This is an optimization exercise on Yosys and OpenROAD, whose aim is small area, a short achievable clock period and few clock cycles per item, not a production implementation.
RTL that was checked went through simulation tests only; none was proved equivalent to the original.
Not every run is shown, and edits may drop behaviour that the tests do not exercise.
The RTL of runs 2 to 4 was laid out without a check of its function.
Power and IR drop assume default switching activity.

==> design/flow/design.v <==
module FGHI(
    input clk,
    input reset_n,
    input go,
    input [31 : 0] M_0,
    input [31 : 0] M_1,
    input [31 : 0] M_2,
    input [31 : 0] M_3,
    input [31 : 0] M_4,
    input [31 : 0] M_5,
    input [31 : 0] M_6,
    input [31 : 0] M_7,
    input [31 : 0] M_8,
    input [31 : 0] M_9,
    input [31 : 0] M_10,
    input [31 : 0] M_11,
    input [31 : 0] M_12,
    input [31 : 0] M_13,
    input [31 : 0] M_14,
    input [31 : 0] M_15,
    output reg valid,
    output reg [31 : 0] Oword_0,
    output reg [31 : 0] Oword_1,
    output reg [31 : 0] Oword_2,
    output reg [31 : 0] Oword_3
    );
reg         busy;
reg [6 : 0] j;           
reg [5 : 0] n;           
reg [31 : 0] a, b, c, d;
reg [31 : 0] P;          
reg [511 : 0] X;
reg [31 : 0] Kn;
reg [3 : 0]  gn;
reg [31 : 0] Xg;
reg [31 : 0] f;
reg [31 : 0] t;
reg [31 : 0] r;
always @(*) begin
  case (n)
    6'd0 : Kn = 32'hd76aa478;
    6'd1 : Kn = 32'he8c7b756;
    6'd2 : Kn = 32'h242070db;
    6'd3 : Kn = 32'hc1bdceee;
    6'd4 : Kn = 32'hf57c0faf;
    6'd5 : Kn = 32'h4787c62a;
    6'd6 : Kn = 32'ha8304613;
    6'd7 : Kn = 32'hfd469501;
    6'd8 : Kn = 32'h698098d8;
    6'd9 : Kn = 32'h8b44f7af;
    6'd10 : Kn = 32'hffff5bb1;
    6'd11 : Kn = 32'h895cd7be;
    6'd12 : Kn = 32'h6b901122;
    6'd13 : Kn = 32'hfd987193;
    6'd14 : Kn = 32'ha679438e;
    6'd15 : Kn = 32'h49b40821;
    6'd16 : Kn = 32'hf61e2562;
    6'd17 : Kn = 32'hc040b340;
    6'd18 : Kn = 32'h265e5a51;
    6'd19 : Kn = 32'he9b6c7aa;
    6'd20 : Kn = 32'hd62f105d;
    6'd21 : Kn = 32'h02441453;
    6'd22 : Kn = 32'hd8a1e681;
    6'd23 : Kn = 32'he7d3fbc8;
    6'd24 : Kn = 32'h21e1cde6;
    6'd25 : Kn = 32'hc33707d6;
    6'd26 : Kn = 32'hf4d50d87;
    6'd27 : Kn = 32'h455a14ed;
    6'd28 : Kn = 32'ha9e3e905;
    6'd29 : Kn = 32'hfcefa3f8;
    6'd30 : Kn = 32'h676f02d9;
    6'd31 : Kn = 32'h8d2a4c8a;
    6'd32 : Kn = 32'hfffa3942;
    6'd33 : Kn = 32'h8771f681;
    6'd34 : Kn = 32'h6d9d6122;
    6'd35 : Kn = 32'hfde5380c;
    6'd36 : Kn = 32'ha4beea44;
    6'd37 : Kn = 32'h4bdecfa9;
    6'd38 : Kn = 32'hf6bb4b60;
    6'd39 : Kn = 32'hbebfbc70;
    6'd40 : Kn = 32'h289b7ec6;
    6'd41 : Kn = 32'heaa127fa;
    6'd42 : Kn = 32'hd4ef3085;
    6'd43 : Kn = 32'h04881d05;
    6'd44 : Kn = 32'hd9d4d039;
    6'd45 : Kn = 32'he6db99e5;
    6'd46 : Kn = 32'h1fa27cf8;
    6'd47 : Kn = 32'hc4ac5665;
    6'd48 : Kn = 32'hf4292244;
    6'd49 : Kn = 32'h432aff97;
    6'd50 : Kn = 32'hab9423a7;
    6'd51 : Kn = 32'hfc93a039;
    6'd52 : Kn = 32'h655b59c3;
    6'd53 : Kn = 32'h8f0ccc92;
    6'd54 : Kn = 32'hffeff47d;
    6'd55 : Kn = 32'h85845dd1;
    6'd56 : Kn = 32'h6fa87e4f;
    6'd57 : Kn = 32'hfe2ce6e0;
    6'd58 : Kn = 32'ha3014314;
    6'd59 : Kn = 32'h4e0811a1;
    6'd60 : Kn = 32'hf7537e82;
    6'd61 : Kn = 32'hbd3af235;
    6'd62 : Kn = 32'h2ad7d2bb;
    6'd63 : Kn = 32'heb86d391;
  endcase
  case (n[5 : 4])
    2'd0 : gn = n[3 : 0];
    2'd1 : gn = 4'd5 * n[3 : 0] + 4'd1;
    2'd2 : gn = 4'd3 * n[3 : 0] + 4'd5;
    2'd3 : gn = 4'd7 * n[3 : 0];
  endcase
  case (gn)
    4'd0 : Xg = X[31 : 0];
    4'd1 : Xg = X[63 : 32];
    4'd2 : Xg = X[95 : 64];
    4'd3 : Xg = X[127 : 96];
    4'd4 : Xg = X[159 : 128];
    4'd5 : Xg = X[191 : 160];
    4'd6 : Xg = X[223 : 192];
    4'd7 : Xg = X[255 : 224];
    4'd8 : Xg = X[287 : 256];
    4'd9 : Xg = X[319 : 288];
    4'd10 : Xg = X[351 : 320];
    4'd11 : Xg = X[383 : 352];
    4'd12 : Xg = X[415 : 384];
    4'd13 : Xg = X[447 : 416];
    4'd14 : Xg = X[479 : 448];
    4'd15 : Xg = X[511 : 480];
  endcase
  case (j[5 : 4])
    2'd0 : f = (b & c) | (~b & d);
    2'd1 : f = (b & d) | (c & ~d);
    2'd2 : f = b ^ c ^ d;
    2'd3 : f = c ^ (b | ~d);
  endcase
  t = P + f;
  case ({j[5 : 4], j[1 : 0]})
    4'd0 : r = {t[24 : 0], t[31 : 25]};
    4'd1 : r = {t[19 : 0], t[31 : 20]};
    4'd2 : r = {t[14 : 0], t[31 : 15]};
    4'd3 : r = {t[9 : 0], t[31 : 10]};
    4'd4 : r = {t[26 : 0], t[31 : 27]};
    4'd5 : r = {t[22 : 0], t[31 : 23]};
    4'd6 : r = {t[17 : 0], t[31 : 18]};
    4'd7 : r = {t[11 : 0], t[31 : 12]};
    4'd8 : r = {t[27 : 0], t[31 : 28]};
    4'd9 : r = {t[20 : 0], t[31 : 21]};
    4'd10 : r = {t[15 : 0], t[31 : 16]};
    4'd11 : r = {t[8 : 0], t[31 : 9]};
    4'd12 : r = {t[25 : 0], t[31 : 26]};
    4'd13 : r = {t[21 : 0], t[31 : 22]};
    4'd14 : r = {t[16 : 0], t[31 : 17]};
    4'd15 : r = {t[10 : 0], t[31 : 11]};
  endcase
end
wire [31 : 0] nb  = b + r;
wire [31 : 0] fin = Oword_0 + b;
wire [31 : 0] Pn  = (busy ? d : Oword_0) + Kn + (busy ? Xg : M_0);
wire          fin_en = busy && (j >= 7'd61);
always @(posedge clk) begin
  if (!reset_n) begin
    busy    <= 1'b0;
    valid   <= 1'b0;
    n       <= 6'd0;
    Oword_0 <= 32'h67452301;
    Oword_1 <= 32'hefcdab89;
    Oword_2 <= 32'h98badcfe;
    Oword_3 <= 32'h10325476;
  end else begin
    if (!busy) begin
      if (go) begin
        X     <= {M_15, M_14, M_13, M_12, M_11, M_10, M_9, M_8,
                  M_7, M_6, M_5, M_4, M_3, M_2, M_1, M_0};
        a     <= Oword_0;
        b     <= Oword_1;
        c     <= Oword_2;
        d     <= Oword_3;
        P     <= Pn;
        j     <= 7'd0;
        n     <= 6'd1;
        busy  <= 1'b1;
        valid <= 1'b0;
      end
    end else begin
      a <= d;
      b <= nb;
      c <= b;
      d <= c;
      P <= Pn;
      j <= j + 7'd1;
      n <= (j == 7'd64) ? 6'd0 : n + 6'd1;
      if (j == 7'd64) begin
        busy  <= 1'b0;
        valid <= 1'b1;
      end
    end
    if (fin_en) begin
      Oword_0 <= Oword_3;
      Oword_1 <= fin;
      Oword_2 <= Oword_1;
      Oword_3 <= Oword_2;
    end
  end
end
endmodule
==> design/flow/run.sh <==
#!/bin/bash
# synth_recipe.tcl (not shown) runs the flow's synth.tcl, then flattens the netlist and writes it again
# the make line also repeats each setting of config.mk as NAME=value (left out here)
make -C /OpenROAD-flow-scripts/flow DESIGN_CONFIG=/design/flow/config.mk WORK_HOME=/design/flow/orfs CLKGATE_MAP_FILE= SYNTH_SCRIPT=/design/flow/synth_recipe.tcl finish
==> design/flow/config.mk <==
export PLATFORM = sky130hd
export DESIGN_NAME = FGHI
export DESIGN_NICKNAME = FGHI
export VERILOG_FILES = /design/flow/design.v
export SDC_FILE = /design/flow/constraint.sdc
export NUM_CORES = 4
export LEC_CHECK = 0
export CAP_MARGIN = 20
export CORE_MARGIN = 2
export CORE_UTILIZATION = 40
export SLEW_MARGIN = 20
==> design/flow/constraint.sdc <==
create_clock -name core_clock -period 10.0 [get_ports {clk}]
set_input_delay 2.0000 -clock core_clock [delete_from_list [all_inputs] [get_ports {clk}]]
set_output_delay 2.0000 -clock core_clock [all_outputs]
set_load 0.01 [all_outputs]
**Run 1: cell sizes after repair**

Scale: 1.5 px per µm.
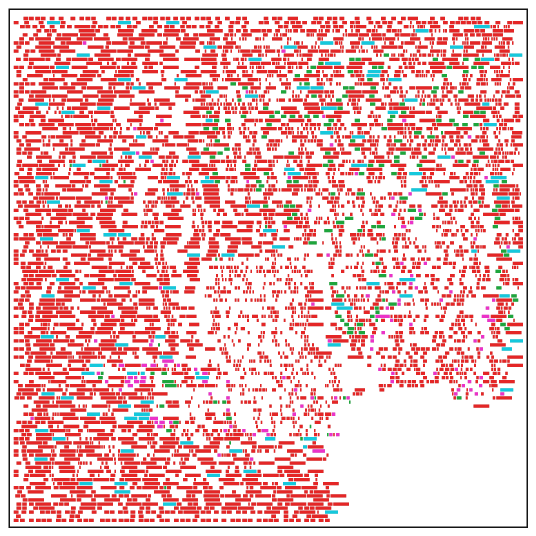
size	color	cells	share
x2	green	188	3.7%
x1 and smaller	red	4589	91%
x6 and larger	cyan	120	2.4%
x3 and x4	magenta	126	2.5%

**Run 1: M3 wires**

Scale: 1.5 px per µm. Cells faint in the background.
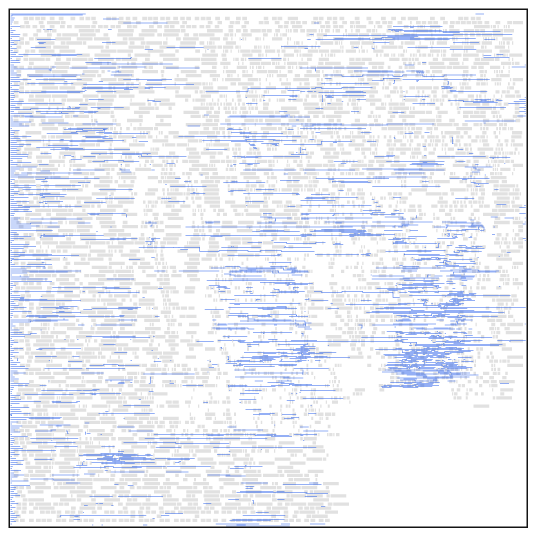
nets with wire on the layer	896
longest straight run	130 µm

**Run 1: signal wires by layer**

Scale: 2 px per µm.
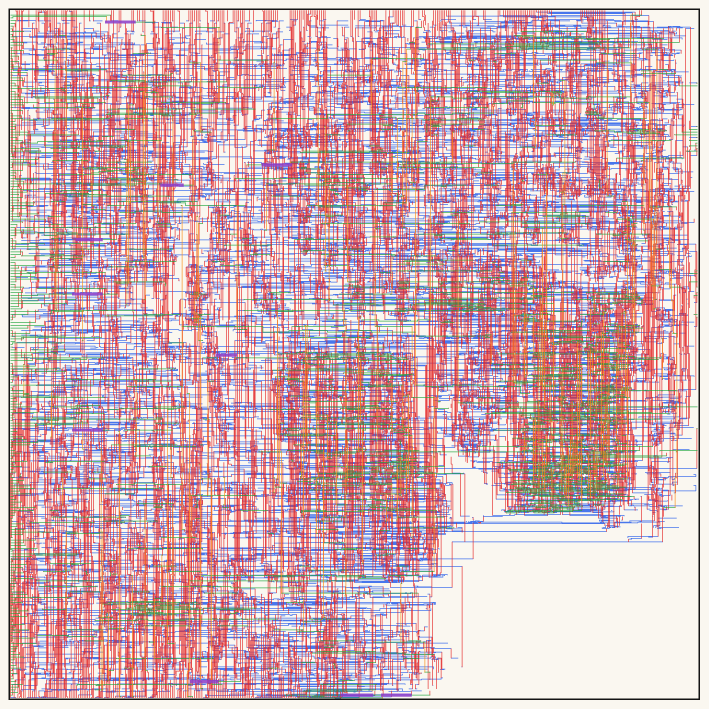
layer	color	wire length
M3	green	17100 µm
M1	blue	80.2 mm
M4	orange	8420 µm
M5	purple	128 µm
M2	red	95.7 mm

[run 1: per-layer routing]
metal	GRT usage, %	routed length (µm)	vias to the layer above
met1	43.7	80200	20262
met4	11.9	8420	20
met5	0	127	-
met3	5.52	17100	456
li1	-	-	18074
met2	55.1	95700	2426
[run 1: cell usage after synthesis (33+ instances only)]
cell and number:
o221ai_1 94, o211ai_1 51, and2_1 33, clkbuf_1 258, o22ai_1 33, mux2_2 123
xor2_1 41, a221o_1 45, ha_1 188, inv_1 92, a22oi_1 146, a21boi_0 57
nand3_1 185, a21o_1 53, o21ai_0 268, a221oi_1 100, a31oi_1 43, nand2b_1 80
xnor2_1 121, a222oi_1 34, o2111ai_1 41, nor2_1 245, nand2_1 526, buf_2 35
dfxtp_1 168, nor3_1 47, a21oi_1 262, edfxtp_1 647, fa_1 37
[run 1: state kept, by name (all words and copies together), names as in the netlist, 32 cells and up]
signal	cells
Oword_0	32
c	32
Oword_2	32
Oword_1	32
X	512
P	32
Oword_3	32
Kn	32
b	32
d	32
[run 1: per-stage QoR]
stage | setup slack (ps) | power (µW)
floorplan | -436 | 7910
global placement | 1210 | 10000
detailed placement | 1280 | 10000
CTS | 1220 | 13500
global route | 794 | 14200
finish | 1410 | 13700
[run 1: how the worst max path moves through the flow]
stage	slack, ps	endpoint	from
after global routing	790	P[30]	n[0]
after detailed placement	1280	P[30]	n[0]
after CTS	1220	P[30]	n[0]
after floorplan	-440	X[0]	reset_n
after global placement	1210	P[30]	n[0]
final	1410	P[30]	n[0]
[run 1: area by class of cell]
class                   instances  area, µm²  area share [%]
repair buffers                742       7270            12.6
inverters                      94        353           0.614
flip-flops and latches        815      22800            39.6
clock buffers                 115       2430            4.23
well taps                    1512       1890            3.29
clock inverters                51        594            1.03
diodes                         10       25.0          0.0435
multi-input cells            3206      22100            38.5
[run 1: tightest hold or removal path: cells and delay by family, from the launching register on]
| kind | cells | cell delay [ps] |
|---|---|---|
| flip-flops | 1 | 330 |
| AND/OR/NAND/NOR | 2 | 120 |
[run 1: logic make-up after synthesis]
family	after synthesis	synth area share, %
DFF	815	49.2
adders and majority gates	227	6.72
buffers and inverters	417	3.50
and+or+nand+nor	1235	12.0
xor gates and xnor gates	169	3.36
AOI/OAI and AO/OA	1424	21.5
muxes	151	3.65
[run 1: power breakdown]
part	internal (µW)	switching, µW	total (µW)
combinational	2210	3720	5930
clock	1950	1500	3450
sequential	4000	281	4280
==> results.tsv, run 1 <==
stage	metric	value	unit
timing	finalCritPeriodShare	85.9	%
timing	drv_slew	0	
floorplanning	rows	124	
clock_tree	cts_setup_buffers	0	
routing	vias_per_cell	6.30	
timing	final_hold_viol_count	0	
synth	synth_cell_types	100	
critical_path	worstPathRequired	10440	ps
critical_path	cp_data_arrival_time	9030	ps
power_and_ir_drop	leakage	0.0205	µW
finish	final_cells	6545	
placement	placed_cells	6367	
synth	synth_edf_count	647	
timing	fin_tns_setup	0	ps
synth	seq_area_frac_synth	49.2	%
finish	fillers	10361	
clock_tree	clock_path_buffers	3	
timing	setup_viol	0	
routing	antenna_left	0	
critical_path	start_kind	flip-flop	
floorplanning	design.core.area	0.115	mm²
run	max-cap-violations	0	
run_status	status	complete, no violations	
clock_tree	cts_inserted_buffers	92	
global_routing	grt_antenna_before_repair	27	
critical_path	path_delay_family	compound AO/OA/AOI/OAI gates	
routing	drt_wl_total	202000	µm
placement	place_hpwl	152000	µm
synth	syn_inst	4438	
Testbench counts for the RTL of run 1, summed over its fixed seeds: cycles 8,448, items 128.
**Run 1: clock nets**

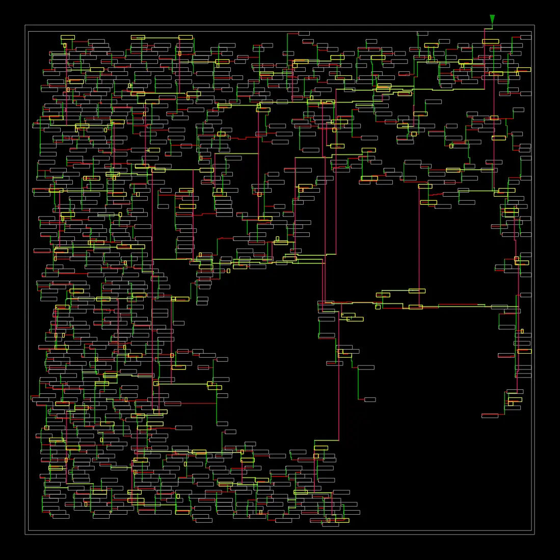

## Run 2: files that changed since run 1, shown whole
==> design/flow/design.v <==
module FGHI(
    input clk,
    input reset_n,
    input go,
    input [31 : 0] M_0,
    input [31 : 0] M_1,
    input [31 : 0] M_2,
    input [31 : 0] M_3,
    input [31 : 0] M_4,
    input [31 : 0] M_5,
    input [31 : 0] M_6,
    input [31 : 0] M_7,
    input [31 : 0] M_8,
    input [31 : 0] M_9,
    input [31 : 0] M_10,
    input [31 : 0] M_11,
    input [31 : 0] M_12,
    input [31 : 0] M_13,
    input [31 : 0] M_14,
    input [31 : 0] M_15,
    output reg valid,
    output reg [31 : 0] Oword_0,
    output reg [31 : 0] Oword_1,
    output reg [31 : 0] Oword_2,
    output reg [31 : 0] Oword_3
    );
reg          busy;
reg [6 : 0]  j;           
reg [5 : 0]  n;           
reg [7 : 0]  xs;          
reg [15 : 0] rh;          
reg [3 : 0]  fh;          
reg          finq;        
reg [31 : 0] a, b, c, d;
reg [31 : 0] P;           
reg [511 : 0] X;          
function [31 : 0] bk_add(input [31 : 0] u, input [31 : 0] v);
  reg [31 : 0] p, g, pp, gg;
  integer i, l;
  begin
    p = u ^ v;
    g = u & v;
    pp = p;
    gg = g;
    for (l = 1; l < 32; l = l * 2)
      for (i = 2 * l - 1; i < 32; i = i + 2 * l) begin
        gg[i] = gg[i] | (pp[i] & gg[i - l]);
        pp[i] = pp[i] & pp[i - l];
      end
    for (l = 8; l >= 1; l = l / 2)
      for (i = 3 * l - 1; i < 32; i = i + 2 * l) begin
        gg[i] = gg[i] | (pp[i] & gg[i - l]);
        pp[i] = pp[i] & pp[i - l];
      end
    bk_add = p ^ {gg[30 : 0], 1'b0};
  end
endfunction
wire       acc  = !busy && go;
wire       last = j[6];
wire [6 : 0] j_nx = acc ? 7'd0 : j + 7'd1;
wire [5 : 0] n_nx = (busy && !last) ? n + 6'd1 : (acc ? 6'd1 : 6'd0);
reg [31 : 0] Kn;
reg [31 : 0] Xg;
reg [7 : 0]  xs_nx;
reg [31 : 0] f;
reg [31 : 0] t;
reg [31 : 0] r;
always @(*) begin
  case (n)
    6'd0 : Kn = 32'hd76aa478;
    6'd1 : Kn = 32'he8c7b756;
    6'd2 : Kn = 32'h242070db;
    6'd3 : Kn = 32'hc1bdceee;
    6'd4 : Kn = 32'hf57c0faf;
    6'd5 : Kn = 32'h4787c62a;
    6'd6 : Kn = 32'ha8304613;
    6'd7 : Kn = 32'hfd469501;
    6'd8 : Kn = 32'h698098d8;
    6'd9 : Kn = 32'h8b44f7af;
    6'd10 : Kn = 32'hffff5bb1;
    6'd11 : Kn = 32'h895cd7be;
    6'd12 : Kn = 32'h6b901122;
    6'd13 : Kn = 32'hfd987193;
    6'd14 : Kn = 32'ha679438e;
    6'd15 : Kn = 32'h49b40821;
    6'd16 : Kn = 32'hf61e2562;
    6'd17 : Kn = 32'hc040b340;
    6'd18 : Kn = 32'h265e5a51;
    6'd19 : Kn = 32'he9b6c7aa;
    6'd20 : Kn = 32'hd62f105d;
    6'd21 : Kn = 32'h02441453;
    6'd22 : Kn = 32'hd8a1e681;
    6'd23 : Kn = 32'he7d3fbc8;
    6'd24 : Kn = 32'h21e1cde6;
    6'd25 : Kn = 32'hc33707d6;
    6'd26 : Kn = 32'hf4d50d87;
    6'd27 : Kn = 32'h455a14ed;
    6'd28 : Kn = 32'ha9e3e905;
    6'd29 : Kn = 32'hfcefa3f8;
    6'd30 : Kn = 32'h676f02d9;
    6'd31 : Kn = 32'h8d2a4c8a;
    6'd32 : Kn = 32'hfffa3942;
    6'd33 : Kn = 32'h8771f681;
    6'd34 : Kn = 32'h6d9d6122;
    6'd35 : Kn = 32'hfde5380c;
    6'd36 : Kn = 32'ha4beea44;
    6'd37 : Kn = 32'h4bdecfa9;
    6'd38 : Kn = 32'hf6bb4b60;
    6'd39 : Kn = 32'hbebfbc70;
    6'd40 : Kn = 32'h289b7ec6;
    6'd41 : Kn = 32'heaa127fa;
    6'd42 : Kn = 32'hd4ef3085;
    6'd43 : Kn = 32'h04881d05;
    6'd44 : Kn = 32'hd9d4d039;
    6'd45 : Kn = 32'he6db99e5;
    6'd46 : Kn = 32'h1fa27cf8;
    6'd47 : Kn = 32'hc4ac5665;
    6'd48 : Kn = 32'hf4292244;
    6'd49 : Kn = 32'h432aff97;
    6'd50 : Kn = 32'hab9423a7;
    6'd51 : Kn = 32'hfc93a039;
    6'd52 : Kn = 32'h655b59c3;
    6'd53 : Kn = 32'h8f0ccc92;
    6'd54 : Kn = 32'hffeff47d;
    6'd55 : Kn = 32'h85845dd1;
    6'd56 : Kn = 32'h6fa87e4f;
    6'd57 : Kn = 32'hfe2ce6e0;
    6'd58 : Kn = 32'ha3014314;
    6'd59 : Kn = 32'h4e0811a1;
    6'd60 : Kn = 32'hf7537e82;
    6'd61 : Kn = 32'hbd3af235;
    6'd62 : Kn = 32'h2ad7d2bb;
    6'd63 : Kn = 32'heb86d391;
  endcase
  xs_nx = 8'd0;
  case (j_nx[5 : 0])
    6'd0 : xs_nx = 8'd2;
    6'd1 : xs_nx = 8'd8;
    6'd2 : xs_nx = 8'd16;
    6'd3 : xs_nx = 8'd32;
    6'd4 : xs_nx = 8'd32;
    6'd5 : xs_nx = 8'd8;
    6'd6 : xs_nx = 8'd16;
    6'd7 : xs_nx = 8'd2;
    6'd8 : xs_nx = 8'd2;
    6'd9 : xs_nx = 8'd8;
    6'd10 : xs_nx = 8'd16;
    6'd11 : xs_nx = 8'd32;
    6'd12 : xs_nx = 8'd32;
    6'd13 : xs_nx = 8'd8;
    6'd14 : xs_nx = 8'd16;
    6'd15 : xs_nx = 8'd4;
    6'd16 : xs_nx = 8'd128;
    6'd17 : xs_nx = 8'd2;
    6'd18 : xs_nx = 8'd1;
    6'd19 : xs_nx = 8'd64;
    6'd20 : xs_nx = 8'd128;
    6'd21 : xs_nx = 8'd2;
    6'd22 : xs_nx = 8'd8;
    6'd23 : xs_nx = 8'd4;
    6'd24 : xs_nx = 8'd128;
    6'd25 : xs_nx = 8'd2;
    6'd26 : xs_nx = 8'd1;
    6'd27 : xs_nx = 8'd64;
    6'd28 : xs_nx = 8'd128;
    6'd29 : xs_nx = 8'd2;
    6'd30 : xs_nx = 8'd8;
    6'd31 : xs_nx = 8'd1;
    6'd32 : xs_nx = 8'd16;
    6'd33 : xs_nx = 8'd2;
    6'd34 : xs_nx = 8'd2;
    6'd35 : xs_nx = 8'd1;
    6'd36 : xs_nx = 8'd16;
    6'd37 : xs_nx = 8'd32;
    6'd38 : xs_nx = 8'd32;
    6'd39 : xs_nx = 8'd1;
    6'd40 : xs_nx = 8'd16;
    6'd41 : xs_nx = 8'd2;
    6'd42 : xs_nx = 8'd2;
    6'd43 : xs_nx = 8'd1;
    6'd44 : xs_nx = 8'd16;
    6'd45 : xs_nx = 8'd32;
    6'd46 : xs_nx = 8'd32;
    6'd47 : xs_nx = 8'd2;
    6'd48 : xs_nx = 8'd1;
    6'd49 : xs_nx = 8'd4;
    6'd50 : xs_nx = 8'd128;
    6'd51 : xs_nx = 8'd2;
    6'd52 : xs_nx = 8'd8;
    6'd53 : xs_nx = 8'd64;
    6'd54 : xs_nx = 8'd128;
    6'd55 : xs_nx = 8'd2;
    6'd56 : xs_nx = 8'd1;
    6'd57 : xs_nx = 8'd4;
    6'd58 : xs_nx = 8'd128;
    6'd59 : xs_nx = 8'd2;
    6'd60 : xs_nx = 8'd8;
    6'd61 : xs_nx = 8'd64;
    6'd62 : xs_nx = 8'd128;
    default : xs_nx = 8'd0;
  endcase
  Xg = 32'd0;
  Xg = Xg | ({32{xs[0]}} & X[95 : 64]);
  Xg = Xg | ({32{xs[1]}} & X[191 : 160]);
  Xg = Xg | ({32{xs[2]}} & X[223 : 192]);
  Xg = Xg | ({32{xs[3]}} & X[351 : 320]);
  Xg = Xg | ({32{xs[4]}} & X[415 : 384]);
  Xg = Xg | ({32{xs[5]}} & X[447 : 416]);
  Xg = Xg | ({32{xs[6]}} & X[479 : 448]);
  Xg = Xg | ({32{xs[7]}} & X[511 : 480]);
  f = ({32{fh[0]}} & ((b & c) | (~b & d)))
    | ({32{fh[1]}} & ((b & d) | (c & ~d)))
    | ({32{fh[2]}} & (b ^ c ^ d))
    | ({32{fh[3]}} & (c ^ (b | ~d)));
  t = P + f;
  r = 32'd0;
  r = r | ({32{rh[0]}} & {t[24 : 0], t[31 : 25]});
  r = r | ({32{rh[1]}} & {t[19 : 0], t[31 : 20]});
  r = r | ({32{rh[2]}} & {t[14 : 0], t[31 : 15]});
  r = r | ({32{rh[3]}} & {t[9 : 0], t[31 : 10]});
  r = r | ({32{rh[4]}} & {t[26 : 0], t[31 : 27]});
  r = r | ({32{rh[5]}} & {t[22 : 0], t[31 : 23]});
  r = r | ({32{rh[6]}} & {t[17 : 0], t[31 : 18]});
  r = r | ({32{rh[7]}} & {t[11 : 0], t[31 : 12]});
  r = r | ({32{rh[8]}} & {t[27 : 0], t[31 : 28]});
  r = r | ({32{rh[9]}} & {t[20 : 0], t[31 : 21]});
  r = r | ({32{rh[10]}} & {t[15 : 0], t[31 : 16]});
  r = r | ({32{rh[11]}} & {t[8 : 0], t[31 : 9]});
  r = r | ({32{rh[12]}} & {t[25 : 0], t[31 : 26]});
  r = r | ({32{rh[13]}} & {t[21 : 0], t[31 : 22]});
  r = r | ({32{rh[14]}} & {t[16 : 0], t[31 : 17]});
  r = r | ({32{rh[15]}} & {t[10 : 0], t[31 : 11]});
end
wire [31 : 0] nb  = b + r;
wire [31 : 0] fin = bk_add(Oword_0, b);
wire [31 : 0] Pn  = (busy ? d : Oword_0) + Kn + (busy ? Xg : M_0);
always @(posedge clk) begin
  j    <= j_nx;
  xs   <= xs_nx;
  rh   <= 16'd1 << {j_nx[5 : 4], j_nx[1 : 0]};
  fh   <= 4'd1 << j_nx[5 : 4];
  P    <= Pn;
  if (busy) begin
    a <= d;
    b <= nb;
    c <= b;
    d <= c;
  end else begin
    a <= Oword_0;
    b <= Oword_1;
    c <= Oword_2;
    d <= Oword_3;
  end
  if (acc)
    X <= {M_6, M_3, M_9, M_8, M_2, M_15, M_13, M_12, M_14, M_11, M_1, M_0, M_10, M_7, M_5, M_4};
  else
    X <= {X[31 : 0], X[511 : 32]};
  if (!reset_n) begin
    busy    <= 1'b0;
    valid   <= 1'b0;
    finq    <= 1'b0;
    n       <= 6'd0;
    Oword_0 <= 32'h67452301;
    Oword_1 <= 32'hefcdab89;
    Oword_2 <= 32'h98badcfe;
    Oword_3 <= 32'h10325476;
  end else begin
    n    <= n_nx;
    finq <= busy && !last && (j[5 : 0] >= 6'd60);
    if (acc) begin
      busy  <= 1'b1;
      valid <= 1'b0;
    end else if (busy && last) begin
      busy  <= 1'b0;
      valid <= 1'b1;
    end
    if (finq) begin
      Oword_0 <= Oword_3;
      Oword_1 <= fin;
      Oword_2 <= Oword_1;
      Oword_3 <= Oword_2;
    end
  end
end
endmodule
==> design/flow/config.mk <==
export PLATFORM = sky130hd
export DESIGN_NAME = FGHI
export DESIGN_NICKNAME = FGHI
export VERILOG_FILES = /design/flow/design.v
export SDC_FILE = /design/flow/constraint.sdc
export NUM_CORES = 4
export LEC_CHECK = 0
export CAP_MARGIN = 20
export CORE_MARGIN = 2
export CORE_UTILIZATION = 40
export SETUP_SLACK_MARGIN = 5
export SLEW_MARGIN = 20
**Run 2: clock nets**

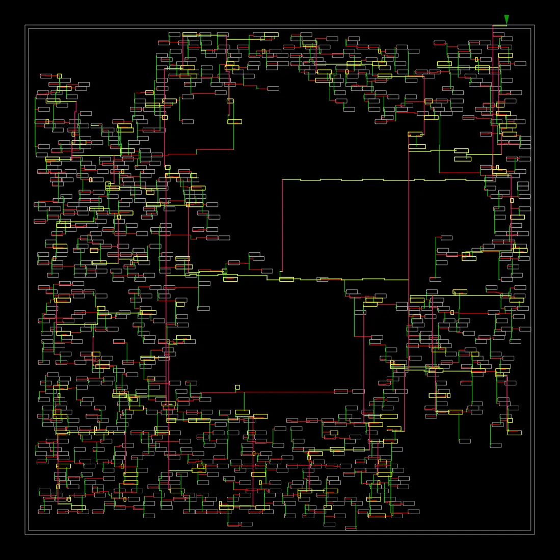
setup skew after layout: 63.1 ps
clk sinks: 812
Worst-Skew Late Latency: 720 ps
Seq cells: 812
clock-net power: 3510 µW

**Run 2: cell sizes after repair**

Scale: 1.5 px per µm.
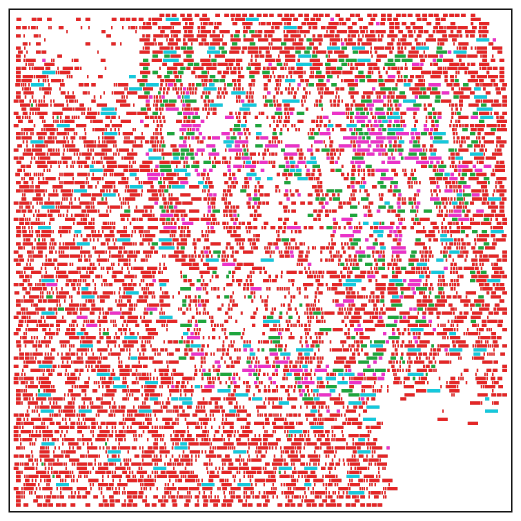
size	color	cells	share
x3 and x4	magenta	323	5.2%
x2	green	360	5.8%
x1 and smaller	red	5351	86%
x6 and larger	cyan	197	3.2%

**Run 2: M3 wires**

Scale: 1.5 px per µm. Cells faint in the background.
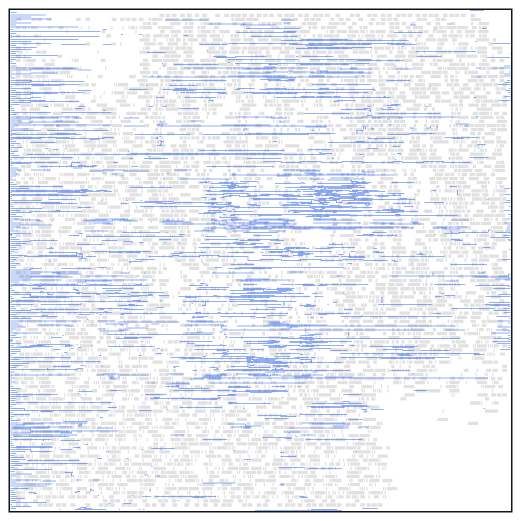
longest straight run	199 µm
share of all routed wire	9.3%

==> run 2 against run 1 <==
Against the previous run: non-clock buffer count rose by 155; total power rose by 39%; maximum frequency rose by 30%; die area down 5.9%; sequential power hardly changed; routed wire length is 1.6% higher; final cell count rose by 17%; area after synthesis decreased by 5.9%; count of clock-buffer cells in the layout rose by 14; combinational power grew 89%; first-iteration DRC count decreased by 14%.
==> results.tsv, run 2 <==
stage	metric	value	unit
routing	wl_met2	92600	µm
routing	wl_met1	79800	µm
clock_tree	cts_inserted_buffers	91	
finish	largest-register	X	
routing	antenna_left	0	
finish	largest_reg_flops	512	
critical_path	cp_slowest_cell	dfxtp_4	
synth	syn_nets	6299	
synth	synth_ff_type	dfxtp_1	
critical_path	worstPathRequired	10590	ps
synth	synthAdderAreaFrac	6.83	%
routing	drt_wl_total	205000	µm
routing	dr_wl_met3	19100	µm
synth	synthSimpleGateAreaFrac	24.3	%
finish	area_growth	32.8	%
power_and_ir_drop	irDropWorstVdd	0.255	mV
synth	synth_cell_types	101	
clock_tree	cts_tree	yes	
timing	setup_viol	0	
placement	port_buffers	643	
critical_path	cp_data_arrival_time	7220	ps
synth	synth_common_cells	nand2_1, dfxtp_1, clkbuf_1, nor2_1, a21oi_1	
run	max-cap-violations	0	
global_routing	grt_antenna_before_repair	49	
critical_path	start_kind	flip-flop	
synth	syn_inst	5576	
timing	finalCritPeriodShare	66.3	%
critical_path	criticalPathCategory	reg -> reg	
synth	synth_top_family_by_area	simple AND/OR/NAND/NOR gates	
finish	stdcell_area	0.0579	mm²
timing	final_hold_viol_count	0	
routing	drcViolationCount	0	
routing	vias_per_cell	5.77	
floorplanning	design.core.area	0.108	mm²
clock_tree	clock_path_buffers	3	
synth	synth_area_leader_cell	dfxtp_1	
placement	place_hpwl	153000	µm
synth	synth_warnings	1	
power_and_ir_drop	leakage	0.0244	µW
synth	synth_xor_area_share	3.29	%
run_status	status	complete, no violations	
synth	seq_area_frac_synth	37.3	%
clock_tree	postCtsHoldBufs	0	
global_routing	gr-total-overflow	0	
synth	netlist_area	0.0436	mm²
clock_tree	cts_setup_buffers	118	
floorplanning	rows	121	
synth	synth.area.mux_share	6.19	%
critical_path	worst_setup_path_end_kind	flip-flop	
timing	drv_slew	0	
synth	synth_edf_count	0	
synth	synth_compound_area_share	17.7	%
synth	synth_most_common_cell	nand2_1	
timing	fin_tns_setup	0	ps
routing	top_layer	met5	
synth	ys_seq_elements	812	
run 2: changes by cell type after synthesis, moves of 67 or more:
cell      change
nand3_1     -109
dfxtp_1     +644
nand2_1    +1399
a21oi_1      -80
o21ai_0     -124
edfxtp_1    -647
o221ai_1     -88
mux2i_1     +104
a31oi_1      +67
clkbuf_1     +99
run 2: worst paths after layout:
check,from,end,slack [ps],cells past startpoint
setup reg to reg,fh[3],b[30],3370,31
hold / removal,X[295],X[263],420,2
setup / recovery,fh[3],b[30],3370,31
hold reg to reg,X[295],X[263],420,2
run 2: power by group:
part	switching [µW]	leakage, µW	internal [µW]	total, µW
clock	1480	0.00154	2030	3510
combinational	6270	0.0161	4910	11200
sequential	518	0.00677	3780	4300
total	8260	0.0244	10700	19000
run 2: critical path: cells and delay by family, from the launching register on:
| kind | cells | cell delay [ps] |
|---|---|---|
| flops | 1 | 470 |
| fa+ha+maj | 2 | 700 |
| compound gates | 16 | 3460 |
| xor+xnor | 1 | 140 |
| simple gates | 6 | 950 |
| buf+inv | 6 | 760 |
run 2: metal layers:
layer,GRT usage [%],up-vias
li1,-,20401
met1,43.1,21124
met2,56.6,2172
met3,9.27,479
met4,20.1,52
met5,0,-
run 2: final cells by class:
type                    instances  area, µm²
clock buffers                 129       2630
clock inverters                38        513
flip-flops and latches        812      16300
well taps                    1414       1770
diodes                         21       52.6
repair buffers                897       8860
fillers                     10290      50500
multi-input cells            4259      27300
inverters                      96        393
run 2: logic make-up (layout without fill, tap and decap cells):
| group | after synthesis | in the layout |
|---|---|---|
| AO/OA/AOI/OAI | 1071 | 1071 |
| XOR/XNOR | 162 | 162 |
| adder cells (fa/ha/maj) | 208 | 208 |
| buffers and inverters | 505 | 1160 |
| flip-flops | 812 | 812 |
| multiplexers | 249 | 249 |
| other | 0 | 21 |
| AND/OR/NAND/NOR | 2569 | 2569 |
run 2: stage by stage:
stage | power, µW | hold slack (ps) | instances | util [%] | setup slack [ps]
floorplan | 9790 | 399 | 5576 | - | 4190
global placement | 12400 | 402 | 7312 | 47.1 | 2480
detailed placement | 12500 | 406 | 7312 | 47.1 | 2360
CTS | 17700 | 403 | 7602 | 52.3 | 3570
global route | 19800 | 435 | 7663 | 53.4 | 3210
finish | 19000 | 415 | 7666 | 53.4 | 3370
**Run 2: signal wires by layer**

Scale: 2 px per µm.
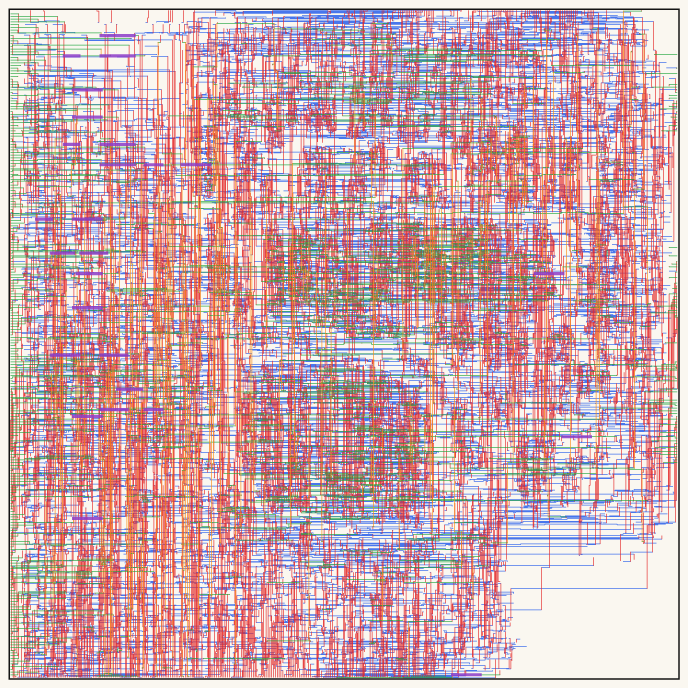

==> inputs of run 3 (changes only) <==
--- a/design/flow/design.v
+++ b/design/flow/design.v
@@ -26,3 +26,3 @@
     );
-reg          busy;
+reg          busy;        
 reg [6 : 0]  j;           
@@ -30,8 +30,9 @@
 reg [7 : 0]  xs;          
-reg [15 : 0] rh;          
 reg [3 : 0]  fh;          
 reg          finq;        
-reg [31 : 0] a, b, c, d;
+reg [31 : 0] a, b, c, d;  
 reg [31 : 0] P;           
 reg [511 : 0] X;          
+reg [3 : 0]  rl;          
+reg [3 : 0]  rc;          
 function [31 : 0] bk_add(input [31 : 0] u, input [31 : 0] v);
@@ -57,6 +58,7 @@
 endfunction
-wire       acc  = !busy && go;
-wire       last = j[6];
-wire [6 : 0] j_nx = acc ? 7'd0 : j + 7'd1;
-wire [5 : 0] n_nx = (busy && !last) ? n + 6'd1 : (acc ? 6'd1 : 6'd0);
+wire         acc     = !busy && go;
+wire         last    = j[6];
+wire         busy_nx = acc || (busy && !last);
+wire [6 : 0] j_nx    = acc ? 7'd0 : j + 7'd1;
+wire [5 : 0] n_nx    = (busy && !last) ? n + 6'd1 : (acc ? 6'd1 : 6'd0);
 reg [31 : 0] Kn;
@@ -67,2 +69,5 @@
 reg [31 : 0] r;
+reg [31 : 0] r1;
+reg [3 : 0]  rl_nx;
+reg [3 : 0]  rc_nx;
 always @(*) begin
@@ -134,3 +139,2 @@
   endcase
-  xs_nx = 8'd0;
   case (j_nx[5 : 0])
@@ -201,11 +205,10 @@
   endcase
-  Xg = 32'd0;
-  Xg = Xg | ({32{xs[0]}} & X[95 : 64]);
-  Xg = Xg | ({32{xs[1]}} & X[191 : 160]);
-  Xg = Xg | ({32{xs[2]}} & X[223 : 192]);
-  Xg = Xg | ({32{xs[3]}} & X[351 : 320]);
-  Xg = Xg | ({32{xs[4]}} & X[415 : 384]);
-  Xg = Xg | ({32{xs[5]}} & X[447 : 416]);
-  Xg = Xg | ({32{xs[6]}} & X[479 : 448]);
-  Xg = Xg | ({32{xs[7]}} & X[511 : 480]);
+  Xg = ({32{xs[0]}} & X[95 : 64])
+     | ({32{xs[1]}} & X[191 : 160])
+     | ({32{xs[2]}} & X[223 : 192])
+     | ({32{xs[3]}} & X[351 : 320])
+     | ({32{xs[4]}} & X[415 : 384])
+     | ({32{xs[5]}} & X[447 : 416])
+     | ({32{xs[6]}} & X[479 : 448])
+     | ({32{xs[7]}} & X[511 : 480]);
   f = ({32{fh[0]}} & ((b & c) | (~b & d)))
@@ -215,21 +218,31 @@
   t = P + f;
-  r = 32'd0;
-  r = r | ({32{rh[0]}} & {t[24 : 0], t[31 : 25]});
-  r = r | ({32{rh[1]}} & {t[19 : 0], t[31 : 20]});
-  r = r | ({32{rh[2]}} & {t[14 : 0], t[31 : 15]});
-  r = r | ({32{rh[3]}} & {t[9 : 0], t[31 : 10]});
-  r = r | ({32{rh[4]}} & {t[26 : 0], t[31 : 27]});
-  r = r | ({32{rh[5]}} & {t[22 : 0], t[31 : 23]});
-  r = r | ({32{rh[6]}} & {t[17 : 0], t[31 : 18]});
-  r = r | ({32{rh[7]}} & {t[11 : 0], t[31 : 12]});
-  r = r | ({32{rh[8]}} & {t[27 : 0], t[31 : 28]});
-  r = r | ({32{rh[9]}} & {t[20 : 0], t[31 : 21]});
-  r = r | ({32{rh[10]}} & {t[15 : 0], t[31 : 16]});
-  r = r | ({32{rh[11]}} & {t[8 : 0], t[31 : 9]});
-  r = r | ({32{rh[12]}} & {t[25 : 0], t[31 : 26]});
-  r = r | ({32{rh[13]}} & {t[21 : 0], t[31 : 22]});
-  r = r | ({32{rh[14]}} & {t[16 : 0], t[31 : 17]});
-  r = r | ({32{rh[15]}} & {t[10 : 0], t[31 : 11]});
+  r1 = ({32{rl[0]}} & t)
+     | ({32{rl[1]}} & {t[30 : 0], t[31 : 31]})
+     | ({32{rl[2]}} & {t[29 : 0], t[31 : 30]})
+     | ({32{rl[3]}} & {t[28 : 0], t[31 : 29]});
+  r  = ({32{rc[0]}} & {r1[27 : 0], r1[31 : 28]})
+     | ({32{rc[1]}} & {r1[22 : 0], r1[31 : 23]})
+     | ({32{rc[2]}} & {r1[17 : 0], r1[31 : 18]})
+     | ({32{rc[3]}} & {r1[11 : 0], r1[31 : 12]});
+  case ({j_nx[5 : 4], j_nx[1 : 0]})
+    4'd0 : begin rl_nx = 4'd8; rc_nx = 4'd1; end
+    4'd1 : begin rl_nx = 4'd8; rc_nx = 4'd2; end
+    4'd2 : begin rl_nx = 4'd8; rc_nx = 4'd4; end
+    4'd3 : begin rl_nx = 4'd4; rc_nx = 4'd8; end
+    4'd4 : begin rl_nx = 4'd2; rc_nx = 4'd1; end
+    4'd5 : begin rl_nx = 4'd1; rc_nx = 4'd2; end
+    4'd6 : begin rl_nx = 4'd1; rc_nx = 4'd4; end
+    4'd7 : begin rl_nx = 4'd1; rc_nx = 4'd8; end
+    4'd8 : begin rl_nx = 4'd1; rc_nx = 4'd1; end
+    4'd9 : begin rl_nx = 4'd4; rc_nx = 4'd2; end
+    4'd10 : begin rl_nx = 4'd4; rc_nx = 4'd4; end
+    4'd11 : begin rl_nx = 4'd8; rc_nx = 4'd8; end
+    4'd12 : begin rl_nx = 4'd4; rc_nx = 4'd1; end
+    4'd13 : begin rl_nx = 4'd2; rc_nx = 4'd2; end
+    4'd14 : begin rl_nx = 4'd2; rc_nx = 4'd4; end
+    4'd15 : begin rl_nx = 4'd2; rc_nx = 4'd8; end
+  endcase
 end
-wire [31 : 0] nb  = b + r;
+wire [31 : 0] bo  = busy ? b : Oword_1;
+wire [31 : 0] nb  = bo + r;
 wire [31 : 0] fin = bk_add(Oword_0, b);
@@ -239,8 +252,9 @@
   xs   <= xs_nx;
-  rh   <= 16'd1 << {j_nx[5 : 4], j_nx[1 : 0]};
   fh   <= 4'd1 << j_nx[5 : 4];
+  rl   <= rl_nx;
+  rc   <= (reset_n && busy_nx) ? rc_nx : 4'd0;
   P    <= Pn;
+  b    <= nb;
   if (busy) begin
     a <= d;
-    b <= nb;
     c <= b;
@@ -249,3 +263,2 @@
     a <= Oword_0;
-    b <= Oword_1;
     c <= Oword_2;
@@ -267,11 +280,9 @@
   end else begin
+    busy <= busy_nx;
     n    <= n_nx;
     finq <= busy && !last && (j[5 : 0] >= 6'd60);
-    if (acc) begin
-      busy  <= 1'b1;
+    if (acc)
       valid <= 1'b0;
-    end else if (busy && last) begin
-      busy  <= 1'b0;
+    else if (busy && last)
       valid <= 1'b1;
-    end
     if (finq) begin
==> design/flow/flow/run.sh (new file) <==
#!/bin/bash
# Own layout flow: the standard ORFS flow, with two changes:
#  - the port buffers are the smallest buffer (buf_1) instead of ORFS's default pick;
#  - clock tree synthesis uses clkbuf_8 and inserts no dummy loads.
# Each make run's full output goes to a log file in the work folder.
set -euo pipefail
bash standard.sh \
  "BUFFER_PORTS_ARGS=-buffer_cell sky130_fd_sc_hd__buf_1" \
  "CTS_ARGS=-sink_clustering_enable -repair_clock_nets -dont_use_dummy_load -buf_list sky130_fd_sc_hd__clkbuf_8" \
  finish > flow_make.log 2>&1
==> design/flow/standard.sh (new file) <==
#!/bin/bash
# synth_recipe.tcl (not shown) runs the flow's synth.tcl, then flattens the netlist and writes it again
# the make line also repeats each setting of config.mk as NAME=value (left out here)
make -C /OpenROAD-flow-scripts/flow DESIGN_CONFIG=/design/flow/config.mk WORK_HOME=/design/flow/orfs CLKGATE_MAP_FILE= SYNTH_SCRIPT=/design/flow/synth_recipe.tcl "${@:-finish}"
removed: design/flow/run.sh
**Run 3: signal wires by layer**

Scale: 2 px per µm.
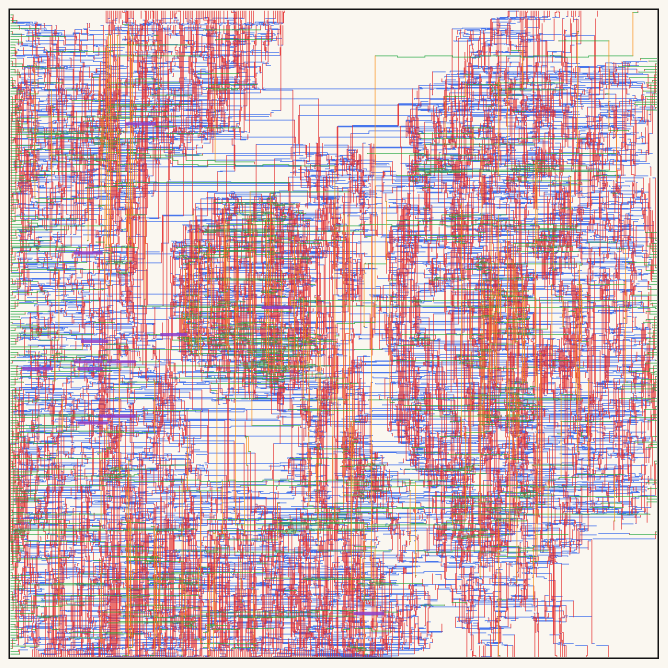
layer	color	wire length
M1	blue	69.2 mm
M5	purple	159 µm
M2	red	72.7 mm
M3	green	13600 µm
M4	orange	7740 µm

**Run 3: M3 wires**

Scale: 1.5 px per µm. Cells faint in the background.
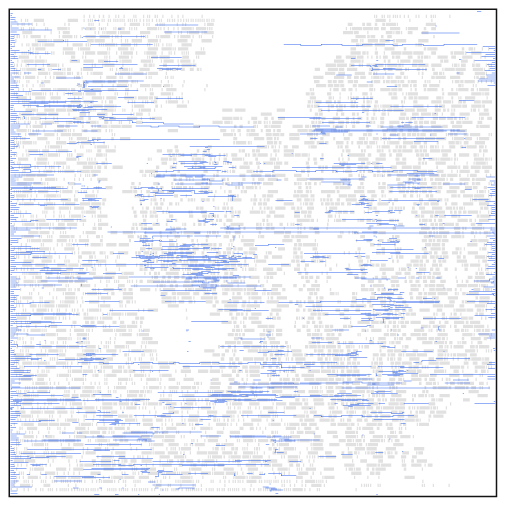
main direction	horizontal
longest straight run	183 µm
wire length on this layer	13600 µm

==> run 3 against run 2 <==
Against the previous run: first-iteration DRC count shrank 24%; combinational power shrank 43%; clock skew grew 44 ps; final area shrank 14%; register-to-register slack lost 140 ps; highest routed layer unchanged.
==> results.tsv, run 3 <==
stage	metric	value	unit
placement	place_hpwl	119000	µm
synth	syn_inst	5199	
critical_path	path_delay_family	compound AO/OA/AOI/OAI gates	
finish	finish.utilization	48.8	%
timing	finalCritPeriodShare	67.7	%
synth	synth_most_common_cell	nand2_1	
critical_path	worstPathRequired	10630	ps
global_routing	gr-total-overflow	0	
synth	synth_common_cells	nand2_1, dfxtp_1, clkbuf_1, o21ai_0, a21oi_1	
finish	largest_reg_flops	512	
critical_path	start_kind	flip-flop	
routing	drt_wl_total	163000	µm
routing	antenna_left	0	
synth	synth_cell_types	80	
floorplanning	design.core.area	0.102	mm²
synth	synth_ff_type	dfxtp_1	
routing	wl_met1	69200	µm
synth	synth_warnings	1	
timing	fin_tns_setup	0	ps
finish	area_growth	21.3	%
routing	vias_per_cell	5.53	
critical_path	criticalPathCategory	reg -> reg	
critical_path	cp_slowest_cell	a2111o_1	
timing	skew	107	ps
clock_tree	postCtsHoldBufs	0	
synth	netlist_area	0.0409	mm²
synth	syn_nets	5923	
routing	top_layer	met5	
run_status	status	complete, no violations	
finish	stdcell_area	0.0496	mm²
timing	setup_viol	0	
clock_tree	clock_path_buffers	3	
routing	dr_wl_met3	13600	µm
critical_path	critical_path_buf_inv_count	4	
power_and_ir_drop	irDropWorstVdd	0.141	mV
**Run 3: clock nets**

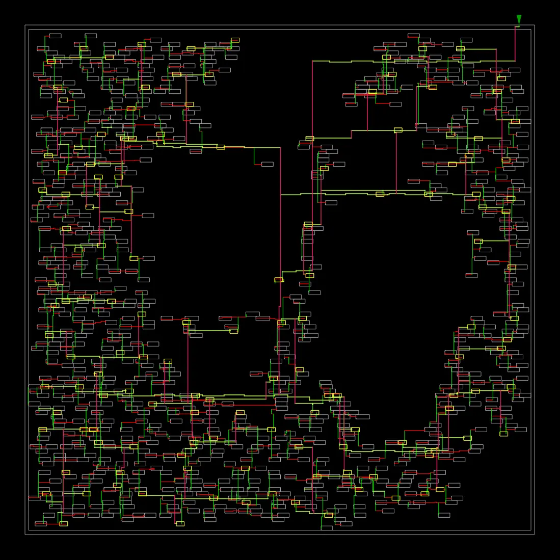
clock-net power: 2460 µW
Seq cells: 804
clk sinks: 804
Worst-Skew Late Latency: 850 ps

-- run 3: cell types whose count changed in the layout (fill, tap and decap cells not counted), sizes merged, moves of 42 or more --
cell           before  now
and3               62   16
a22oi              89   13
o21ai             158  203
nor2              219  148
a31oi             112   49
clkdlybuf4s50     641    0
mux2              114   61
buf               251  856
o211ai             22   64
-- run 3: kinds of logic (layout without fill, tap and decap cells) --
family / Yosys count / in the layout / synth area share [%]
compound gates: 980 / 980 / 16.6
mux: 167 / 167 / 4.40
other cells: 0 / 18 / 0
flops: 804 / 804 / 39.3
fa+ha+maj: 209 / 209 / 7.31
buf+inv: 434 / 1119 / 3.99
simple gates: 2427 / 2427 / 24.6
xor+xnor: 178 / 178 / 3.81
-- run 3: metal layers --
layer	vias to the layer above	track usage, %
li1	18965	-
met1	18944	39.7
met2	1814	47.3
met3	420	6.07
met4	24	13.4
met5	-	0
-- run 3: worst paths after layout --
path	startpoint	cells after the start	to	slack, ps
worst max register to register	fh[1]	29	b[31]	3230
worst min register to register	X[62]	2	X[30]	380
worst min-delay path	X[62]	2	X[30]	380
worst max-delay path	fh[1]	29	b[31]	3230
-- run 3: final cells by class --
type / count / area (µm²)
Antenna cell: 18 / 45.0
Clock buffer: 140 / 1930
Fill cell: 10159 / 52000
Inverter: 116 / 477
Multi-Input combinational cell: 3961 / 24800
Sequential cell: 804 / 16100
Tap cell: 1368 / 1710
Timing Repair Buffer: 859 / 4440
Timing Repair inverter: 4 / 60.1
-- run 3: repair_timing --
action / 4_1_cts / 5_1_grt
gates cloned: 6 / 0
buffers inserted: 123 / 41
endpoints found under the setup margin: 59 / 44
gates resized for setup: 257 / 147
pin swaps: 130 / 123
-- run 3: stage by stage --
stage	power, µW	hold slack (ps)	instances	worst slack (ps)
2_1_floorplan	7880	399	5199	4070
3_3_place_gp	9490	401	6942	2370
3_5_place_dp	9510	403	6942	2280
4_1_cts	12700	372	7211	3510
5_1_grt	13900	417	7264	3100
6_report	13100	383	7270	3230
-- run 3: tightest hold or removal path: cells and delay by family (launching register included) --
| family | cells | cell delay [ps] |
|---|---|---|
| AND/OR/NAND/NOR | 2 | 90 |
| flip-flops | 1 | 300 |
-- run 3: where the power goes --
part	total [µW]	switching, µW	internal (µW)
clock	2460	1230	1230
combinational	6390	3670	2720
sequential	4270	496	3780
total	13100	5400	7720
**Run 3: layout detail**

Region (230, 68) to (255, 93) µm. Cells in gray, sequential cells in the stronger gray; small squares are vias.
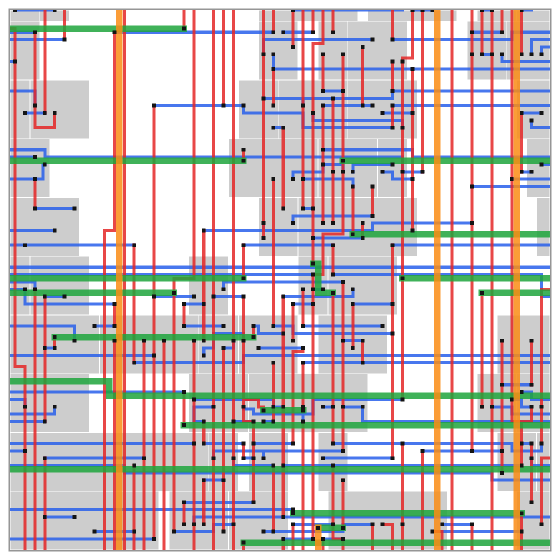

==> inputs of run 4 (changes only) <==
--- a/design/flow/config.mk
+++ b/design/flow/config.mk
@@ -9,3 +9,3 @@
 export CORE_MARGIN = 2
-export CORE_UTILIZATION = 40
+export CORE_UTILIZATION = 55
 export SETUP_SLACK_MARGIN = 5
**Run 4: layout detail**

Region (195, 57) to (220, 82) µm. Cells in gray, sequential cells in the stronger gray; small squares are vias.
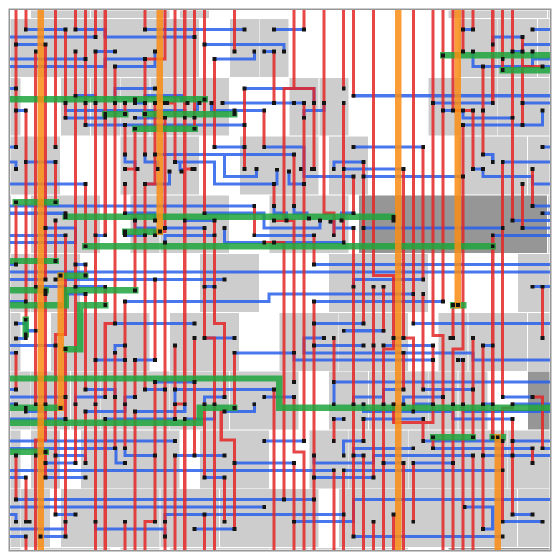
layer	color
M2	red
M4	orange
M3	green
M1	blue
sequential cells in the window	1
netlist names of flops here include	fh (1)
most frequent	nand2_1 (13), buf_4 (5)
cells with their middle in the window	53

**Run 4: M3 wires**

Scale: 1.5 px per µm. Cells faint in the background.
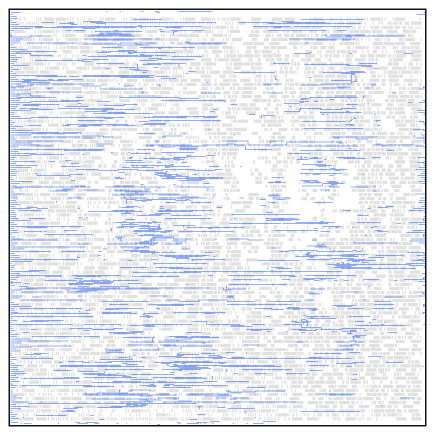
nets with wire on the layer	858
longest straight run	112 µm
share of all routed wire	9.2%
main direction	horizontal

==> run 4 against run 3 <==
Against the previous run: area after synthesis stayed put; non-clock buffer count is 27 lower; final cell count is 6.0% lower; sequential share of layout area is 0.81 points higher; critical endpoint unchanged; maximum frequency is 0.11% higher; die area is 27% lower; still clean on timing, DRC and antenna.
==> results.tsv, run 4 <==
stage	metric	value	unit
synth	synth_common_cells	nand2_1, dfxtp_1, clkbuf_1, o21ai_0, a21oi_1	
critical_path	path_delay_family	compound AO/OA/AOI/OAI gates	
finish	area_growth	18.3	%
power_and_ir_drop	leakage	0.0209	µW
timing	final_hold_viol_count	0	
critical_path	cp_slowest_cell	dfxtp_4	
routing	drt_wl_total	155000	µm
timing	finalCritPeriodShare	67.6	%
clock_tree	cts_tree	yes	
global_routing	busiest_layer	met2	
run_status	status	complete, no violations	
clock_tree	clock_path_buffers	3	
routing	antenna_left	0	
synth	netlist_area	0.0409	mm²
global_routing	grtUsageMet3	8.04	%
placement	place_hpwl	112000	µm
synth	synth_most_common_cell	nand2_1	
run	max-cap-violations	0	
routing	vias_per_cell	5.90	
finish	final_cells	6833	
timing	setup_viol	0	
critical_path	criticalPathCategory	reg -> reg	
placement	placed_cells	6534	
critical_path	cp_data_arrival_time	7460	ps
routing	drcViolationCount	0	
clock_tree	clock_sinks	804	
power_and_ir_drop	p_comb_share	48.0	%
finish	largest_reg_flops	512	
synth	synth_edf_count	0	
floorplanning	design.core.area	0.0733	mm²
placement	port_buffers	643	
finish	largest-register	X	
power_and_ir_drop	p_int	7530	µW
critical_path	worstPathRequired	10700	ps
power_and_ir_drop	switching_share	41.0	%
power_and_ir_drop	seq_power_share	33.2	%
synth	syn_inst	5199	
synth	ys_seq_elements	804	
clock_tree	postCtsHoldBufs	0	
timing	drv_slew	0	
global_routing	grtUsageMet1	50.9	%
critical_path	worst_setup_path_end_kind	flip-flop	
**Run 4: clock nets**

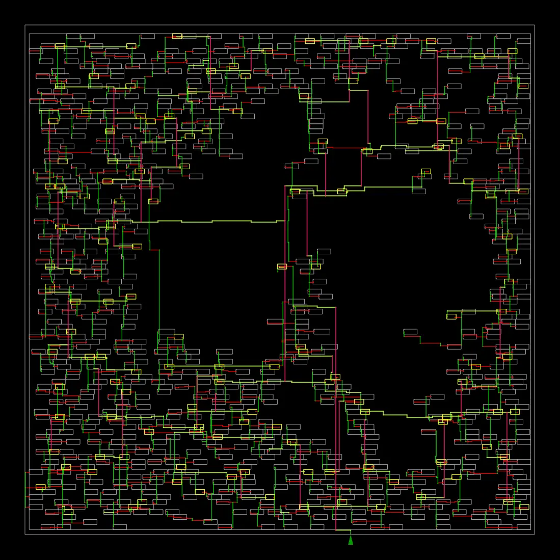
setup skew after layout: 108 ps
# clk buffers: 135
Worst-Skew Late Latency: 830 ps
clock-net power: 2400 µW

==> run 4: power by group through the flow <==
stage / combinational, µW / clock (µW) / sequential [µW]
global placement: 5110 / 0 / 4270
finish: 6140 / 2400 / 4240
CTS: 5660 / 2420 / 4220
global route: 6610 / 2550 / 4290
floorplan: 3780 / 0 / 4100
detailed placement: 5130 / 0 / 4280
==> run 4: repair_timing <==
item / 4_1_cts / 5_1_grt
endpoints found under the setup margin: 59 / 45
setup buffers: 86 / 49
resized for setup: 197 / 136
pin swaps: 110 / 104
gates cloned: 3 / 1
==> run 4: cell families (layout without fill, tap and decap cells) <==
group	after synthesis	after routing	synth area share, %
multiplexers	167	167	4.40
adder cells (fa/ha/maj)	209	209	7.31
AND/OR/NAND/NOR	2427	2427	24.6
AO/OA/AOI/OAI	980	980	16.6
flip-flops	804	804	39.3
other	0	25	0
buffers and inverters	434	1084	3.99
XOR/XNOR	178	178	3.81
==> run 4: per-layer routing <==
| layer | share of wire, % | up-vias |
|---|---|---|
| met5 | 0.10 | - |
| met4 | 5.1 | 18 |
| met3 | 9.2 | 438 |
| met2 | 45 | 2071 |
| met1 | 41 | 18897 |
| li1 | - | 18905 |
==> run 4: area by class of cell <==
type,instances,area (µm²)
Timing Repair Buffer,832,4200
Inverter,116,475
Fill cell,6345,25000
Clock buffer,135,1860
Tap cell,959,1200
Timing Repair inverter,1,5.00
Multi-Input combinational cell,3961,24400
Sequential cell,804,16100
Antenna cell,25,62.6
==> run 4: final timing paths <==
check          from  endpoint  slack [ps]  cells past startpoint
min reg2reg  X[142]    X[110]         380                      2
min          X[142]    X[110]         380                      2
max           fh[3]     b[31]        3240                     33
max reg2reg   fh[3]     b[31]        3240                     33
==> run 4: metrics by stage <==
| stage | setup WS [ps] | power (µW) | instance area (µm²) | hold slack [ps] | util, % |
|---|---|---|---|---|---|
| 2_1_floorplan | 4070 | 7880 | 41100 | 399 | - |
| 3_3_place_gp | 2470 | 9380 | 43900 | 401 | 59.9 |
| 3_5_place_dp | 2530 | 9410 | 43900 | 405 | 59.9 |
| 4_1_cts | 3490 | 12300 | 47300 | 375 | 64.5 |
| 5_1_grt | 2980 | 13400 | 48400 | 402 | 66.0 |
| 6_report | 3240 | 12800 | 48400 | 376 | 66.0 |
**Run 4: cell sizes after repair**

Scale: 2 px per µm.
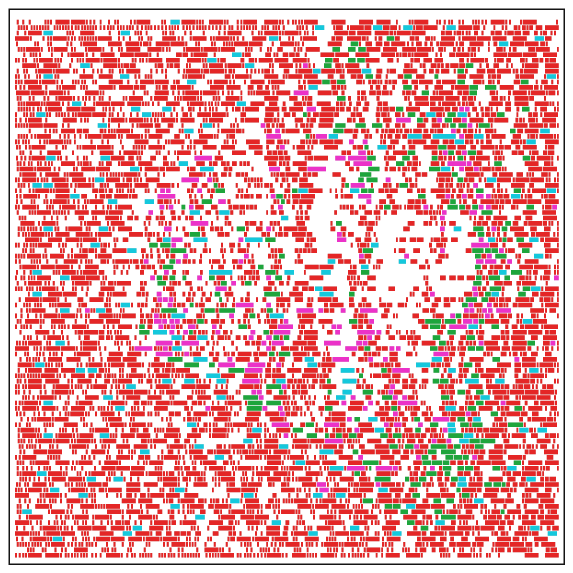

==> inputs of run 5 (changes only) <==
--- a/design/flow/design.v
+++ b/design/flow/design.v
@@ -30,5 +30,5 @@
 reg [7 : 0]  xs;          
-reg [3 : 0]  fh;          
+reg [31 : 0] f1, f0;      
 reg          finq;        
-reg [31 : 0] a, b, c, d;  
+reg [31 : 0] b, c, d;     
 reg [31 : 0] P;           
@@ -205,3 +205,3 @@
   endcase
-  Xg = ({32{xs[0]}} & X[95 : 64])
+  Xg = {32{~j[0]}} ^ (({32{xs[0]}} & X[95 : 64])
      | ({32{xs[1]}} & X[191 : 160])
@@ -212,7 +212,4 @@
      | ({32{xs[6]}} & X[479 : 448])
-     | ({32{xs[7]}} & X[511 : 480]);
-  f = ({32{fh[0]}} & ((b & c) | (~b & d)))
-    | ({32{fh[1]}} & ((b & d) | (c & ~d)))
-    | ({32{fh[2]}} & (b ^ c ^ d))
-    | ({32{fh[3]}} & (c ^ (b | ~d)));
+     | ({32{xs[7]}} & X[511 : 480]));
+  f = (b & f1) | (~b & f0);
   t = P + f;
@@ -248,3 +245,14 @@
 wire [31 : 0] fin = bk_add(Oword_0, b);
-wire [31 : 0] Pn  = (busy ? d : Oword_0) + Kn + (busy ? Xg : M_0);
+wire [31 : 0] F0o = (Oword_1 & Oword_2) | (~Oword_1 & Oword_3);
+wire [31 : 0] Pn  = (busy ? d : Oword_0) + Kn + (busy ? Xg : F0o);
+wire [31 : 0] c_nx = busy ? b : Oword_2;
+wire [31 : 0] d_nx = busy ? c : Oword_3;
+reg [31 : 0] f1_nx, f0_nx;
+always @(*)
+  case (j_nx[5 : 4])
+    2'd0 : begin f1_nx = c_nx;           f0_nx = d_nx;           end
+    2'd1 : begin f1_nx = c_nx | d_nx;    f0_nx = c_nx & ~d_nx;   end
+    2'd2 : begin f1_nx = ~(c_nx ^ d_nx); f0_nx = c_nx ^ d_nx;    end
+    2'd3 : begin f1_nx = ~c_nx;          f0_nx = ~(c_nx ^ d_nx); end
+  endcase
 always @(posedge clk) begin
@@ -252,3 +260,4 @@
   xs   <= xs_nx;
-  fh   <= 4'd1 << j_nx[5 : 4];
+  f1   <= busy ? f1_nx : M_0;
+  f0   <= busy ? f0_nx : M_0;
   rl   <= rl_nx;
@@ -257,15 +266,8 @@
   b    <= nb;
-  if (busy) begin
-    a <= d;
-    c <= b;
-    d <= c;
-  end else begin
-    a <= Oword_0;
-    c <= Oword_2;
-    d <= Oword_3;
-  end
+  c    <= c_nx;
+  d    <= d_nx;
   if (acc)
-    X <= {M_6, M_3, M_9, M_8, M_2, M_15, M_13, M_12, M_14, M_11, M_1, M_0, M_10, M_7, M_5, M_4};
+    X <= ~{M_6, M_3, M_9, M_8, M_2, M_15, M_13, M_12, M_14, M_11, M_1, M_0, M_10, M_7, M_5, M_4};
   else
-    X <= {X[31 : 0], X[511 : 32]};
+    X <= ~{X[31 : 0], X[511 : 32]};
   if (!reset_n) begin
==> design/flow/flow/run.sh (replaced) <==
#!/bin/bash
# Own layout flow: the standard ORFS flow, with two changes:
#  - the port buffers are the smallest buffer (buf_1) instead of ORFS's default pick;
#  - clock tree synthesis uses clkbuf_8, larger sink clusters and no dummy loads.
# The make run's full output goes to flow_make.log in the work folder.
set -euo pipefail
bash standard.sh \
  "BUFFER_PORTS_ARGS=-buffer_cell sky130_fd_sc_hd__buf_1" \
  "CTS_ARGS=-sink_clustering_enable -repair_clock_nets -dont_use_dummy_load -sink_clustering_size 14 -sink_clustering_max_diameter 60 -buf_list sky130_fd_sc_hd__clkbuf_8" \
  finish > flow_make.log 2>&1
--- a/design/flow/config.mk
+++ b/design/flow/config.mk
@@ -7,5 +7,6 @@
 export LEC_CHECK = 0
+export ABC_AREA = 1
 export CAP_MARGIN = 20
 export CORE_MARGIN = 2
-export CORE_UTILIZATION = 55
+export CORE_UTILIZATION = 50
 export SETUP_SLACK_MARGIN = 5
**Run 5: cell sizes after repair**

Scale: 2 px per µm.
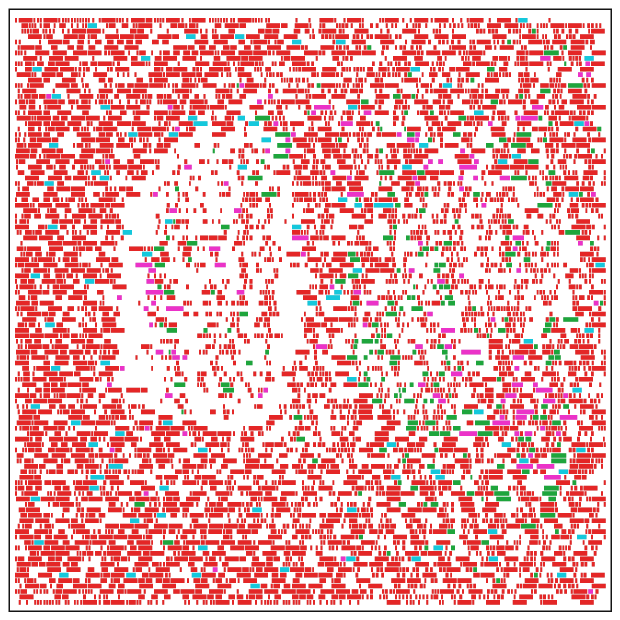
size	color	cells	share
x6 and larger	cyan	93	1.6%
x3 and x4	magenta	129	2.2%
x2	green	243	4.1%
x1 and smaller	red	5498	92%

**Run 5: layout detail**

Region (213, 63) to (238, 88) µm. Cells in gray, sequential cells in the stronger gray; small squares are vias.
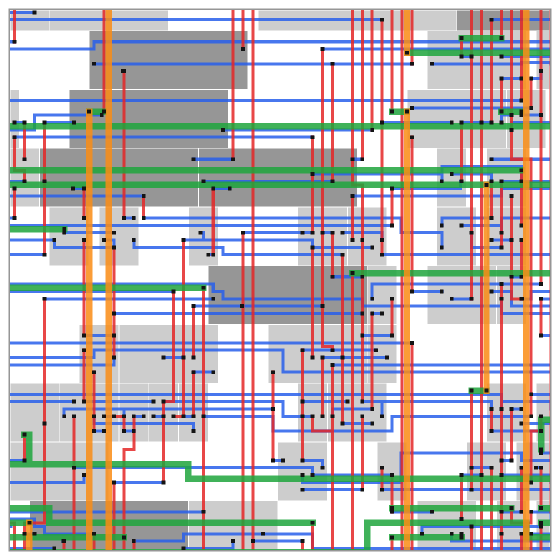
layer	color
M2	red
M4	orange
M1	blue
M3	green
sequential cells in the window	6
netlist names of flops here include	f0 (2)
cells with their middle in the window	41
most frequent	dfxtp_1 (6), o21ai_0 (6), nor2_1 (5)

**Run 5: signal wires by layer**

Scale: 2 px per µm.
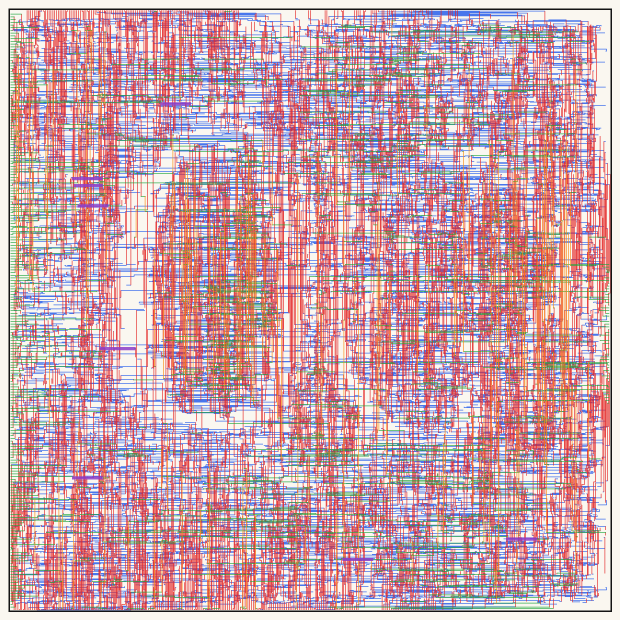
layer	color	wire length
M4	orange	9700 µm
M3	green	14300 µm
M1	blue	74.1 mm
M2	red	81.7 mm
M5	purple	112 µm

==> run 5 against run 4 <==
Against the previous run: first-iteration DRC count fell by 6.3%; synthesized cell count rose by 4.3%; area after synthesis rose by 7.3%; critical path type is now in -> reg; critical endpoint is now f1[22]; largest cell class unchanged.
==> results.tsv, run 5 <==
stage	metric	value	unit
critical_path	worstPathRequired	10670	ps
synth	synth_xor_area_share	1.50	%
timing	final_hold_viol_count	0	
routing	drcViolationCount	0	
synth	synth_top_family_by_area	simple AND/OR/NAND/NOR gates	
global_routing	gr-total-overflow	0	
timing	finalCritPeriodShare	49.1	%
synth	synth_cell_types	62	
synth	syn_inst	5422	
synth	seq_area_frac_synth	39.4	%
clock_tree	postCtsHoldBufs	0	
clock_tree	cts_inserted_buffers	82	
clock_tree	clk-insertion-delay-late	790	ps
critical_path	worst_setup_path_end_kind	flip-flop	
synth	synth_most_common_cell	nand2_1	
floorplanning	design.core.area	0.0869	mm²
synth	synthSimpleGateAreaFrac	16.9	%
critical_path	cp_slowest_cell	nor2_4	
routing	drt_wl_total	180000	µm
critical_path	cp_data_arrival_time	5590	ps
timing	setup_viol	0	
finish	largest_reg_flops	512	
clock_tree	cts_tree	yes	
synth	synth_compound_area_share	14.9	%
synth	ys_seq_elements	864	
synth	synthAdderAreaFrac	8.47	%
critical_path	reg2reg_from	b[23]	
synth	synth.area.mux_share	11.6	%
placement	port_buffers	643	
run_status	status	complete, no violations	
synth	synth_ff_type	dfxtp_1	
global_routing	grt_antenna_before_repair	32	
critical_path	critPathLaunch	go	
routing	vias_per_cell	5.80	
Testbench counts for the RTL of run 5, summed over its fixed seeds: cycles 8,448, items 128.
-- run 5: changes by cell type after synthesis, sizes merged, moves of 70 or more --
cell,before,now
a21oi,191,346
a22o,71,0
buf,42,112
clkbuf,276,150
inv,113,548
mux2i,102,475
nand2,1898,1029
nand3,72,171
nor2,148,364
nor2b,76,0
o21ai,203,504
xnor2,134,26
-- run 5: cell families after synthesis --
family                     Yosys count
and+or+nand+nor                   1752
AOI/OAI and AO/OA                 1148
DFF                                864
buffers and inverters              810
muxes                              506
adders and majority gates          267
xor gates and xnor gates            75
-- run 5: critical path: cells and delay by family --
family	cells	cell delay, ps
buffers and inverters	6	1640
and+or+nand+nor	3	1350
AOI/OAI and AO/OA	3	470
-- run 5: final timing paths --
kind              cells after the start  slack, ps     end
setup / recovery                     12       5090  f1[22]
hold / removal                        1        350   X[98]
setup reg to reg                     23       5090   b[29]
hold reg to reg                       1        350   X[98]
-- run 5: stage by stage --
stage          setup WS, ps  area (µm²)  cells  hold slack [ps]
2_1_floorplan          5730       43900   5422              391
3_3_place_gp           4090       47100   7015              393
3_5_place_dp           4000       47100   7015              398
4_1_cts                4950       48500   7103              355
5_1_grt                4930       49300   7136              353
6_report               5090       49300   7140              352
-- run 5: layer usage --
metal  vias to the layer above  share of wire, %  track usage, %
met3                       409               8.0            7.12
met2                      1897                45            62.0
met5                         -             0.062               0
met4                        16               5.4            18.6
met1                     19774                41            50.0
li1                      19307                 -               -
-- run 5: power breakdown --
group | internal (µW) | total (µW) | switching, µW
combinational | 2190 | 6410 | 4230
sequential | 4100 | 4490 | 386
clock | 730 | 1900 | 1170
-- run 5: final cells by class --
type                       instances  area, µm²
tap                             1155       1450
sequential                       864      17400
fill                            8263      37600
timing repair buffer             720       3080
clock buffer                      82       1130
antenna                           22       55.1
inverter                         548       2090
multi-input combinational       3749      24100
-- run 5: timing repair --
item,CTS,global route
endpoints found under the setup margin,89,49
buffers inserted,5,15
resized for setup,58,160
cloned,1,0
pin swaps,5,18
**Run 5: M3 wires**

Scale: 1.5 px per µm. Cells faint in the background.
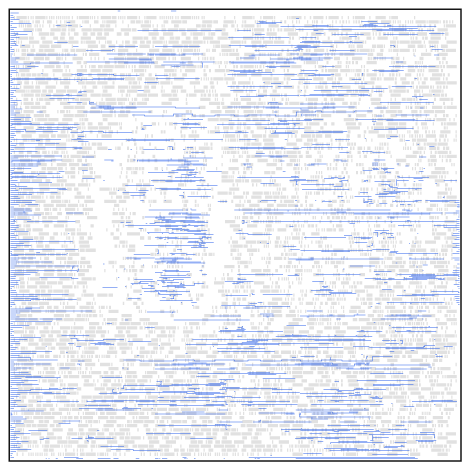

==> inputs of run 6 (changes only) <==
--- a/design/flow/config.mk
+++ b/design/flow/config.mk
@@ -10,3 +10,3 @@
 export CORE_MARGIN = 2
-export CORE_UTILIZATION = 50
+export CORE_UTILIZATION = 65
 export SETUP_SLACK_MARGIN = 5
**Run 6: M3 wires**

Scale: 2 px per µm. Cells faint in the background.
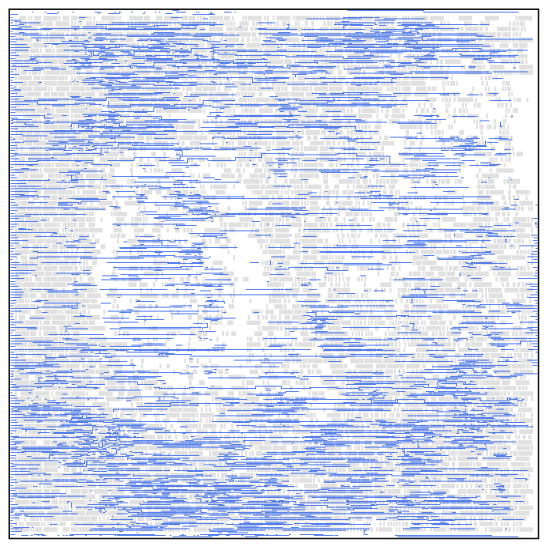
share of all routed wire	14%
main direction	horizontal
wire length on this layer	27.0 mm
nets with wire on the layer	1455
longest straight run	135 µm

**Run 6: layout detail**

Region (185, 53) to (210, 78) µm. Cells in gray, sequential cells in the stronger gray; small squares are vias.
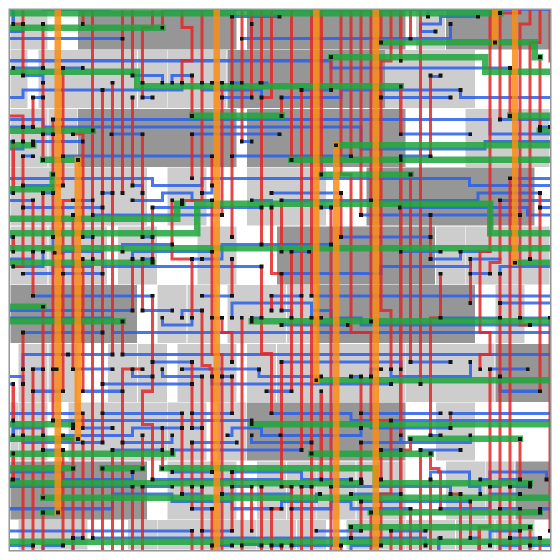
layer	color
M2	red
M1	blue
M4	orange
M3	green
sequential cells in the window	12
netlist names of flops here include	b (3), f0 (3), d (2)
cells with their middle in the window	66
most frequent	nand2_1 (11), dfxtp_1 (9), o21ai_0 (9)

==> run 6 against run 5 <==
Against the previous run: via count up 9.1%; sequential power is 2% higher; combinational power increased by 9.0%; core utilization up 17 points; first-iteration DRC count is 66% higher; count of clock-buffer cells in the layout shrank 4; largest cell class unchanged; register-to-register slack worse by 190 ps; area after synthesis unchanged; total power increased by 5.2%.
==> results.tsv, run 6 <==
stage	metric	value	unit
synth	synth_cell_types	62	
routing	drcViolationCount	0	
critical_path	worstPathRequired	10570	ps
synth	netlist_area	0.0439	mm²
critical_path	criticalPathCategory	reg -> reg	
global_routing	gr-total-overflow	0	
critical_path	worst_setup_path_end_kind	flip-flop	
synth	synth_common_cells	nand2_1, dfxtp_1, inv_1, o21ai_0, mux2i_1	
routing	vias_per_cell	6.55	
synth	synthAdderAreaFrac	8.47	%
critical_path	start_kind	flip-flop	
timing	fin_ws	4890	ps
timing	drv_slew	0	
placement	postPlaceCellArea	0.0467	mm²
clock_tree	clock_sinks	864	
synth	synth_warnings	1	
floorplanning	rows	95	
timing	final_hold_viol_count	0	
power_and_ir_drop	p_total	13500	µW
critical_path	rr_worst_depth	26	
timing	fin_tns_setup	0	ps
timing	finalCritPeriodShare	51.1	%
synth	seq_area_frac_synth	39.4	%
synth	synth.area.mux_share	11.6	%
routing	drt_wl_total	191000	µm
finish	stdcell_area	0.0494	mm²
synth	synth_area_leader_cell	dfxtp_1	
clock_tree	cts_inserted_buffers	78	
global_routing	grt_antenna_before_repair	49	
clock_tree	clock_path_buffers	3	
synth	syn_nets	6204	
synth	synth_edf_count	0	
placement	place_hpwl	141000	µm
timing	setup_viol	0	
run_status	status	complete, no violations	
timing	skew	123	ps
synth	synth_most_common_cell	nand2_1	
finish	largest-register	X	
synth	ys_seq_elements	864	
finish	finish.utilization	73.8	%
routing	antenna_left	0	
synth	syn_inst	5422	
synth	synth_compound_area_share	14.9	%
floorplanning	design.core.area	0.0670	mm²
finish	largest_reg_flops	512	
**Run 6: signal wires by layer**

Scale: 2 px per µm.
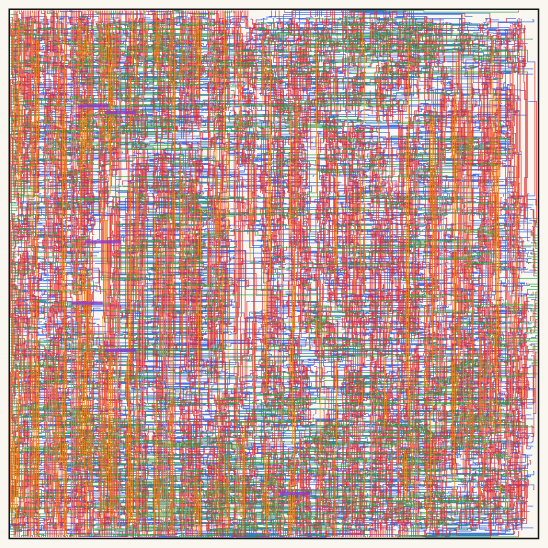
layer	color	wire length
M2	red	80.4 mm
M3	green	27.0 mm
M4	orange	18900 µm
M5	purple	85.6 µm
M1	blue	64.8 mm

==> run 6: cell counts after synthesis <==
Identical to the previous run, type by type.
==> run 6: metal layers <==
metal	vias up	track usage [%]	part of all wire, %
met4	12	41.1	9.9
met2	3988	78.5	42
li1	19341	-	-
met3	1104	16.1	14
met1	20725	62.1	34
met5	-	0	0.044
==> run 6: kinds of logic after synthesis <==
kind of cell    Yosys count
compound gates         1148
xor+xnor                 75
fa+ha+maj               267
buf+inv                 810
flops                   864
mux                     506
simple gates           1752
==> run 6: path summary, 6_finish.rpt <==
check / from / to / slack [ps]
setup / recovery: b[20] / b[21] / 4890
hold / removal: X[10] / X[490] / 380
setup reg to reg: b[20] / b[21] / 4890
hold reg to reg: X[10] / X[490] / 380
==> run 6: cell type report <==
type	count	area (µm²)
antenna	45	113
tap	873	1090
sequential	864	17400
clock buffer	78	1070
timing repair buffer	742	3210
multi-input combinational	3748	24500
fill	4886	17600
inverter	548	2080
==> run 6: repair_timing <==
| item | in CTS | in global routing |
|---|---|---|
| pin swaps | 12 | 42 |
| gates resized for setup | 72 | 219 |
| setup endpoints to repair | 42 | 36 |
| buffers inserted | 14 | 29 |
| cloned | 0 | 0 |
==> run 6: stage by stage <==
stage / std cells / hold slack (ps)
after CTS: 6824 / 369
final: 6898 / 378
after global routing: 6882 / 405
after global placement: 6732 / 393
after detailed placement: 6732 / 398
after floorplan: 5422 / 391
==> run 6: where the power goes <==
part,switching (µW),internal [µW],leakage (µW),total (µW)
registers,459,4110,0.00723,4570
clock network,1210,697,0.000561,1900
logic,4560,2430,0.0151,6990
total,6230,7230,0.0229,13500
==> run 6: critical path, cell delays in order (launching register included) <==
cell	delay, ps
dfxtp_4	410
mux2_2	350
ha_2	430
nand2_2	100
nor2_2	180
nand2_1	100
nor2_1	140
nand2_2	90
nand3_4	130
a21oi_4	80
inv_1	90
nand2_2	70
nand3_1	70
nand4_1	230
buf_4	240
nand2_1	50
nand4_1	360
ha_4	330
a21oi_1	280
o21ai_2	150
a21oi_2	220
nand2_4	140
a21oi_4	210
o21ai_2	80
buf_4	170
buf_4	140
xor2_1	130
**Run 6: clock nets**

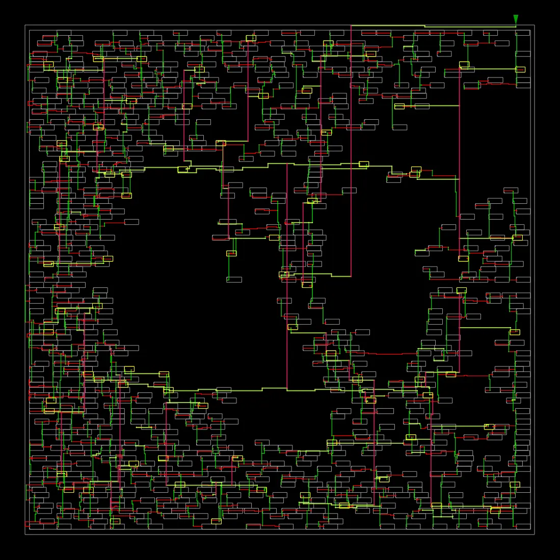

==> inputs of run 7 (changes only) <==
--- a/design/flow/config.mk
+++ b/design/flow/config.mk
@@ -10,3 +10,4 @@
 export CORE_MARGIN = 2
-export CORE_UTILIZATION = 65
+export CORE_UTILIZATION = 55
+export PLACE_DENSITY = 0.75
 export SETUP_SLACK_MARGIN = 5
**Run 7: clock nets**

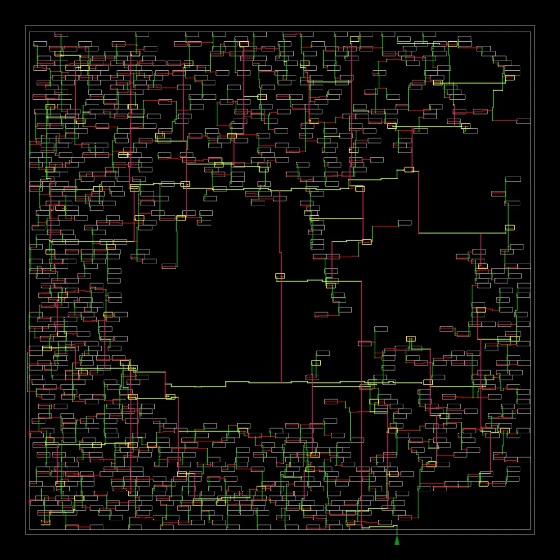
clk sinks: 864
Seq cells: 864
TritonCTS buffer count: 80
# clk buffers: 80
clock-net power: 1890 µW

**Run 7: signal wires by layer**

Scale: 2 px per µm.
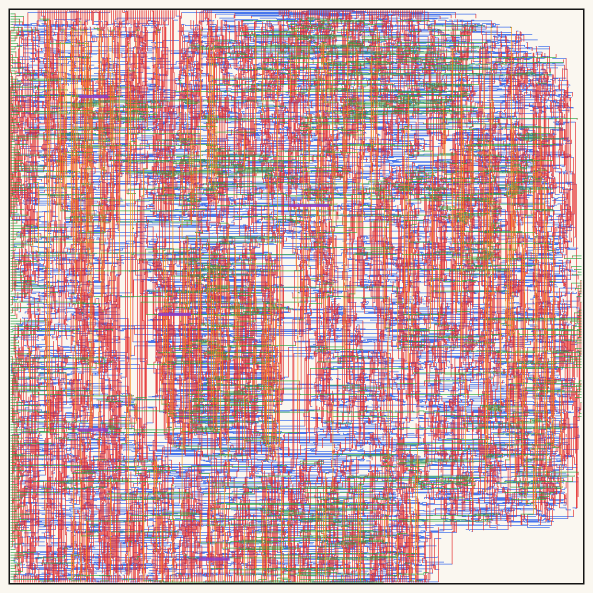
layer	color	wire length
M2	red	80.2 mm
M1	blue	68.2 mm
M3	green	17500 µm
M4	orange	12600 µm
M5	purple	73.6 µm

**Run 7: M3 wires**

Scale: 1.5 px per µm. Cells faint in the background.
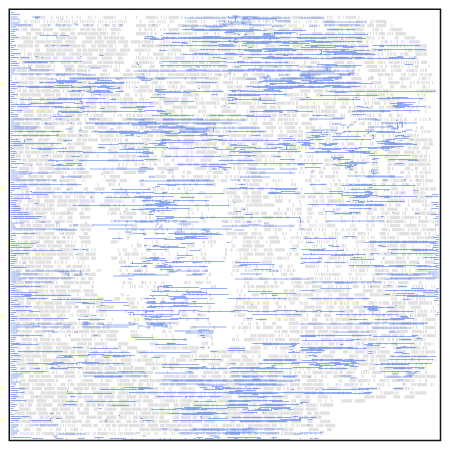
longest straight run	149 µm
nets with wire on the layer	937
share of all routed wire	9.8%
main direction	horizontal
wire length on this layer	17500 µm

==> run 7 against run 6 <==
Against the previous run: synthesized cell count unchanged; die area increased by 18%; final area down 1.7%; largest power group unchanged; still clean; critical endpoint is now P[31]; sequential share of layout area up 0.57 points; global-route usage shrank 10 points; core utilization fell by 12 points; count of clock-buffer cells in the layout up 2; worst setup slack improved by 150 ps.
==> results.tsv, run 7 <==
stage	metric	value	unit
run_status	status	complete, no violations	
power_and_ir_drop	switching_share	45.3	%
timing	skew	135	ps
finish	multiInputGateArea	0.0238	mm²
synth	synth_warnings	1	
synth	ys_seq_elements	864	
synth	synth_area_leader_cell	dfxtp_1	
clock_tree	clk-insertion-delay-late	770	ps
placement	placed_cells	6902	
synth	syn_nets	6204	
synth	synth_ff_type	dfxtp_1	
routing	drcViolationCount	0	
placement	place_hpwl	140000	µm
finish	final_cells	7007	
run	max-cap-violations	0	
clock_tree	postCtsHoldBufs	0	
floorplanning	rows	103	
finish	finish.utilization	61.5	%
routing	vias_per_cell	5.98	
floorplanning	design.core.area	0.0790	mm²
placement	port_buffers	643	
critical_path	slowest_delay	510	ps
global_routing	grtUsageMet1	52.9	%
synth	seq_area_frac_synth	39.4	%
power_and_ir_drop	p_sw	5690	µW
[run 7: cell count changes in the layout (fill, tap and decap cells not counted), sizes merged]
cell    before  now
buf        740  701
diode       45   15
clkbuf      80   81
[run 7: logic make-up (layout without fill, tap and decap cells)]
kind of cell,count (synthesis),in the layout,share of synthesized area [%]
AOI/OAI and AO/OA,1148,1148,14.9
adders and majority gates,267,267,8.47
xor gates and xnor gates,75,75,1.50
buffers and inverters,810,1330,7.19
other,0,15,0
and+or+nand+nor,1752,1752,16.9
muxes,506,506,11.6
DFF,864,864,39.4
[run 7: worst paths after layout]
check / slack [ps] / start / depth (start not counted) / endpoint
hold / removal: 330 / X[149] / 1 / X[117]
setup reg to reg: 5040 / n[2] / 21 / P[31]
hold reg to reg: 330 / X[149] / 1 / X[117]
setup / recovery: 5040 / n[2] / 21 / P[31]
[run 7: routing by layer]
layer  vias to the layer above  wire [µm]
li1                      19266          -
met1                     19639      68200
met2                      2427      80200
met3                       542      17500
met4                        10      12600
met5                         -         73
[run 7: final cells by class]
class / instances / area share (%)
repair buffers: 702 / 6.00
diodes: 15 / 0.0772
clock buffers: 80 / 2.26
inverters: 548 / 4.28
well taps: 1050 / 2.70
flip-flops and latches: 864 / 35.7
multi-input cells: 3748 / 49.0
[run 7: what timing repair did]
item	4_1_cts	5_1_grt
pin swaps	4	9
setup endpoints to repair	25	173
setup buffers	6	4
gates resized for setup	41	92
[run 7: per-stage QoR]
step | setup WS, ps | instance area (µm²) | total power (µW)
6_report | 5040 | 48600 | 12600
3_3_place_gp | 4670 | 47000 | 10200
5_1_grt | 4960 | 48600 | 13200
4_1_cts | 5000 | 48200 | 12200
2_1_floorplan | 5730 | 43900 | 8380
3_5_place_dp | 4600 | 47000 | 10300
[run 7: power groups by stage]
stage	clock (µW)	sequential (µW)	combinational (µW)
floorplan	0	4360	4030
CTS	1890	4520	5820
global placement	0	4570	5650
detailed placement	0	4580	5720
finish	1890	4540	6140
global route	2000	4580	6660
**Run 7: layout detail**

Region (202, 59) to (227, 84) µm. Cells in gray, sequential cells in the stronger gray; small squares are vias.
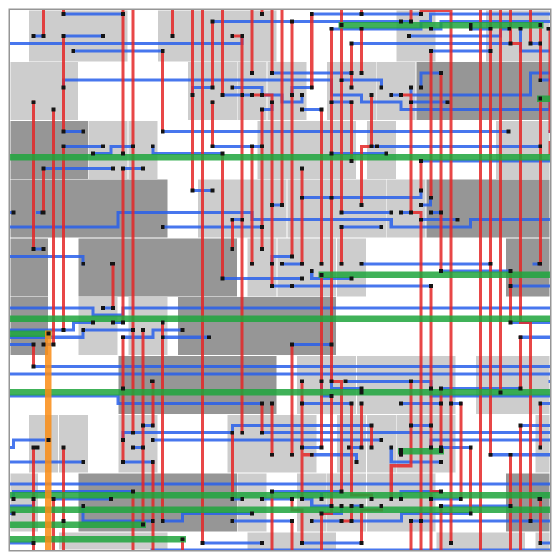

==> inputs of run 8 (changes only) <==
==> design/flow/flow/run.sh (replaced) <==
#!/bin/bash
# Own layout flow: the standard ORFS flow, with these changes:
#  - the port buffers are the smallest buffer (buf_1) instead of ORFS's default pick;
#  - clock tree synthesis uses clkbuf_8, larger sink clusters and no dummy loads;
#  - timing repair aims at a 3.5 ns period (setup slack margin 6.5 ns at the 10 ns clock).
# The make run's full output goes to flow_make.log in the work folder.
set -euo pipefail
bash standard.sh \
  "BUFFER_PORTS_ARGS=-buffer_cell sky130_fd_sc_hd__buf_1" \
  "CTS_ARGS=-sink_clustering_enable -repair_clock_nets -dont_use_dummy_load -sink_clustering_size 14 -sink_clustering_max_diameter 60 -buf_list sky130_fd_sc_hd__clkbuf_8" \
  "SETUP_SLACK_MARGIN=6.5" \
  finish > flow_make.log 2>&1
--- a/design/flow/config.mk
+++ b/design/flow/config.mk
@@ -10,5 +10,3 @@
 export CORE_MARGIN = 2
-export CORE_UTILIZATION = 55
-export PLACE_DENSITY = 0.75
-export SETUP_SLACK_MARGIN = 5
+export CORE_UTILIZATION = 50
 export SLEW_MARGIN = 20
**Run 8: layout detail**

Region (213, 63) to (238, 88) µm. Cells in gray, sequential cells in the stronger gray; small squares are vias.
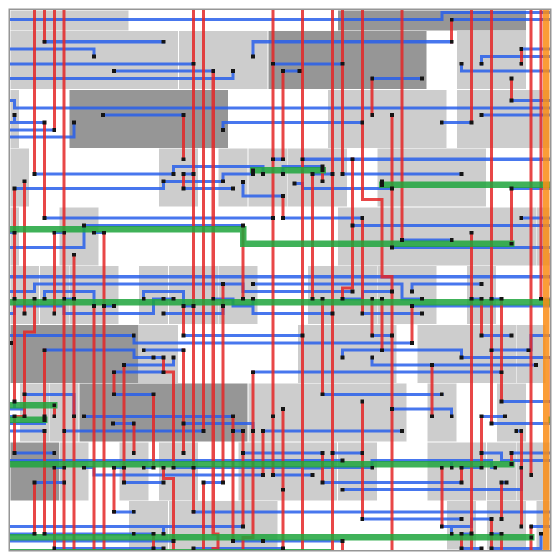
layer	color
M3	green
M2	red
M4	orange
M1	blue
cells with their middle in the window	45
most frequent	nand2_1 (7), nor2_1 (5)
sequential cells in the window	4

**Run 8: signal wires by layer**

Scale: 2 px per µm.
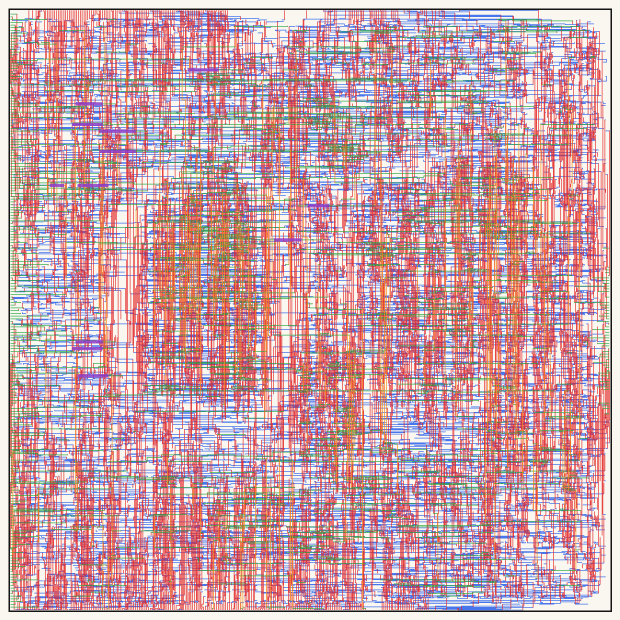
layer	color	wire length
M3	green	16400 µm
M5	purple	153 µm
M4	orange	9240 µm
M1	blue	73.2 mm
M2	red	85.0 mm

==> run 8 against run 7 <==
Against the previous run: still clean on timing, DRC and antenna; core utilization rose by 0.84 points; clock power about the same; first-iteration DRC count is 19% lower; die area is 9.9% higher; count of clock-buffer cells in the layout rose by 2; sequential power down 0.9%; synthesized cell count did not move; routed wire length rose by 3.1%; via count up 1.8%; global-route usage down 3.1 points; sequential cell count unchanged; critical endpoint is now b[25]; largest power group unchanged; highest routed layer unchanged.
==> results.tsv, run 8 <==
stage	metric	value	unit
placement	port_buffers	643	
synth	synth_warnings	1	
floorplanning	rows	108	
clock_tree	postCtsHoldBufs	0	
critical_path	timing.critical_path.mode_cell	nand2_1	
power_and_ir_drop	irDropWorstVdd	0.148	mV
clock_tree	cts_tree	yes	
finish	largest-register	X	
clock_tree	clock_path_buffers	3	
synth	synth_common_cells	nand2_1, dfxtp_1, inv_1, o21ai_0, mux2i_1	
synth	synth_edf_count	0	
synth	synth_most_common_cell	nand2_1	
critical_path	start_kind	flip-flop	
floorplanning	design.core.area	0.0869	mm²
run_status	status	complete, no violations	
synth	synth_cell_types	62	
critical_path	worst_setup_path_end_kind	flip-flop	
clock_tree	cts_inserted_buffers	82	
synth	netlist_area	0.0439	mm²
critical_path	rr_worst_depth	28	
hold_path	worstHoldPathCells	1	
power_and_ir_drop	leakage	0.0246	µW
hold_path	holdPathEnd	X[114]	
synth	ys_seq_elements	864	
finish	area_growth	23.5	%
global_routing	gr-total-overflow	0	
synth	syn_nets	6204	
routing	drcViolationCount	0	
critical_path	reg2reg_to	b[25]	
placement	place_ws	4480	ps
critical_path	cp_data_arrival_time	5230	ps
timing	setup_viol	0	
timing	final_hold_viol_count	0	
finish	largest_reg_flops	512	
critical_path	reg2reg_from	b[0]	
critical_path	criticalPathCategory	reg -> reg	
critical_path	slowest_delay	430	ps
timing	finalCritPeriodShare	46.5	%
critical_path	critical_path_buf_inv_count	3	
critical_path	cp_slowest_cell	ha_4	
placement	place_hpwl	136000	µm
routing	vias_per_cell	5.82	
timing	drv_slew	0	
synth	seq_area_frac_synth	39.4	%
run	max-cap-violations	0	
timing	fin_ws	5350	ps
routing	drt_wl_total	184000	µm
synth	syn_inst	5422	
critical_path	worstPathRequired	10580	ps
routing	antenna_left	0	
synth	async_reset_ff_share	0	%
critical_path	path_delay_family	simple AND/OR/NAND/NOR gates	
hold_path	hold_path.startpoint	X[146]	
synth	synth_ff_type	dfxtp_1	
**Run 8: cell sizes after repair**

Scale: 2 px per µm.
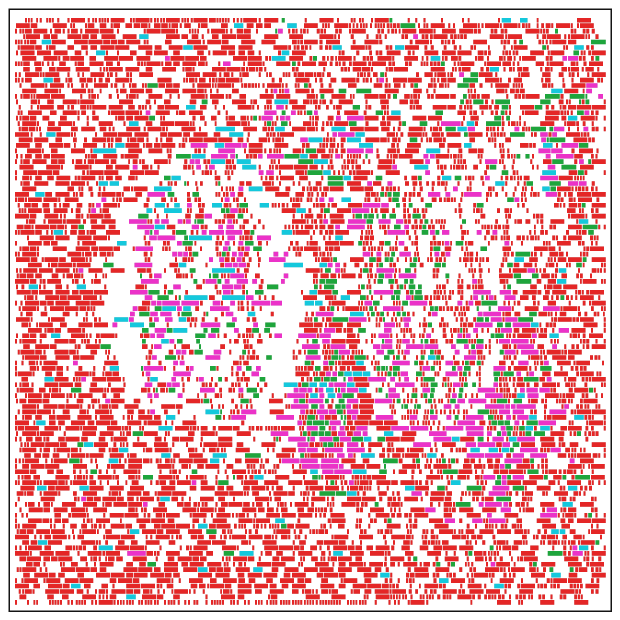
size	color	cells	share
x6 and larger	cyan	169	2.7%
x1 and smaller	red	5090	83%
x2	green	434	7.1%
x3 and x4	magenta	461	7.5%

## run 8: cell counts after synthesis
Identical to the previous run, type by type.
## run 8: where the power goes
part | internal (µW) | switching, µW | leakage (µW)
registers | 4110 | 389 | 0.00723
clock network | 730 | 1170 | 0.000590
logic | 3210 | 4890 | 0.0168
total | 8050 | 6460 | 0.0246
## run 8: worst max-delay path by stage
stage / startpoint / slack [ps] / end / depth (start not counted)
after floorplan: b[1] / 6230 / b[28] / 32
after global placement: go / 4590 / f0[22] / 10
after detailed placement: go / 4480 / f0[22] / 10
after CTS: b[0] / 5480 / b[30] / 31
after global routing: b[0] / 5240 / b[30] / 29
final: b[0] / 5350 / b[25] / 28
## run 8: final cells by class
class	count	area [µm²]
Antenna cell	19	47.5
Clock buffer	82	1130
Fill cell	7723	32700
Inverter	548	2140
Multi-Input combinational cell	3749	26900
Sequential cell	864	17400
Tap cell	1155	1450
Timing Repair Buffer	911	5130
## run 8: cell families after synthesis
family	count (synthesis)	share of synthesized area (%)
flops	864	39.4
mux	506	11.6
xor+xnor	75	1.50
simple gates	1752	16.9
compound gates	1148	14.9
fa+ha+maj	267	8.47
buf+inv	810	7.19
## run 8: worst reg2reg max path: cells and delay by family (launching register included)
kind                       cells  cell delay (ps)
AOI/OAI and AO/OA              3              530
adders and majority gates      3              990
buffers and inverters          3              380
DFF                            1              340
muxes                          1              250
and+or+nand+nor               18             2040
## run 8: metal layers
metal / up-vias / global-route usage, % / share of wire [%]
met3: 455 / 7.96 / 8.9
li1: 19695 / - / -
met5: - / 0 / 0.083
met1: 20419 / 49.8 / 40
met2: 2027 / 63.6 / 46
met4: 24 / 17.1 / 5.0
## run 8: through the flow
stage | area [µm²] | power, µW | cells | hold WS [ps] | util, %
2_1_floorplan | 44400 | 8620 | 5422 | 391 | -
3_3_place_gp | 47700 | 10500 | 7012 | 391 | 54.8
3_5_place_dp | 47700 | 10600 | 7012 | 397 | 54.8
4_1_cts | 52700 | 13600 | 7249 | 347 | 60.6
5_1_grt | 54200 | 15300 | 7323 | 377 | 62.4
6_report | 54200 | 14500 | 7328 | 354 | 62.4
## run 8: repair_timing
item | in CTS | in global routing
gates cloned | 6 | 2
endpoints found under the setup margin | 423 | 79
setup buffers | 149 | 58
resized for setup | 587 | 226
pin swaps | 158 | 112
**Run 8: M3 wires**

Scale: 1.5 px per µm. Cells faint in the background.
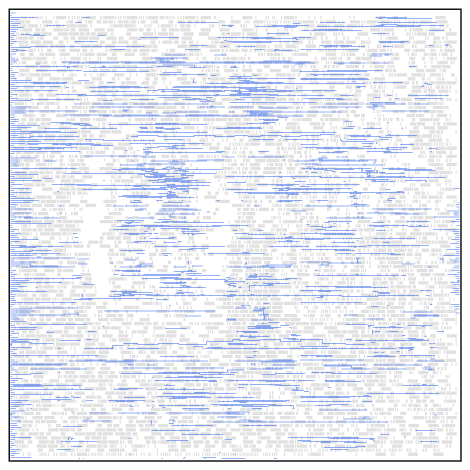

==> inputs of run 9 (changes only) <==
--- a/design/flow/design.v
+++ b/design/flow/design.v
@@ -250,4 +250,5 @@
 reg [31 : 0] f1_nx, f0_nx;
+wire [6 : 0] j_inc = j + 7'd1;       
 always @(*)
-  case (j_nx[5 : 4])
+  case (j_inc[5 : 4])
     2'd0 : begin f1_nx = c_nx;           f0_nx = d_nx;           end
==> design/flow/flow/run.sh (replaced) <==
#!/bin/bash
# Own layout flow: the standard ORFS flow, with these changes:
#  - synthesis leaves adders to ABC (no full/half-adder cell extraction, ADDER_MAP_FILE empty);
#    registers and everything else in synthesis are as in the standard synthesis;
#  - the port buffers are the smallest buffer (buf_1) instead of ORFS's default pick;
#  - clock tree synthesis uses clkbuf_8, sink clusters of 14 and no dummy loads;
#  - timing repair aims at a 4.0 ns period (setup slack margin 6.0 ns at the 10 ns clock).
# The make run's full output goes to flow_make.log in the work folder.
set -euo pipefail
bash standard.sh \
  "ADDER_MAP_FILE=" \
  "BUFFER_PORTS_ARGS=-buffer_cell sky130_fd_sc_hd__buf_1" \
  "CTS_ARGS=-sink_clustering_enable -repair_clock_nets -dont_use_dummy_load -sink_clustering_size 14 -sink_clustering_max_diameter 60 -buf_list sky130_fd_sc_hd__clkbuf_8" \
  "SETUP_SLACK_MARGIN=6.0" \
  finish > flow_make.log 2>&1
--- a/design/flow/config.mk
+++ b/design/flow/config.mk
@@ -10,3 +10,4 @@
 export CORE_MARGIN = 2
-export CORE_UTILIZATION = 50
+export CORE_UTILIZATION = 55
+export PLACE_DENSITY = 0.75
 export SLEW_MARGIN = 20
**Run 9: M3 wires**

Scale: 1.5 px per µm. Cells faint in the background.
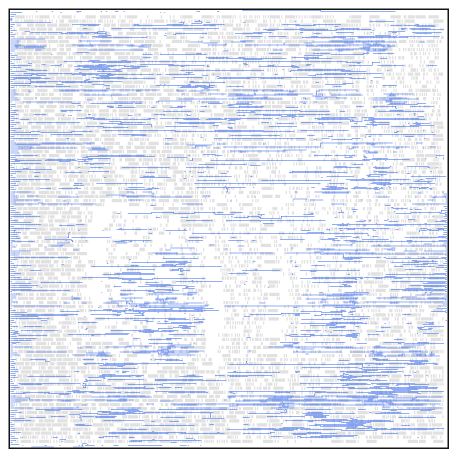
main direction	horizontal
longest straight run	189 µm
wire length on this layer	20.1 mm
nets with wire on the layer	1048

**Run 9: signal wires by layer**

Scale: 2 px per µm.
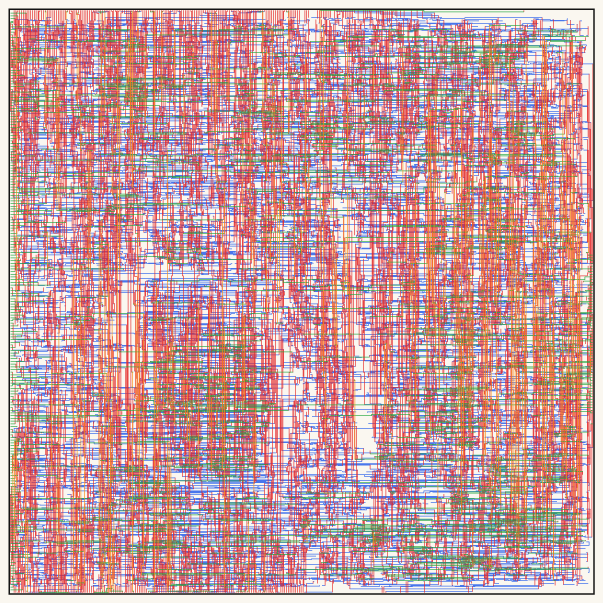
layer	color	wire length
M4	orange	14800 µm
M2	red	87.3 mm
M3	green	20.1 mm
M1	blue	73.9 mm

==> run 9 against run 8 <==
Against the previous run: still clean; synthesized cell count up 21%; largest power group unchanged; area after synthesis up 3.7%; combinational power down 23%; clock power about the same.
==> results.tsv, run 9 <==
stage	metric	value	unit
critical_path	reg2reg_from	b[6]	
clock_tree	clock_sinks	864	
power_and_ir_drop	p_comb_share	48.9	%
critical_path	rr_worst_depth	27	
power_and_ir_drop	p_int	6710	µW
routing	top_layer	met4	
global_routing	gr-total-overflow	0	
placement	place_hpwl	153000	µm
synth	synth_most_common_cell	nand2_1	
floorplanning	design.core.area	0.0820	mm²
floorplanning	rows	105	
run_status	status	complete, no violations	
power_and_ir_drop	p_total	12700	µW
power_and_ir_drop	p_sw	5980	µW
critical_path	worstPathRequired	10610	ps
hold_path	hold_path.startpoint	X[366]	
critical_path	criticalPathCategory	reg -> reg	
routing	drt_wl_total	196000	µm
synth	synth_common_cells	nand2_1, dfxtp_1, inv_1, nor2_1, o21ai_0	
routing	wl_met1	73900	µm
synth	syn_nets	7051	
finish	largest_reg_flops	512	
power_and_ir_drop	switching_share	47.1	%
finish	area_growth	12.6	%
synth	synth_cell_types	69	
placement	placed_cells	8038	
power_and_ir_drop	power.clock.fraction	15.1	%
routing	vias_per_cell	5.85	
synth	synth_warnings	1	
clock_tree	cts_inserted_buffers	81	
timing	fin_tns_setup	0	ps
routing	wl_met2	87300	µm
clock_tree	cts_tree	yes	
global_routing	grt_antenna_before_repair	45	
timing	final_hold_viol_count	0	
critical_path	start_kind	flip-flop	
synth	async_reset_ff_share	0	%
power_and_ir_drop	seq_power_share	36.1	%
clock_tree	clk-insertion-delay-late	810	ps
synth	syn_inst	6536	
run	max-cap-violations	0	
timing	setup_viol	0	
finish	largest-register	X	
power_and_ir_drop	leakage	0.0250	µW
timing	holdWs	340	ps
timing	drv_slew	0	
global_routing	grt_use_met2	70.1	%
Testbench counts for the RTL of run 9, summed over its fixed seeds: cycles 8,448, items 128.
**Run 9: cell sizes after repair**

Scale: 2 px per µm.
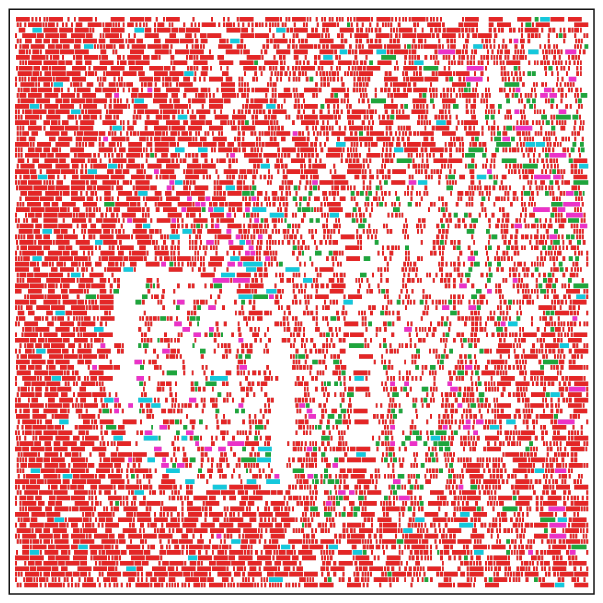
size	color	cells	share
x3 and x4	magenta	140	2.0%
x1 and smaller	red	6460	91%
x6 and larger	cyan	109	1.5%
x2	green	374	5.3%

run 9: power groups by stage:
stage          combinational [µW]  sequential [µW]  clock, µW
2_1_floorplan                3880             4350          0
3_3_place_gp                 5490             4590          0
3_5_place_dp                 5540             4600          0
4_1_cts                      5640             4530       1900
5_1_grt                      6710             4620       2030
6_report                     6200             4580       1910
run 9: through the flow:
step / setup slack, ps / area, µm² / utilization (%)
after detailed placement: 5070 / 48600 / 59.3
after global routing: 5910 / 51200 / 62.5
after floorplan: 6450 / 45500 / -
after global placement: 5160 / 48600 / 59.3
after CTS: 5930 / 50000 / 61.0
final: 6090 / 51200 / 62.5
run 9: worst max path at each step:
stage,depth (start not counted),to,slack [ps],start
after floorplan,5,X[498],6450,go
after global placement,7,n[0],5160,reset_n
after detailed placement,7,n[0],5070,reset_n
after CTS,17,P[22],5930,xs[1]
after global routing,29,b[29],5910,b[7]
final,27,b[27],6090,b[6]
run 9: critical path, cell delays in order, from the launching register on:
cell	delay [ps]
dfxtp_4	460
inv_1	60
nand2_1	130
nand2_1	90
nand2_1	110
nand2_1	90
nor2_1	140
nand2_1	80
nor2_2	210
nand2_1	120
nand3_2	140
nand2_1	120
nand3_1	90
nand4_1	80
buf_4	180
a21boi_1	170
nand3_2	270
or2_1	330
nand2_2	150
nor2_4	60
nand2_1	170
inv_1	70
nand2_1	70
nand2_1	40
a21oi_1	180
nand2_1	80
nand2_1	60
nand2_1	70
run 9: timing repair:
item,4_1_cts,5_1_grt
gates resized for setup,57,316
gates cloned,0,2
pin swaps,3,32
setup buffers,7,25
endpoints found under the setup margin,74,179
run 9: layout make-up:
cell class | instances | area (µm²) | share of cell area [%]
Antenna cell | 44 | 110 | 0.215
Clock buffer | 81 | 1110 | 2.18
Inverter | 702 | 2690 | 5.25
Multi-Input combinational cell | 4714 | 25400 | 49.5
Sequential cell | 864 | 17400 | 33.9
Tap cell | 1070 | 1340 | 2.61
Timing Repair Buffer | 721 | 3230 | 6.30
Timing Repair inverter | 1 | 5.00 | 0.00977
run 9: cell families after synthesis:
family          after synthesis  share of synthesized area [%]
compound gates             1177                           14.3
xor+xnor                     88                           1.71
buf+inv                     958                           8.03
flops                       864                           38.0
mux                         452                           9.95
simple gates               2997                           27.9
**Run 9: layout detail**

Region (206, 60) to (231, 85) µm. Cells in gray, sequential cells in the stronger gray; small squares are vias.
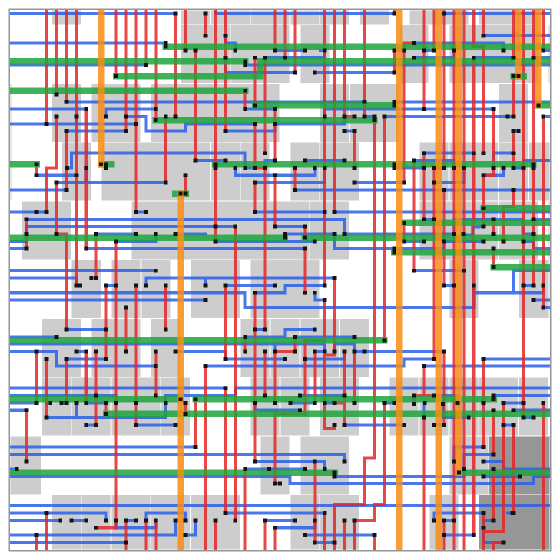

==> inputs of run 10 (changes only) <==
--- a/design/flow/flow/run.sh
+++ b/design/flow/flow/run.sh
@@ -6,3 +6,3 @@
 #  - clock tree synthesis uses clkbuf_8, sink clusters of 14 and no dummy loads;
-#  - timing repair aims at a 4.0 ns period (setup slack margin 6.0 ns at the 10 ns clock).
+#  - timing repair aims at a 3.85 ns period (setup slack margin 6.15 ns at the 10 ns clock).
 # The make run's full output goes to flow_make.log in the work folder.
@@ -13,3 +13,3 @@
   "CTS_ARGS=-sink_clustering_enable -repair_clock_nets -dont_use_dummy_load -sink_clustering_size 14 -sink_clustering_max_diameter 60 -buf_list sky130_fd_sc_hd__clkbuf_8" \
-  "SETUP_SLACK_MARGIN=6.0" \
+  "SETUP_SLACK_MARGIN=6.15" \
   finish > flow_make.log 2>&1
**Run 10: layout detail**

Region (206, 60) to (231, 85) µm. Cells in gray, sequential cells in the stronger gray; small squares are vias.
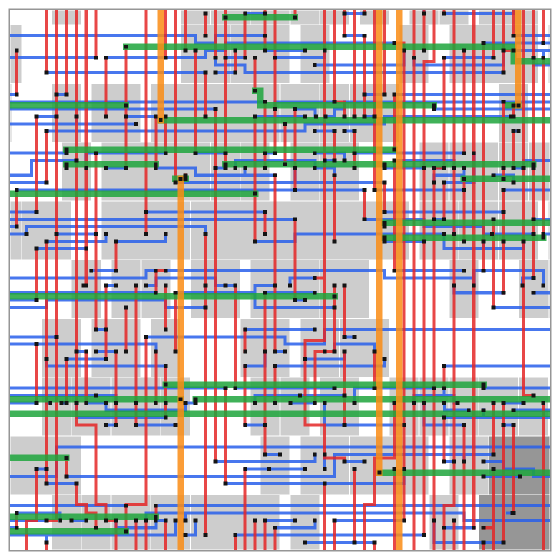
layer	color
M3	green
M4	orange
M2	red
M1	blue
sequential cells in the window	0
cells with their middle in the window	66
most frequent	nand2_1 (22), nand3_1 (11), nand2_2 (10)

**Run 10: M3 wires**

Scale: 1.5 px per µm. Cells faint in the background.
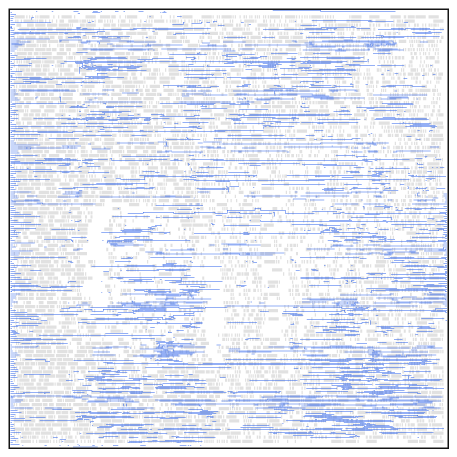
main direction	horizontal
wire length on this layer	21.1 mm

**Run 10: cell sizes after repair**

Scale: 2 px per µm.
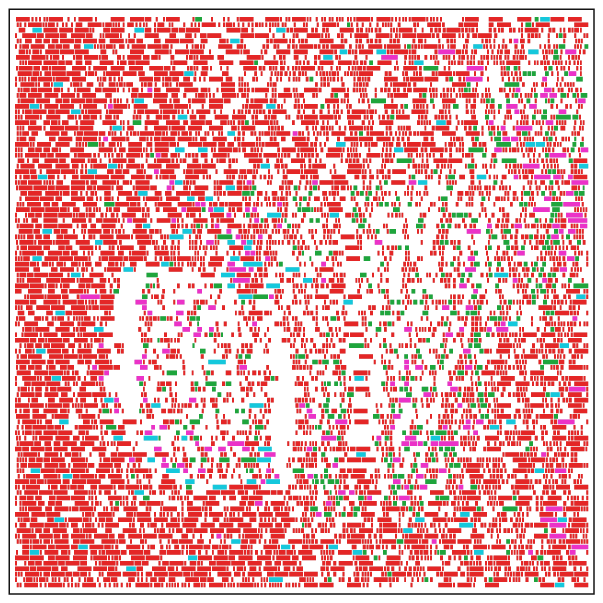
size	color	cells	share
x6 and larger	cyan	115	1.6%
x2	green	473	6.6%
x1 and smaller	red	6310	89%
x3 and x4	magenta	215	3.0%

==> run 10 against run 9 <==
Against the previous run: total power rose by 3.0%; synthesized cell count is the same; first-iteration DRC count is 3.9% higher; highest routed layer unchanged; final area grew 1.9%; largest cell class unchanged.
==> results.tsv, run 10 <==
stage	metric	value	unit
floorplanning	rows	105	
critical_path	crit_chain	clkbuf_2, buf_6, clkinv_4, buf_4, nor3_1, inv_1, a21oi_1	
critical_path	worstPathRequired	10650	ps
synth	ys_seq_elements	864	
global_routing	gr-total-overflow	0	
critical_path	reg2reg_from	n[0]	
routing	drt_wl_total	197000	µm
clock_tree	cts_inserted_buffers	81	
synth	syn_nets	7051	
routing	drcViolationCount	0	
run_status	status	complete, no violations	
power_and_ir_drop	leakage	0.0253	µW
critical_path	cp_slowest_cell	buf_6	
timing	fin_tns_setup	0	ps
critical_path	cp_data_arrival_time	4410	ps
run	max-cap-violations	0	
synth	synth_area_leader_cell	dfxtp_1	
power_and_ir_drop	irDropWorstVdd	0.165	mV
placement	place_hpwl	153000	µm
critical_path	critical_path_buf_inv_count	5	
clock_tree	cts_tree	yes	
finish	stdcell_area	0.0522	mm²
critical_path	crit_path_end	n[3]	
synth	synth_cell_types	69	
synth	seq_area_frac_synth	38.0	%
routing	vias_per_cell	5.88	
critical_path	cp_num_cells	7	
synth	netlist_area	0.0455	mm²
synth	synth_warnings	1	
critical_path	regToRegSetupSlack	6260	ps
finish	largest-register	X	
critical_path	criticalPathCategory	in -> reg	
finish	largest_reg_flops	512	
synth	synth_edf_count	0	
finish	area_growth	14.8	%
floorplanning	design.core.area	0.0820	mm²
critical_path	slowest_delay	500	ps
critical_path	reg2reg_to	P[25]	
timing	setup_viol	0	
clock_tree	clock_sinks	864	
timing	final_hold_viol_count	0	
synth	synth_common_cells	nand2_1, dfxtp_1, inv_1, nor2_1, o21ai_0	
routing	antenna_left	0	
critical_path	worst_setup_path_end_kind	flip-flop	
finish	finish.utilization	63.7	%
clock_tree	clock_path_buffers	3	
synth	syn_inst	6536	
synth	synth_ff_type	dfxtp_1	
timing	finalCritPeriodShare	37.6	%
timing	drv_slew	0	
critical_path	path_delay_family	buffers and inverters	
-- run 10: cell types whose count changed in the layout (fill, tap and decap cells not counted), moves of 8 or more --
| cell | delta |
|---|---|
| nand3_1 | -14 |
| buf_4 | +23 |
| nand2_1 | -76 |
| nand3_2 | +11 |
| nor2_1 | -21 |
| nor2_4 | +21 |
| nand2_4 | +9 |
| o21ai_0 | -14 |
| a21oi_1 | -9 |
| nand2_2 | +68 |
| a21oi_2 | +8 |
-- run 10: final cells by class --
| type | count | area [µm²] | share of cell area [%] |
|---|---|---|---|
| Tap cell | 1070 | 1340 | 2.56 |
| Sequential cell | 864 | 17400 | 33.3 |
| Multi-Input combinational cell | 4715 | 26100 | 50.0 |
| Timing Repair inverter | 1 | 7.51 | 0.0144 |
| Inverter | 702 | 2700 | 5.17 |
| Timing Repair Buffer | 750 | 3470 | 6.65 |
| Clock buffer | 81 | 1110 | 2.13 |
| Antenna cell | 42 | 105 | 0.201 |
-- run 10: cells by family (layout without fill, tap and decap cells) --
logic type	count (synthesis)	in the layout	share of synthesized area, %
and+or+nand+nor	2997	2998	27.9
AOI/OAI and AO/OA	1177	1177	14.3
buffers and inverters	958	1534	8.03
DFF	864	864	38.0
muxes	452	452	9.95
xor gates and xnor gates	88	88	1.71
other	0	42	0
-- run 10: where the power goes --
part / switching [µW] / leakage (µW) / internal, µW
combinational: 4510 / 0.0175 / 2080
sequential: 486 / 0.00723 / 4100
clock: 1180 / 0.000583 / 721
-- run 10: layer usage --
layer | GRT usage (%) | routed length, µm | part of all wire (%)
met1 | 53.6 | 72500 | 37
met2 | 70.2 | 88000 | 45
met3 | 10.1 | 21100 | 11
met4 | 29.8 | 15500 | 7.9
met5 | 0 | 0 | 0
-- run 10: how the worst min path moves through the flow --
stage	start	endpoint	slack (ps)
5_1_grt	X[366]	X[334]	350
6_report	X[366]	X[334]	340
3_5_place_dp	X[359]	X[327]	400
3_3_place_gp	X[316]	X[284]	390
2_1_floorplan	X[32]	X[0]	390
4_1_cts	X[366]	X[334]	330
-- run 10: metrics by stage --
step	cells	total power [µW]	setup WS (ps)
2_1_floorplan	6536	8230	6450
3_3_place_gp	8038	10100	5160
3_5_place_dp	8038	10100	5070
4_1_cts	8135	12100	6130
5_1_grt	8217	13700	6040
6_report	8225	13100	6240
**Run 10: clock nets**

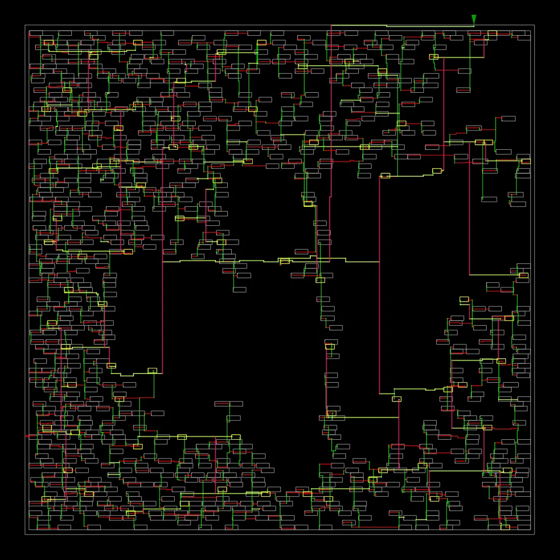

==> inputs of run 11 (changes only) <==
--- a/design/flow/design.v
+++ b/design/flow/design.v
@@ -61,4 +61,5 @@
 wire         busy_nx = acc || (busy && !last);
-wire [6 : 0] j_nx    = acc ? 7'd0 : j + 7'd1;
-wire [5 : 0] n_nx    = (busy && !last) ? n + 6'd1 : (acc ? 6'd1 : 6'd0);
+wire [6 : 0] j_nx    = busy ? j + 7'd1 : 7'd0;
+wire [5 : 0] n_nx    = busy ? n + 6'd1 : 6'd1;
+wire [5 : 0] kn      = busy ? n : 6'd0;   
 reg [31 : 0] Kn;
@@ -73,3 +74,3 @@
 always @(*) begin
-  case (n)
+  case (kn)
     6'd0 : Kn = 32'hd76aa478;
@@ -269,3 +270,3 @@
   d    <= d_nx;
-  if (acc)
+  if (!busy)
     X <= ~{M_6, M_3, M_9, M_8, M_2, M_15, M_13, M_12, M_14, M_11, M_1, M_0, M_10, M_7, M_5, M_4};
@@ -284,3 +285,3 @@
     busy <= busy_nx;
-    n    <= n_nx;
+    n    <= n_nx;   
     finq <= busy && !last && (j[5 : 0] >= 6'd60);
--- a/design/flow/flow/run.sh
+++ b/design/flow/flow/run.sh
@@ -6,3 +6,3 @@
 #  - clock tree synthesis uses clkbuf_8, sink clusters of 14 and no dummy loads;
-#  - timing repair aims at a 3.85 ns period (setup slack margin 6.15 ns at the 10 ns clock).
+#  - timing repair aims at a 4.0 ns period (setup slack margin 6.0 ns at the 10 ns clock).
 # The make run's full output goes to flow_make.log in the work folder.
@@ -13,3 +13,3 @@
   "CTS_ARGS=-sink_clustering_enable -repair_clock_nets -dont_use_dummy_load -sink_clustering_size 14 -sink_clustering_max_diameter 60 -buf_list sky130_fd_sc_hd__clkbuf_8" \
-  "SETUP_SLACK_MARGIN=6.15" \
+  "SETUP_SLACK_MARGIN=6.0" \
   finish > flow_make.log 2>&1
**Run 11: clock nets**

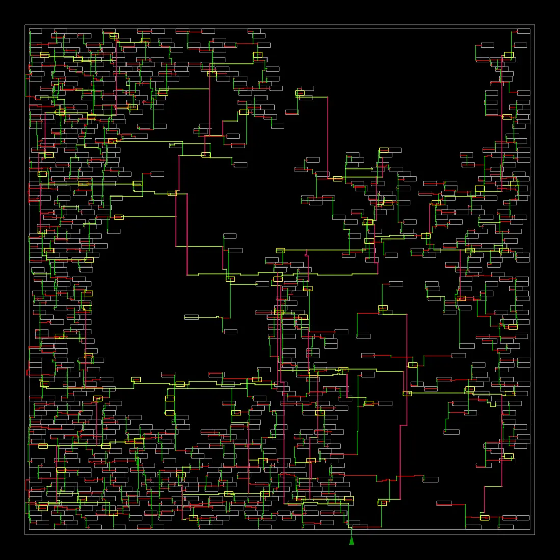
TritonCTS buffer count: 84
Worst-Skew Late Latency: 810 ps
setup skew after layout: 147 ps

**Run 11: signal wires by layer**

Scale: 2 px per µm.
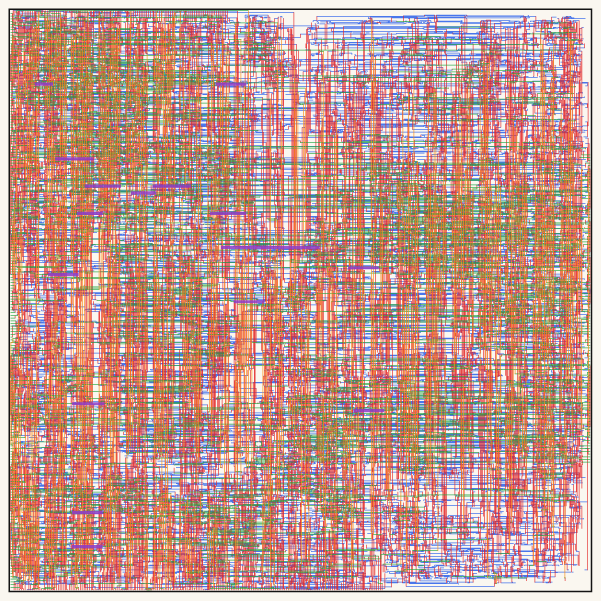
layer	color	wire length
M2	red	96.0 mm
M3	green	34.2 mm
M4	orange	30.9 mm
M1	blue	77.5 mm
M5	purple	257 µm

**Run 11: layout detail**

Region (205, 60) to (230, 85) µm. Cells in gray, sequential cells in the stronger gray; small squares are vias.
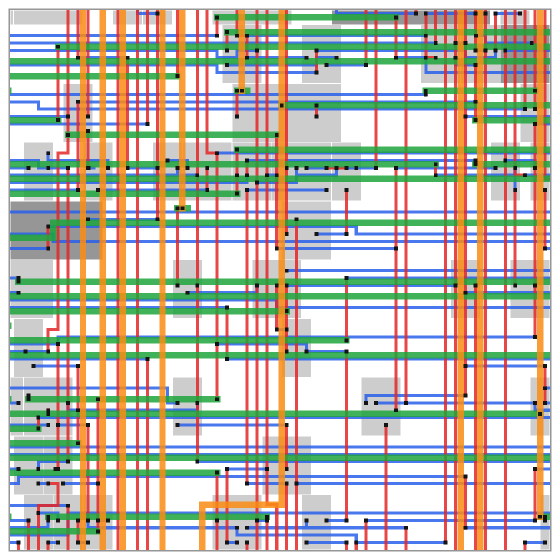
layer	color
M2	red
M3	green
M4	orange
M1	blue
netlist names of flops here include	b (1)
sequential cells in the window	1
cells with their middle in the window	37
most frequent	nor2_1 (10), nand2_1 (7), o21ai_0 (4)

==> run 11 against run 10 <==
Against the previous run: sequential power fell by 0.9%; largest power group unchanged; still clean on timing, DRC and antenna; largest cell class unchanged; count of clock-buffer cells in the layout rose by 3; register-to-register slack got worse by 260 ps.
==> results.tsv, run 11 <==
stage	metric	value	unit
synth	synth_cell_types	60	
timing	fin_tns_setup	0	ps
critical_path	timing.critical_path.mode_cell	nand2_2	
synth	synth_warnings	1	
synth	synth_ff_type	dfxtp_1	
finish	largest_reg_flops	512	
synth	synth_most_common_cell	nand2_1	
critical_path	slowest_delay	410	ps
synth	seq_area_frac_synth	38.3	%
power_and_ir_drop	seq_power_share	32.8	%
synth	synth_top_family_by_area	simple AND/OR/NAND/NOR gates	
critical_path	crit_chain	inv_1, nand2_2, nand3_4, o21ai_4, buf_4, nand3_1, nand3_2, nand2_1, nand3_1, nand2_2, nand3_1, nand2_2, nor2_4, nor2_1, nor2_2, nand3b_1, nand2_2, nor2_4, a21oi_1, nand2_2, nand2_1, nand2_2, buf_4, xnor2_1	
global_routing	gr-total-overflow	0	
critical_path	worstPathRequired	10620	ps
placement	postPlaceCellArea	0.0482	mm²
finish	stdcell_area	0.0531	mm²
routing	drt_wl_total	239000	µm
synth	synth_xor_area_share	1.88	%
synth	synthSimpleGateAreaFrac	27.2	%
synth	synth_edf_count	0	
power_and_ir_drop	irDropWorstVdd	0.175	mV
clock_tree	postCtsHoldBufs	0	
synth	syn_inst	6462	
critical_path	criticalPathCategory	reg -> reg	
synth	synth_compound_area_share	14.6	%
clock_tree	clock_path_buffers	3	
synth	syn_nets	6977	
critical_path	worst_setup_path_end_kind	flip-flop	
timing	drv_slew	0	
synth	synth_common_cells	nand2_1, dfxtp_1, inv_1, nor2_1, o21ai_0	
routing	antenna_left	0	
synth	async_reset_ff_share	0	%
synth	ys_seq_elements	864	
global_routing	grt_antenna_before_repair	50	
timing	fin_ws	6000	ps
placement	port_buffers	643	
placement	placed_cells	7977	
power_and_ir_drop	p_sw	6880	µW
floorplanning	design.core.area	0.0816	mm²
timing	setup_viol	0	
critical_path	start_kind	flip-flop	
timing	finalCritPeriodShare	40.0	%
power_and_ir_drop	switching_share	49.7	%
power_and_ir_drop	p_total	13900	µW
finish	final_cells	8195	
synth	netlist_area	0.0451	mm²
clock_tree	cts_tree	yes	
routing	vias_per_cell	6.37	
placement	place_ws	4530	ps
timing	final_hold_viol_count	0	
critical_path	cp_slowest_cell	dfxtp_4	
finish	area_growth	17.8	%
run_status	status	complete, no violations	
Testbench counts for the RTL of run 11, summed over its fixed seeds: cycles 8,448, items 128.
==> run 11: cell types whose count changed in the layout (fill, tap and decap cells not counted), sizes merged, moves of 10 or more <==
cell,previous run,this run
o22ai,29,41
nand2,1807,1836
a21oi,338,352
nor2,610,557
diode,42,32
inv,691,653
or2,70,53
o21ai,615,534
o211ai,63,46
a221oi,14,36
a21boi,8,33
buf,748,797
==> run 11: power by group through the flow <==
stage	Sequential, µW	Combinational, µW	Clock, µW
2_1_floorplan	4220	3640	0
3_3_place_gp	4480	5610	0
3_5_place_dp	4510	5640	0
4_1_cts	4460	6210	1930
5_1_grt	4540	7690	2050
6_report	4540	7330	1990
==> run 11: kinds of logic after synthesis <==
family,count (synthesis)
flops,864
compound gates,1166
mux,450
simple gates,2964
xor+xnor,95
buf+inv,923
==> run 11: area by class of cell <==
cell class                 instances  area, µm²
antenna                           32       80.1
timing repair buffer             803       3960
tap                             1070       1340
sequential                       864      17400
timing repair inverter             1       7.51
fill                            6835      28500
multi-input combinational       4675      26600
clock buffer                      84       1160
inverter                         666       2570
==> run 11: layer usage <==
| metal | vias up | track usage, % | part of all wire (%) |
|---|---|---|---|
| met3 | 1652 | 22.2 | 14 |
| met2 | 4496 | 79.2 | 40 |
| li1 | 22447 | - | - |
| met1 | 23571 | 57.8 | 32 |
| met4 | 32 | 53.8 | 13 |
| met5 | - | 0 | 0.11 |
==> run 11: final timing paths <==
| kind | startpoint | end | slack, ps | cells after the start |
|---|---|---|---|---|
| setup reg to reg | b[0] | b[15] | 6000 | 24 |
| setup / recovery | b[0] | b[15] | 6000 | 24 |
| hold reg to reg | X[315] | X[283] | 370 | 1 |
| hold / removal | X[315] | X[283] | 370 | 1 |
==> run 11: critical path: cells and delay by family, from the launching register on <==
| family | cells | cell delay [ps] |
|---|---|---|
| XOR/XNOR | 1 | 230 |
| AND/OR/NAND/NOR | 18 | 2310 |
| flip-flops | 1 | 410 |
| AO/OA/AOI/OAI | 2 | 490 |
| buffers and inverters | 3 | 430 |
==> run 11: per-stage QoR <==
stage	util, %	hold WS [ps]
global placement	59.1	392
CTS	62.2	364
global route	65.0	391
floorplan	-	391
detailed placement	59.1	399
finish	65.1	366
==> run 11: timing repair <==
item                       4_1_cts  5_1_grt
gates cloned                     3        2
buffers inserted                35       62
gates resized for setup        335      530
setup endpoints to repair       82       75
hold endpoints to repair         0        0
pin swaps                       31       82

## static timing again, ports no longer ideal
How much do the figures lean on ideal ports? The routed layouts below were timed once more, with nothing changed but the port constraints. Step 1 sets driving cells, clkbuf_16 on the clock port and buf_2 on the other inputs (assumed; they add their load-dependent delay and slew). Step 2 times the ports against the registers' clock, not the clock port: input delays grow and output delays shrink by t, the midpoint of the rising clock arrivals with the driver on. Three values: ideal ports, drivers, drivers and shift; two values: the first two.
run | shift t [ns] | setup slack, ns | worst setup path at the end | latest minus earliest clock arrival (ns)
run 1 | 0.757 | 1.411 / 1.411 / 1.411 | register to register | 0.049 / 0.048
run 2 | 0.770 | 3.372 / 3.372 / 3.372 | register to register | 0.065 / 0.065
run 3 | 0.860 | 3.233 / 3.233 / 3.233 | register to register | 0.108 / 0.107
run 4 | 0.827 | 3.240 / 3.240 / 3.240 | register to register | 0.124 / 0.125
run 5 | 0.799 | 5.086 / 5.008 / 4.208 | input to register | 0.091 / 0.091
run 6 | 0.770 | 4.891 / 4.891 / 4.277 | input to register | 0.125 / 0.124
run 7 | 0.759 | 5.039 / 5.039 / 4.351 | input to register | 0.135 / 0.136
run 8 | 0.766 | 5.350 / 5.350 / 5.350 | register to register | 0.114 / 0.114
run 9 | 0.783 | 6.089 / 6.089 / 5.460 | input to register | 0.180 / 0.179
run 10 | 0.783 | 6.240 / 6.258 / 5.496 | input to register | 0.171 / 0.170
run 11 | 0.794 | 6.005 / 6.005 / 5.889 | input to register | 0.152 / 0.151
After both steps every run listed still meets setup and hold. The setup slack of run 5, which loses most, moves by -0.078 ns with the drivers and by -0.878 ns with both steps.
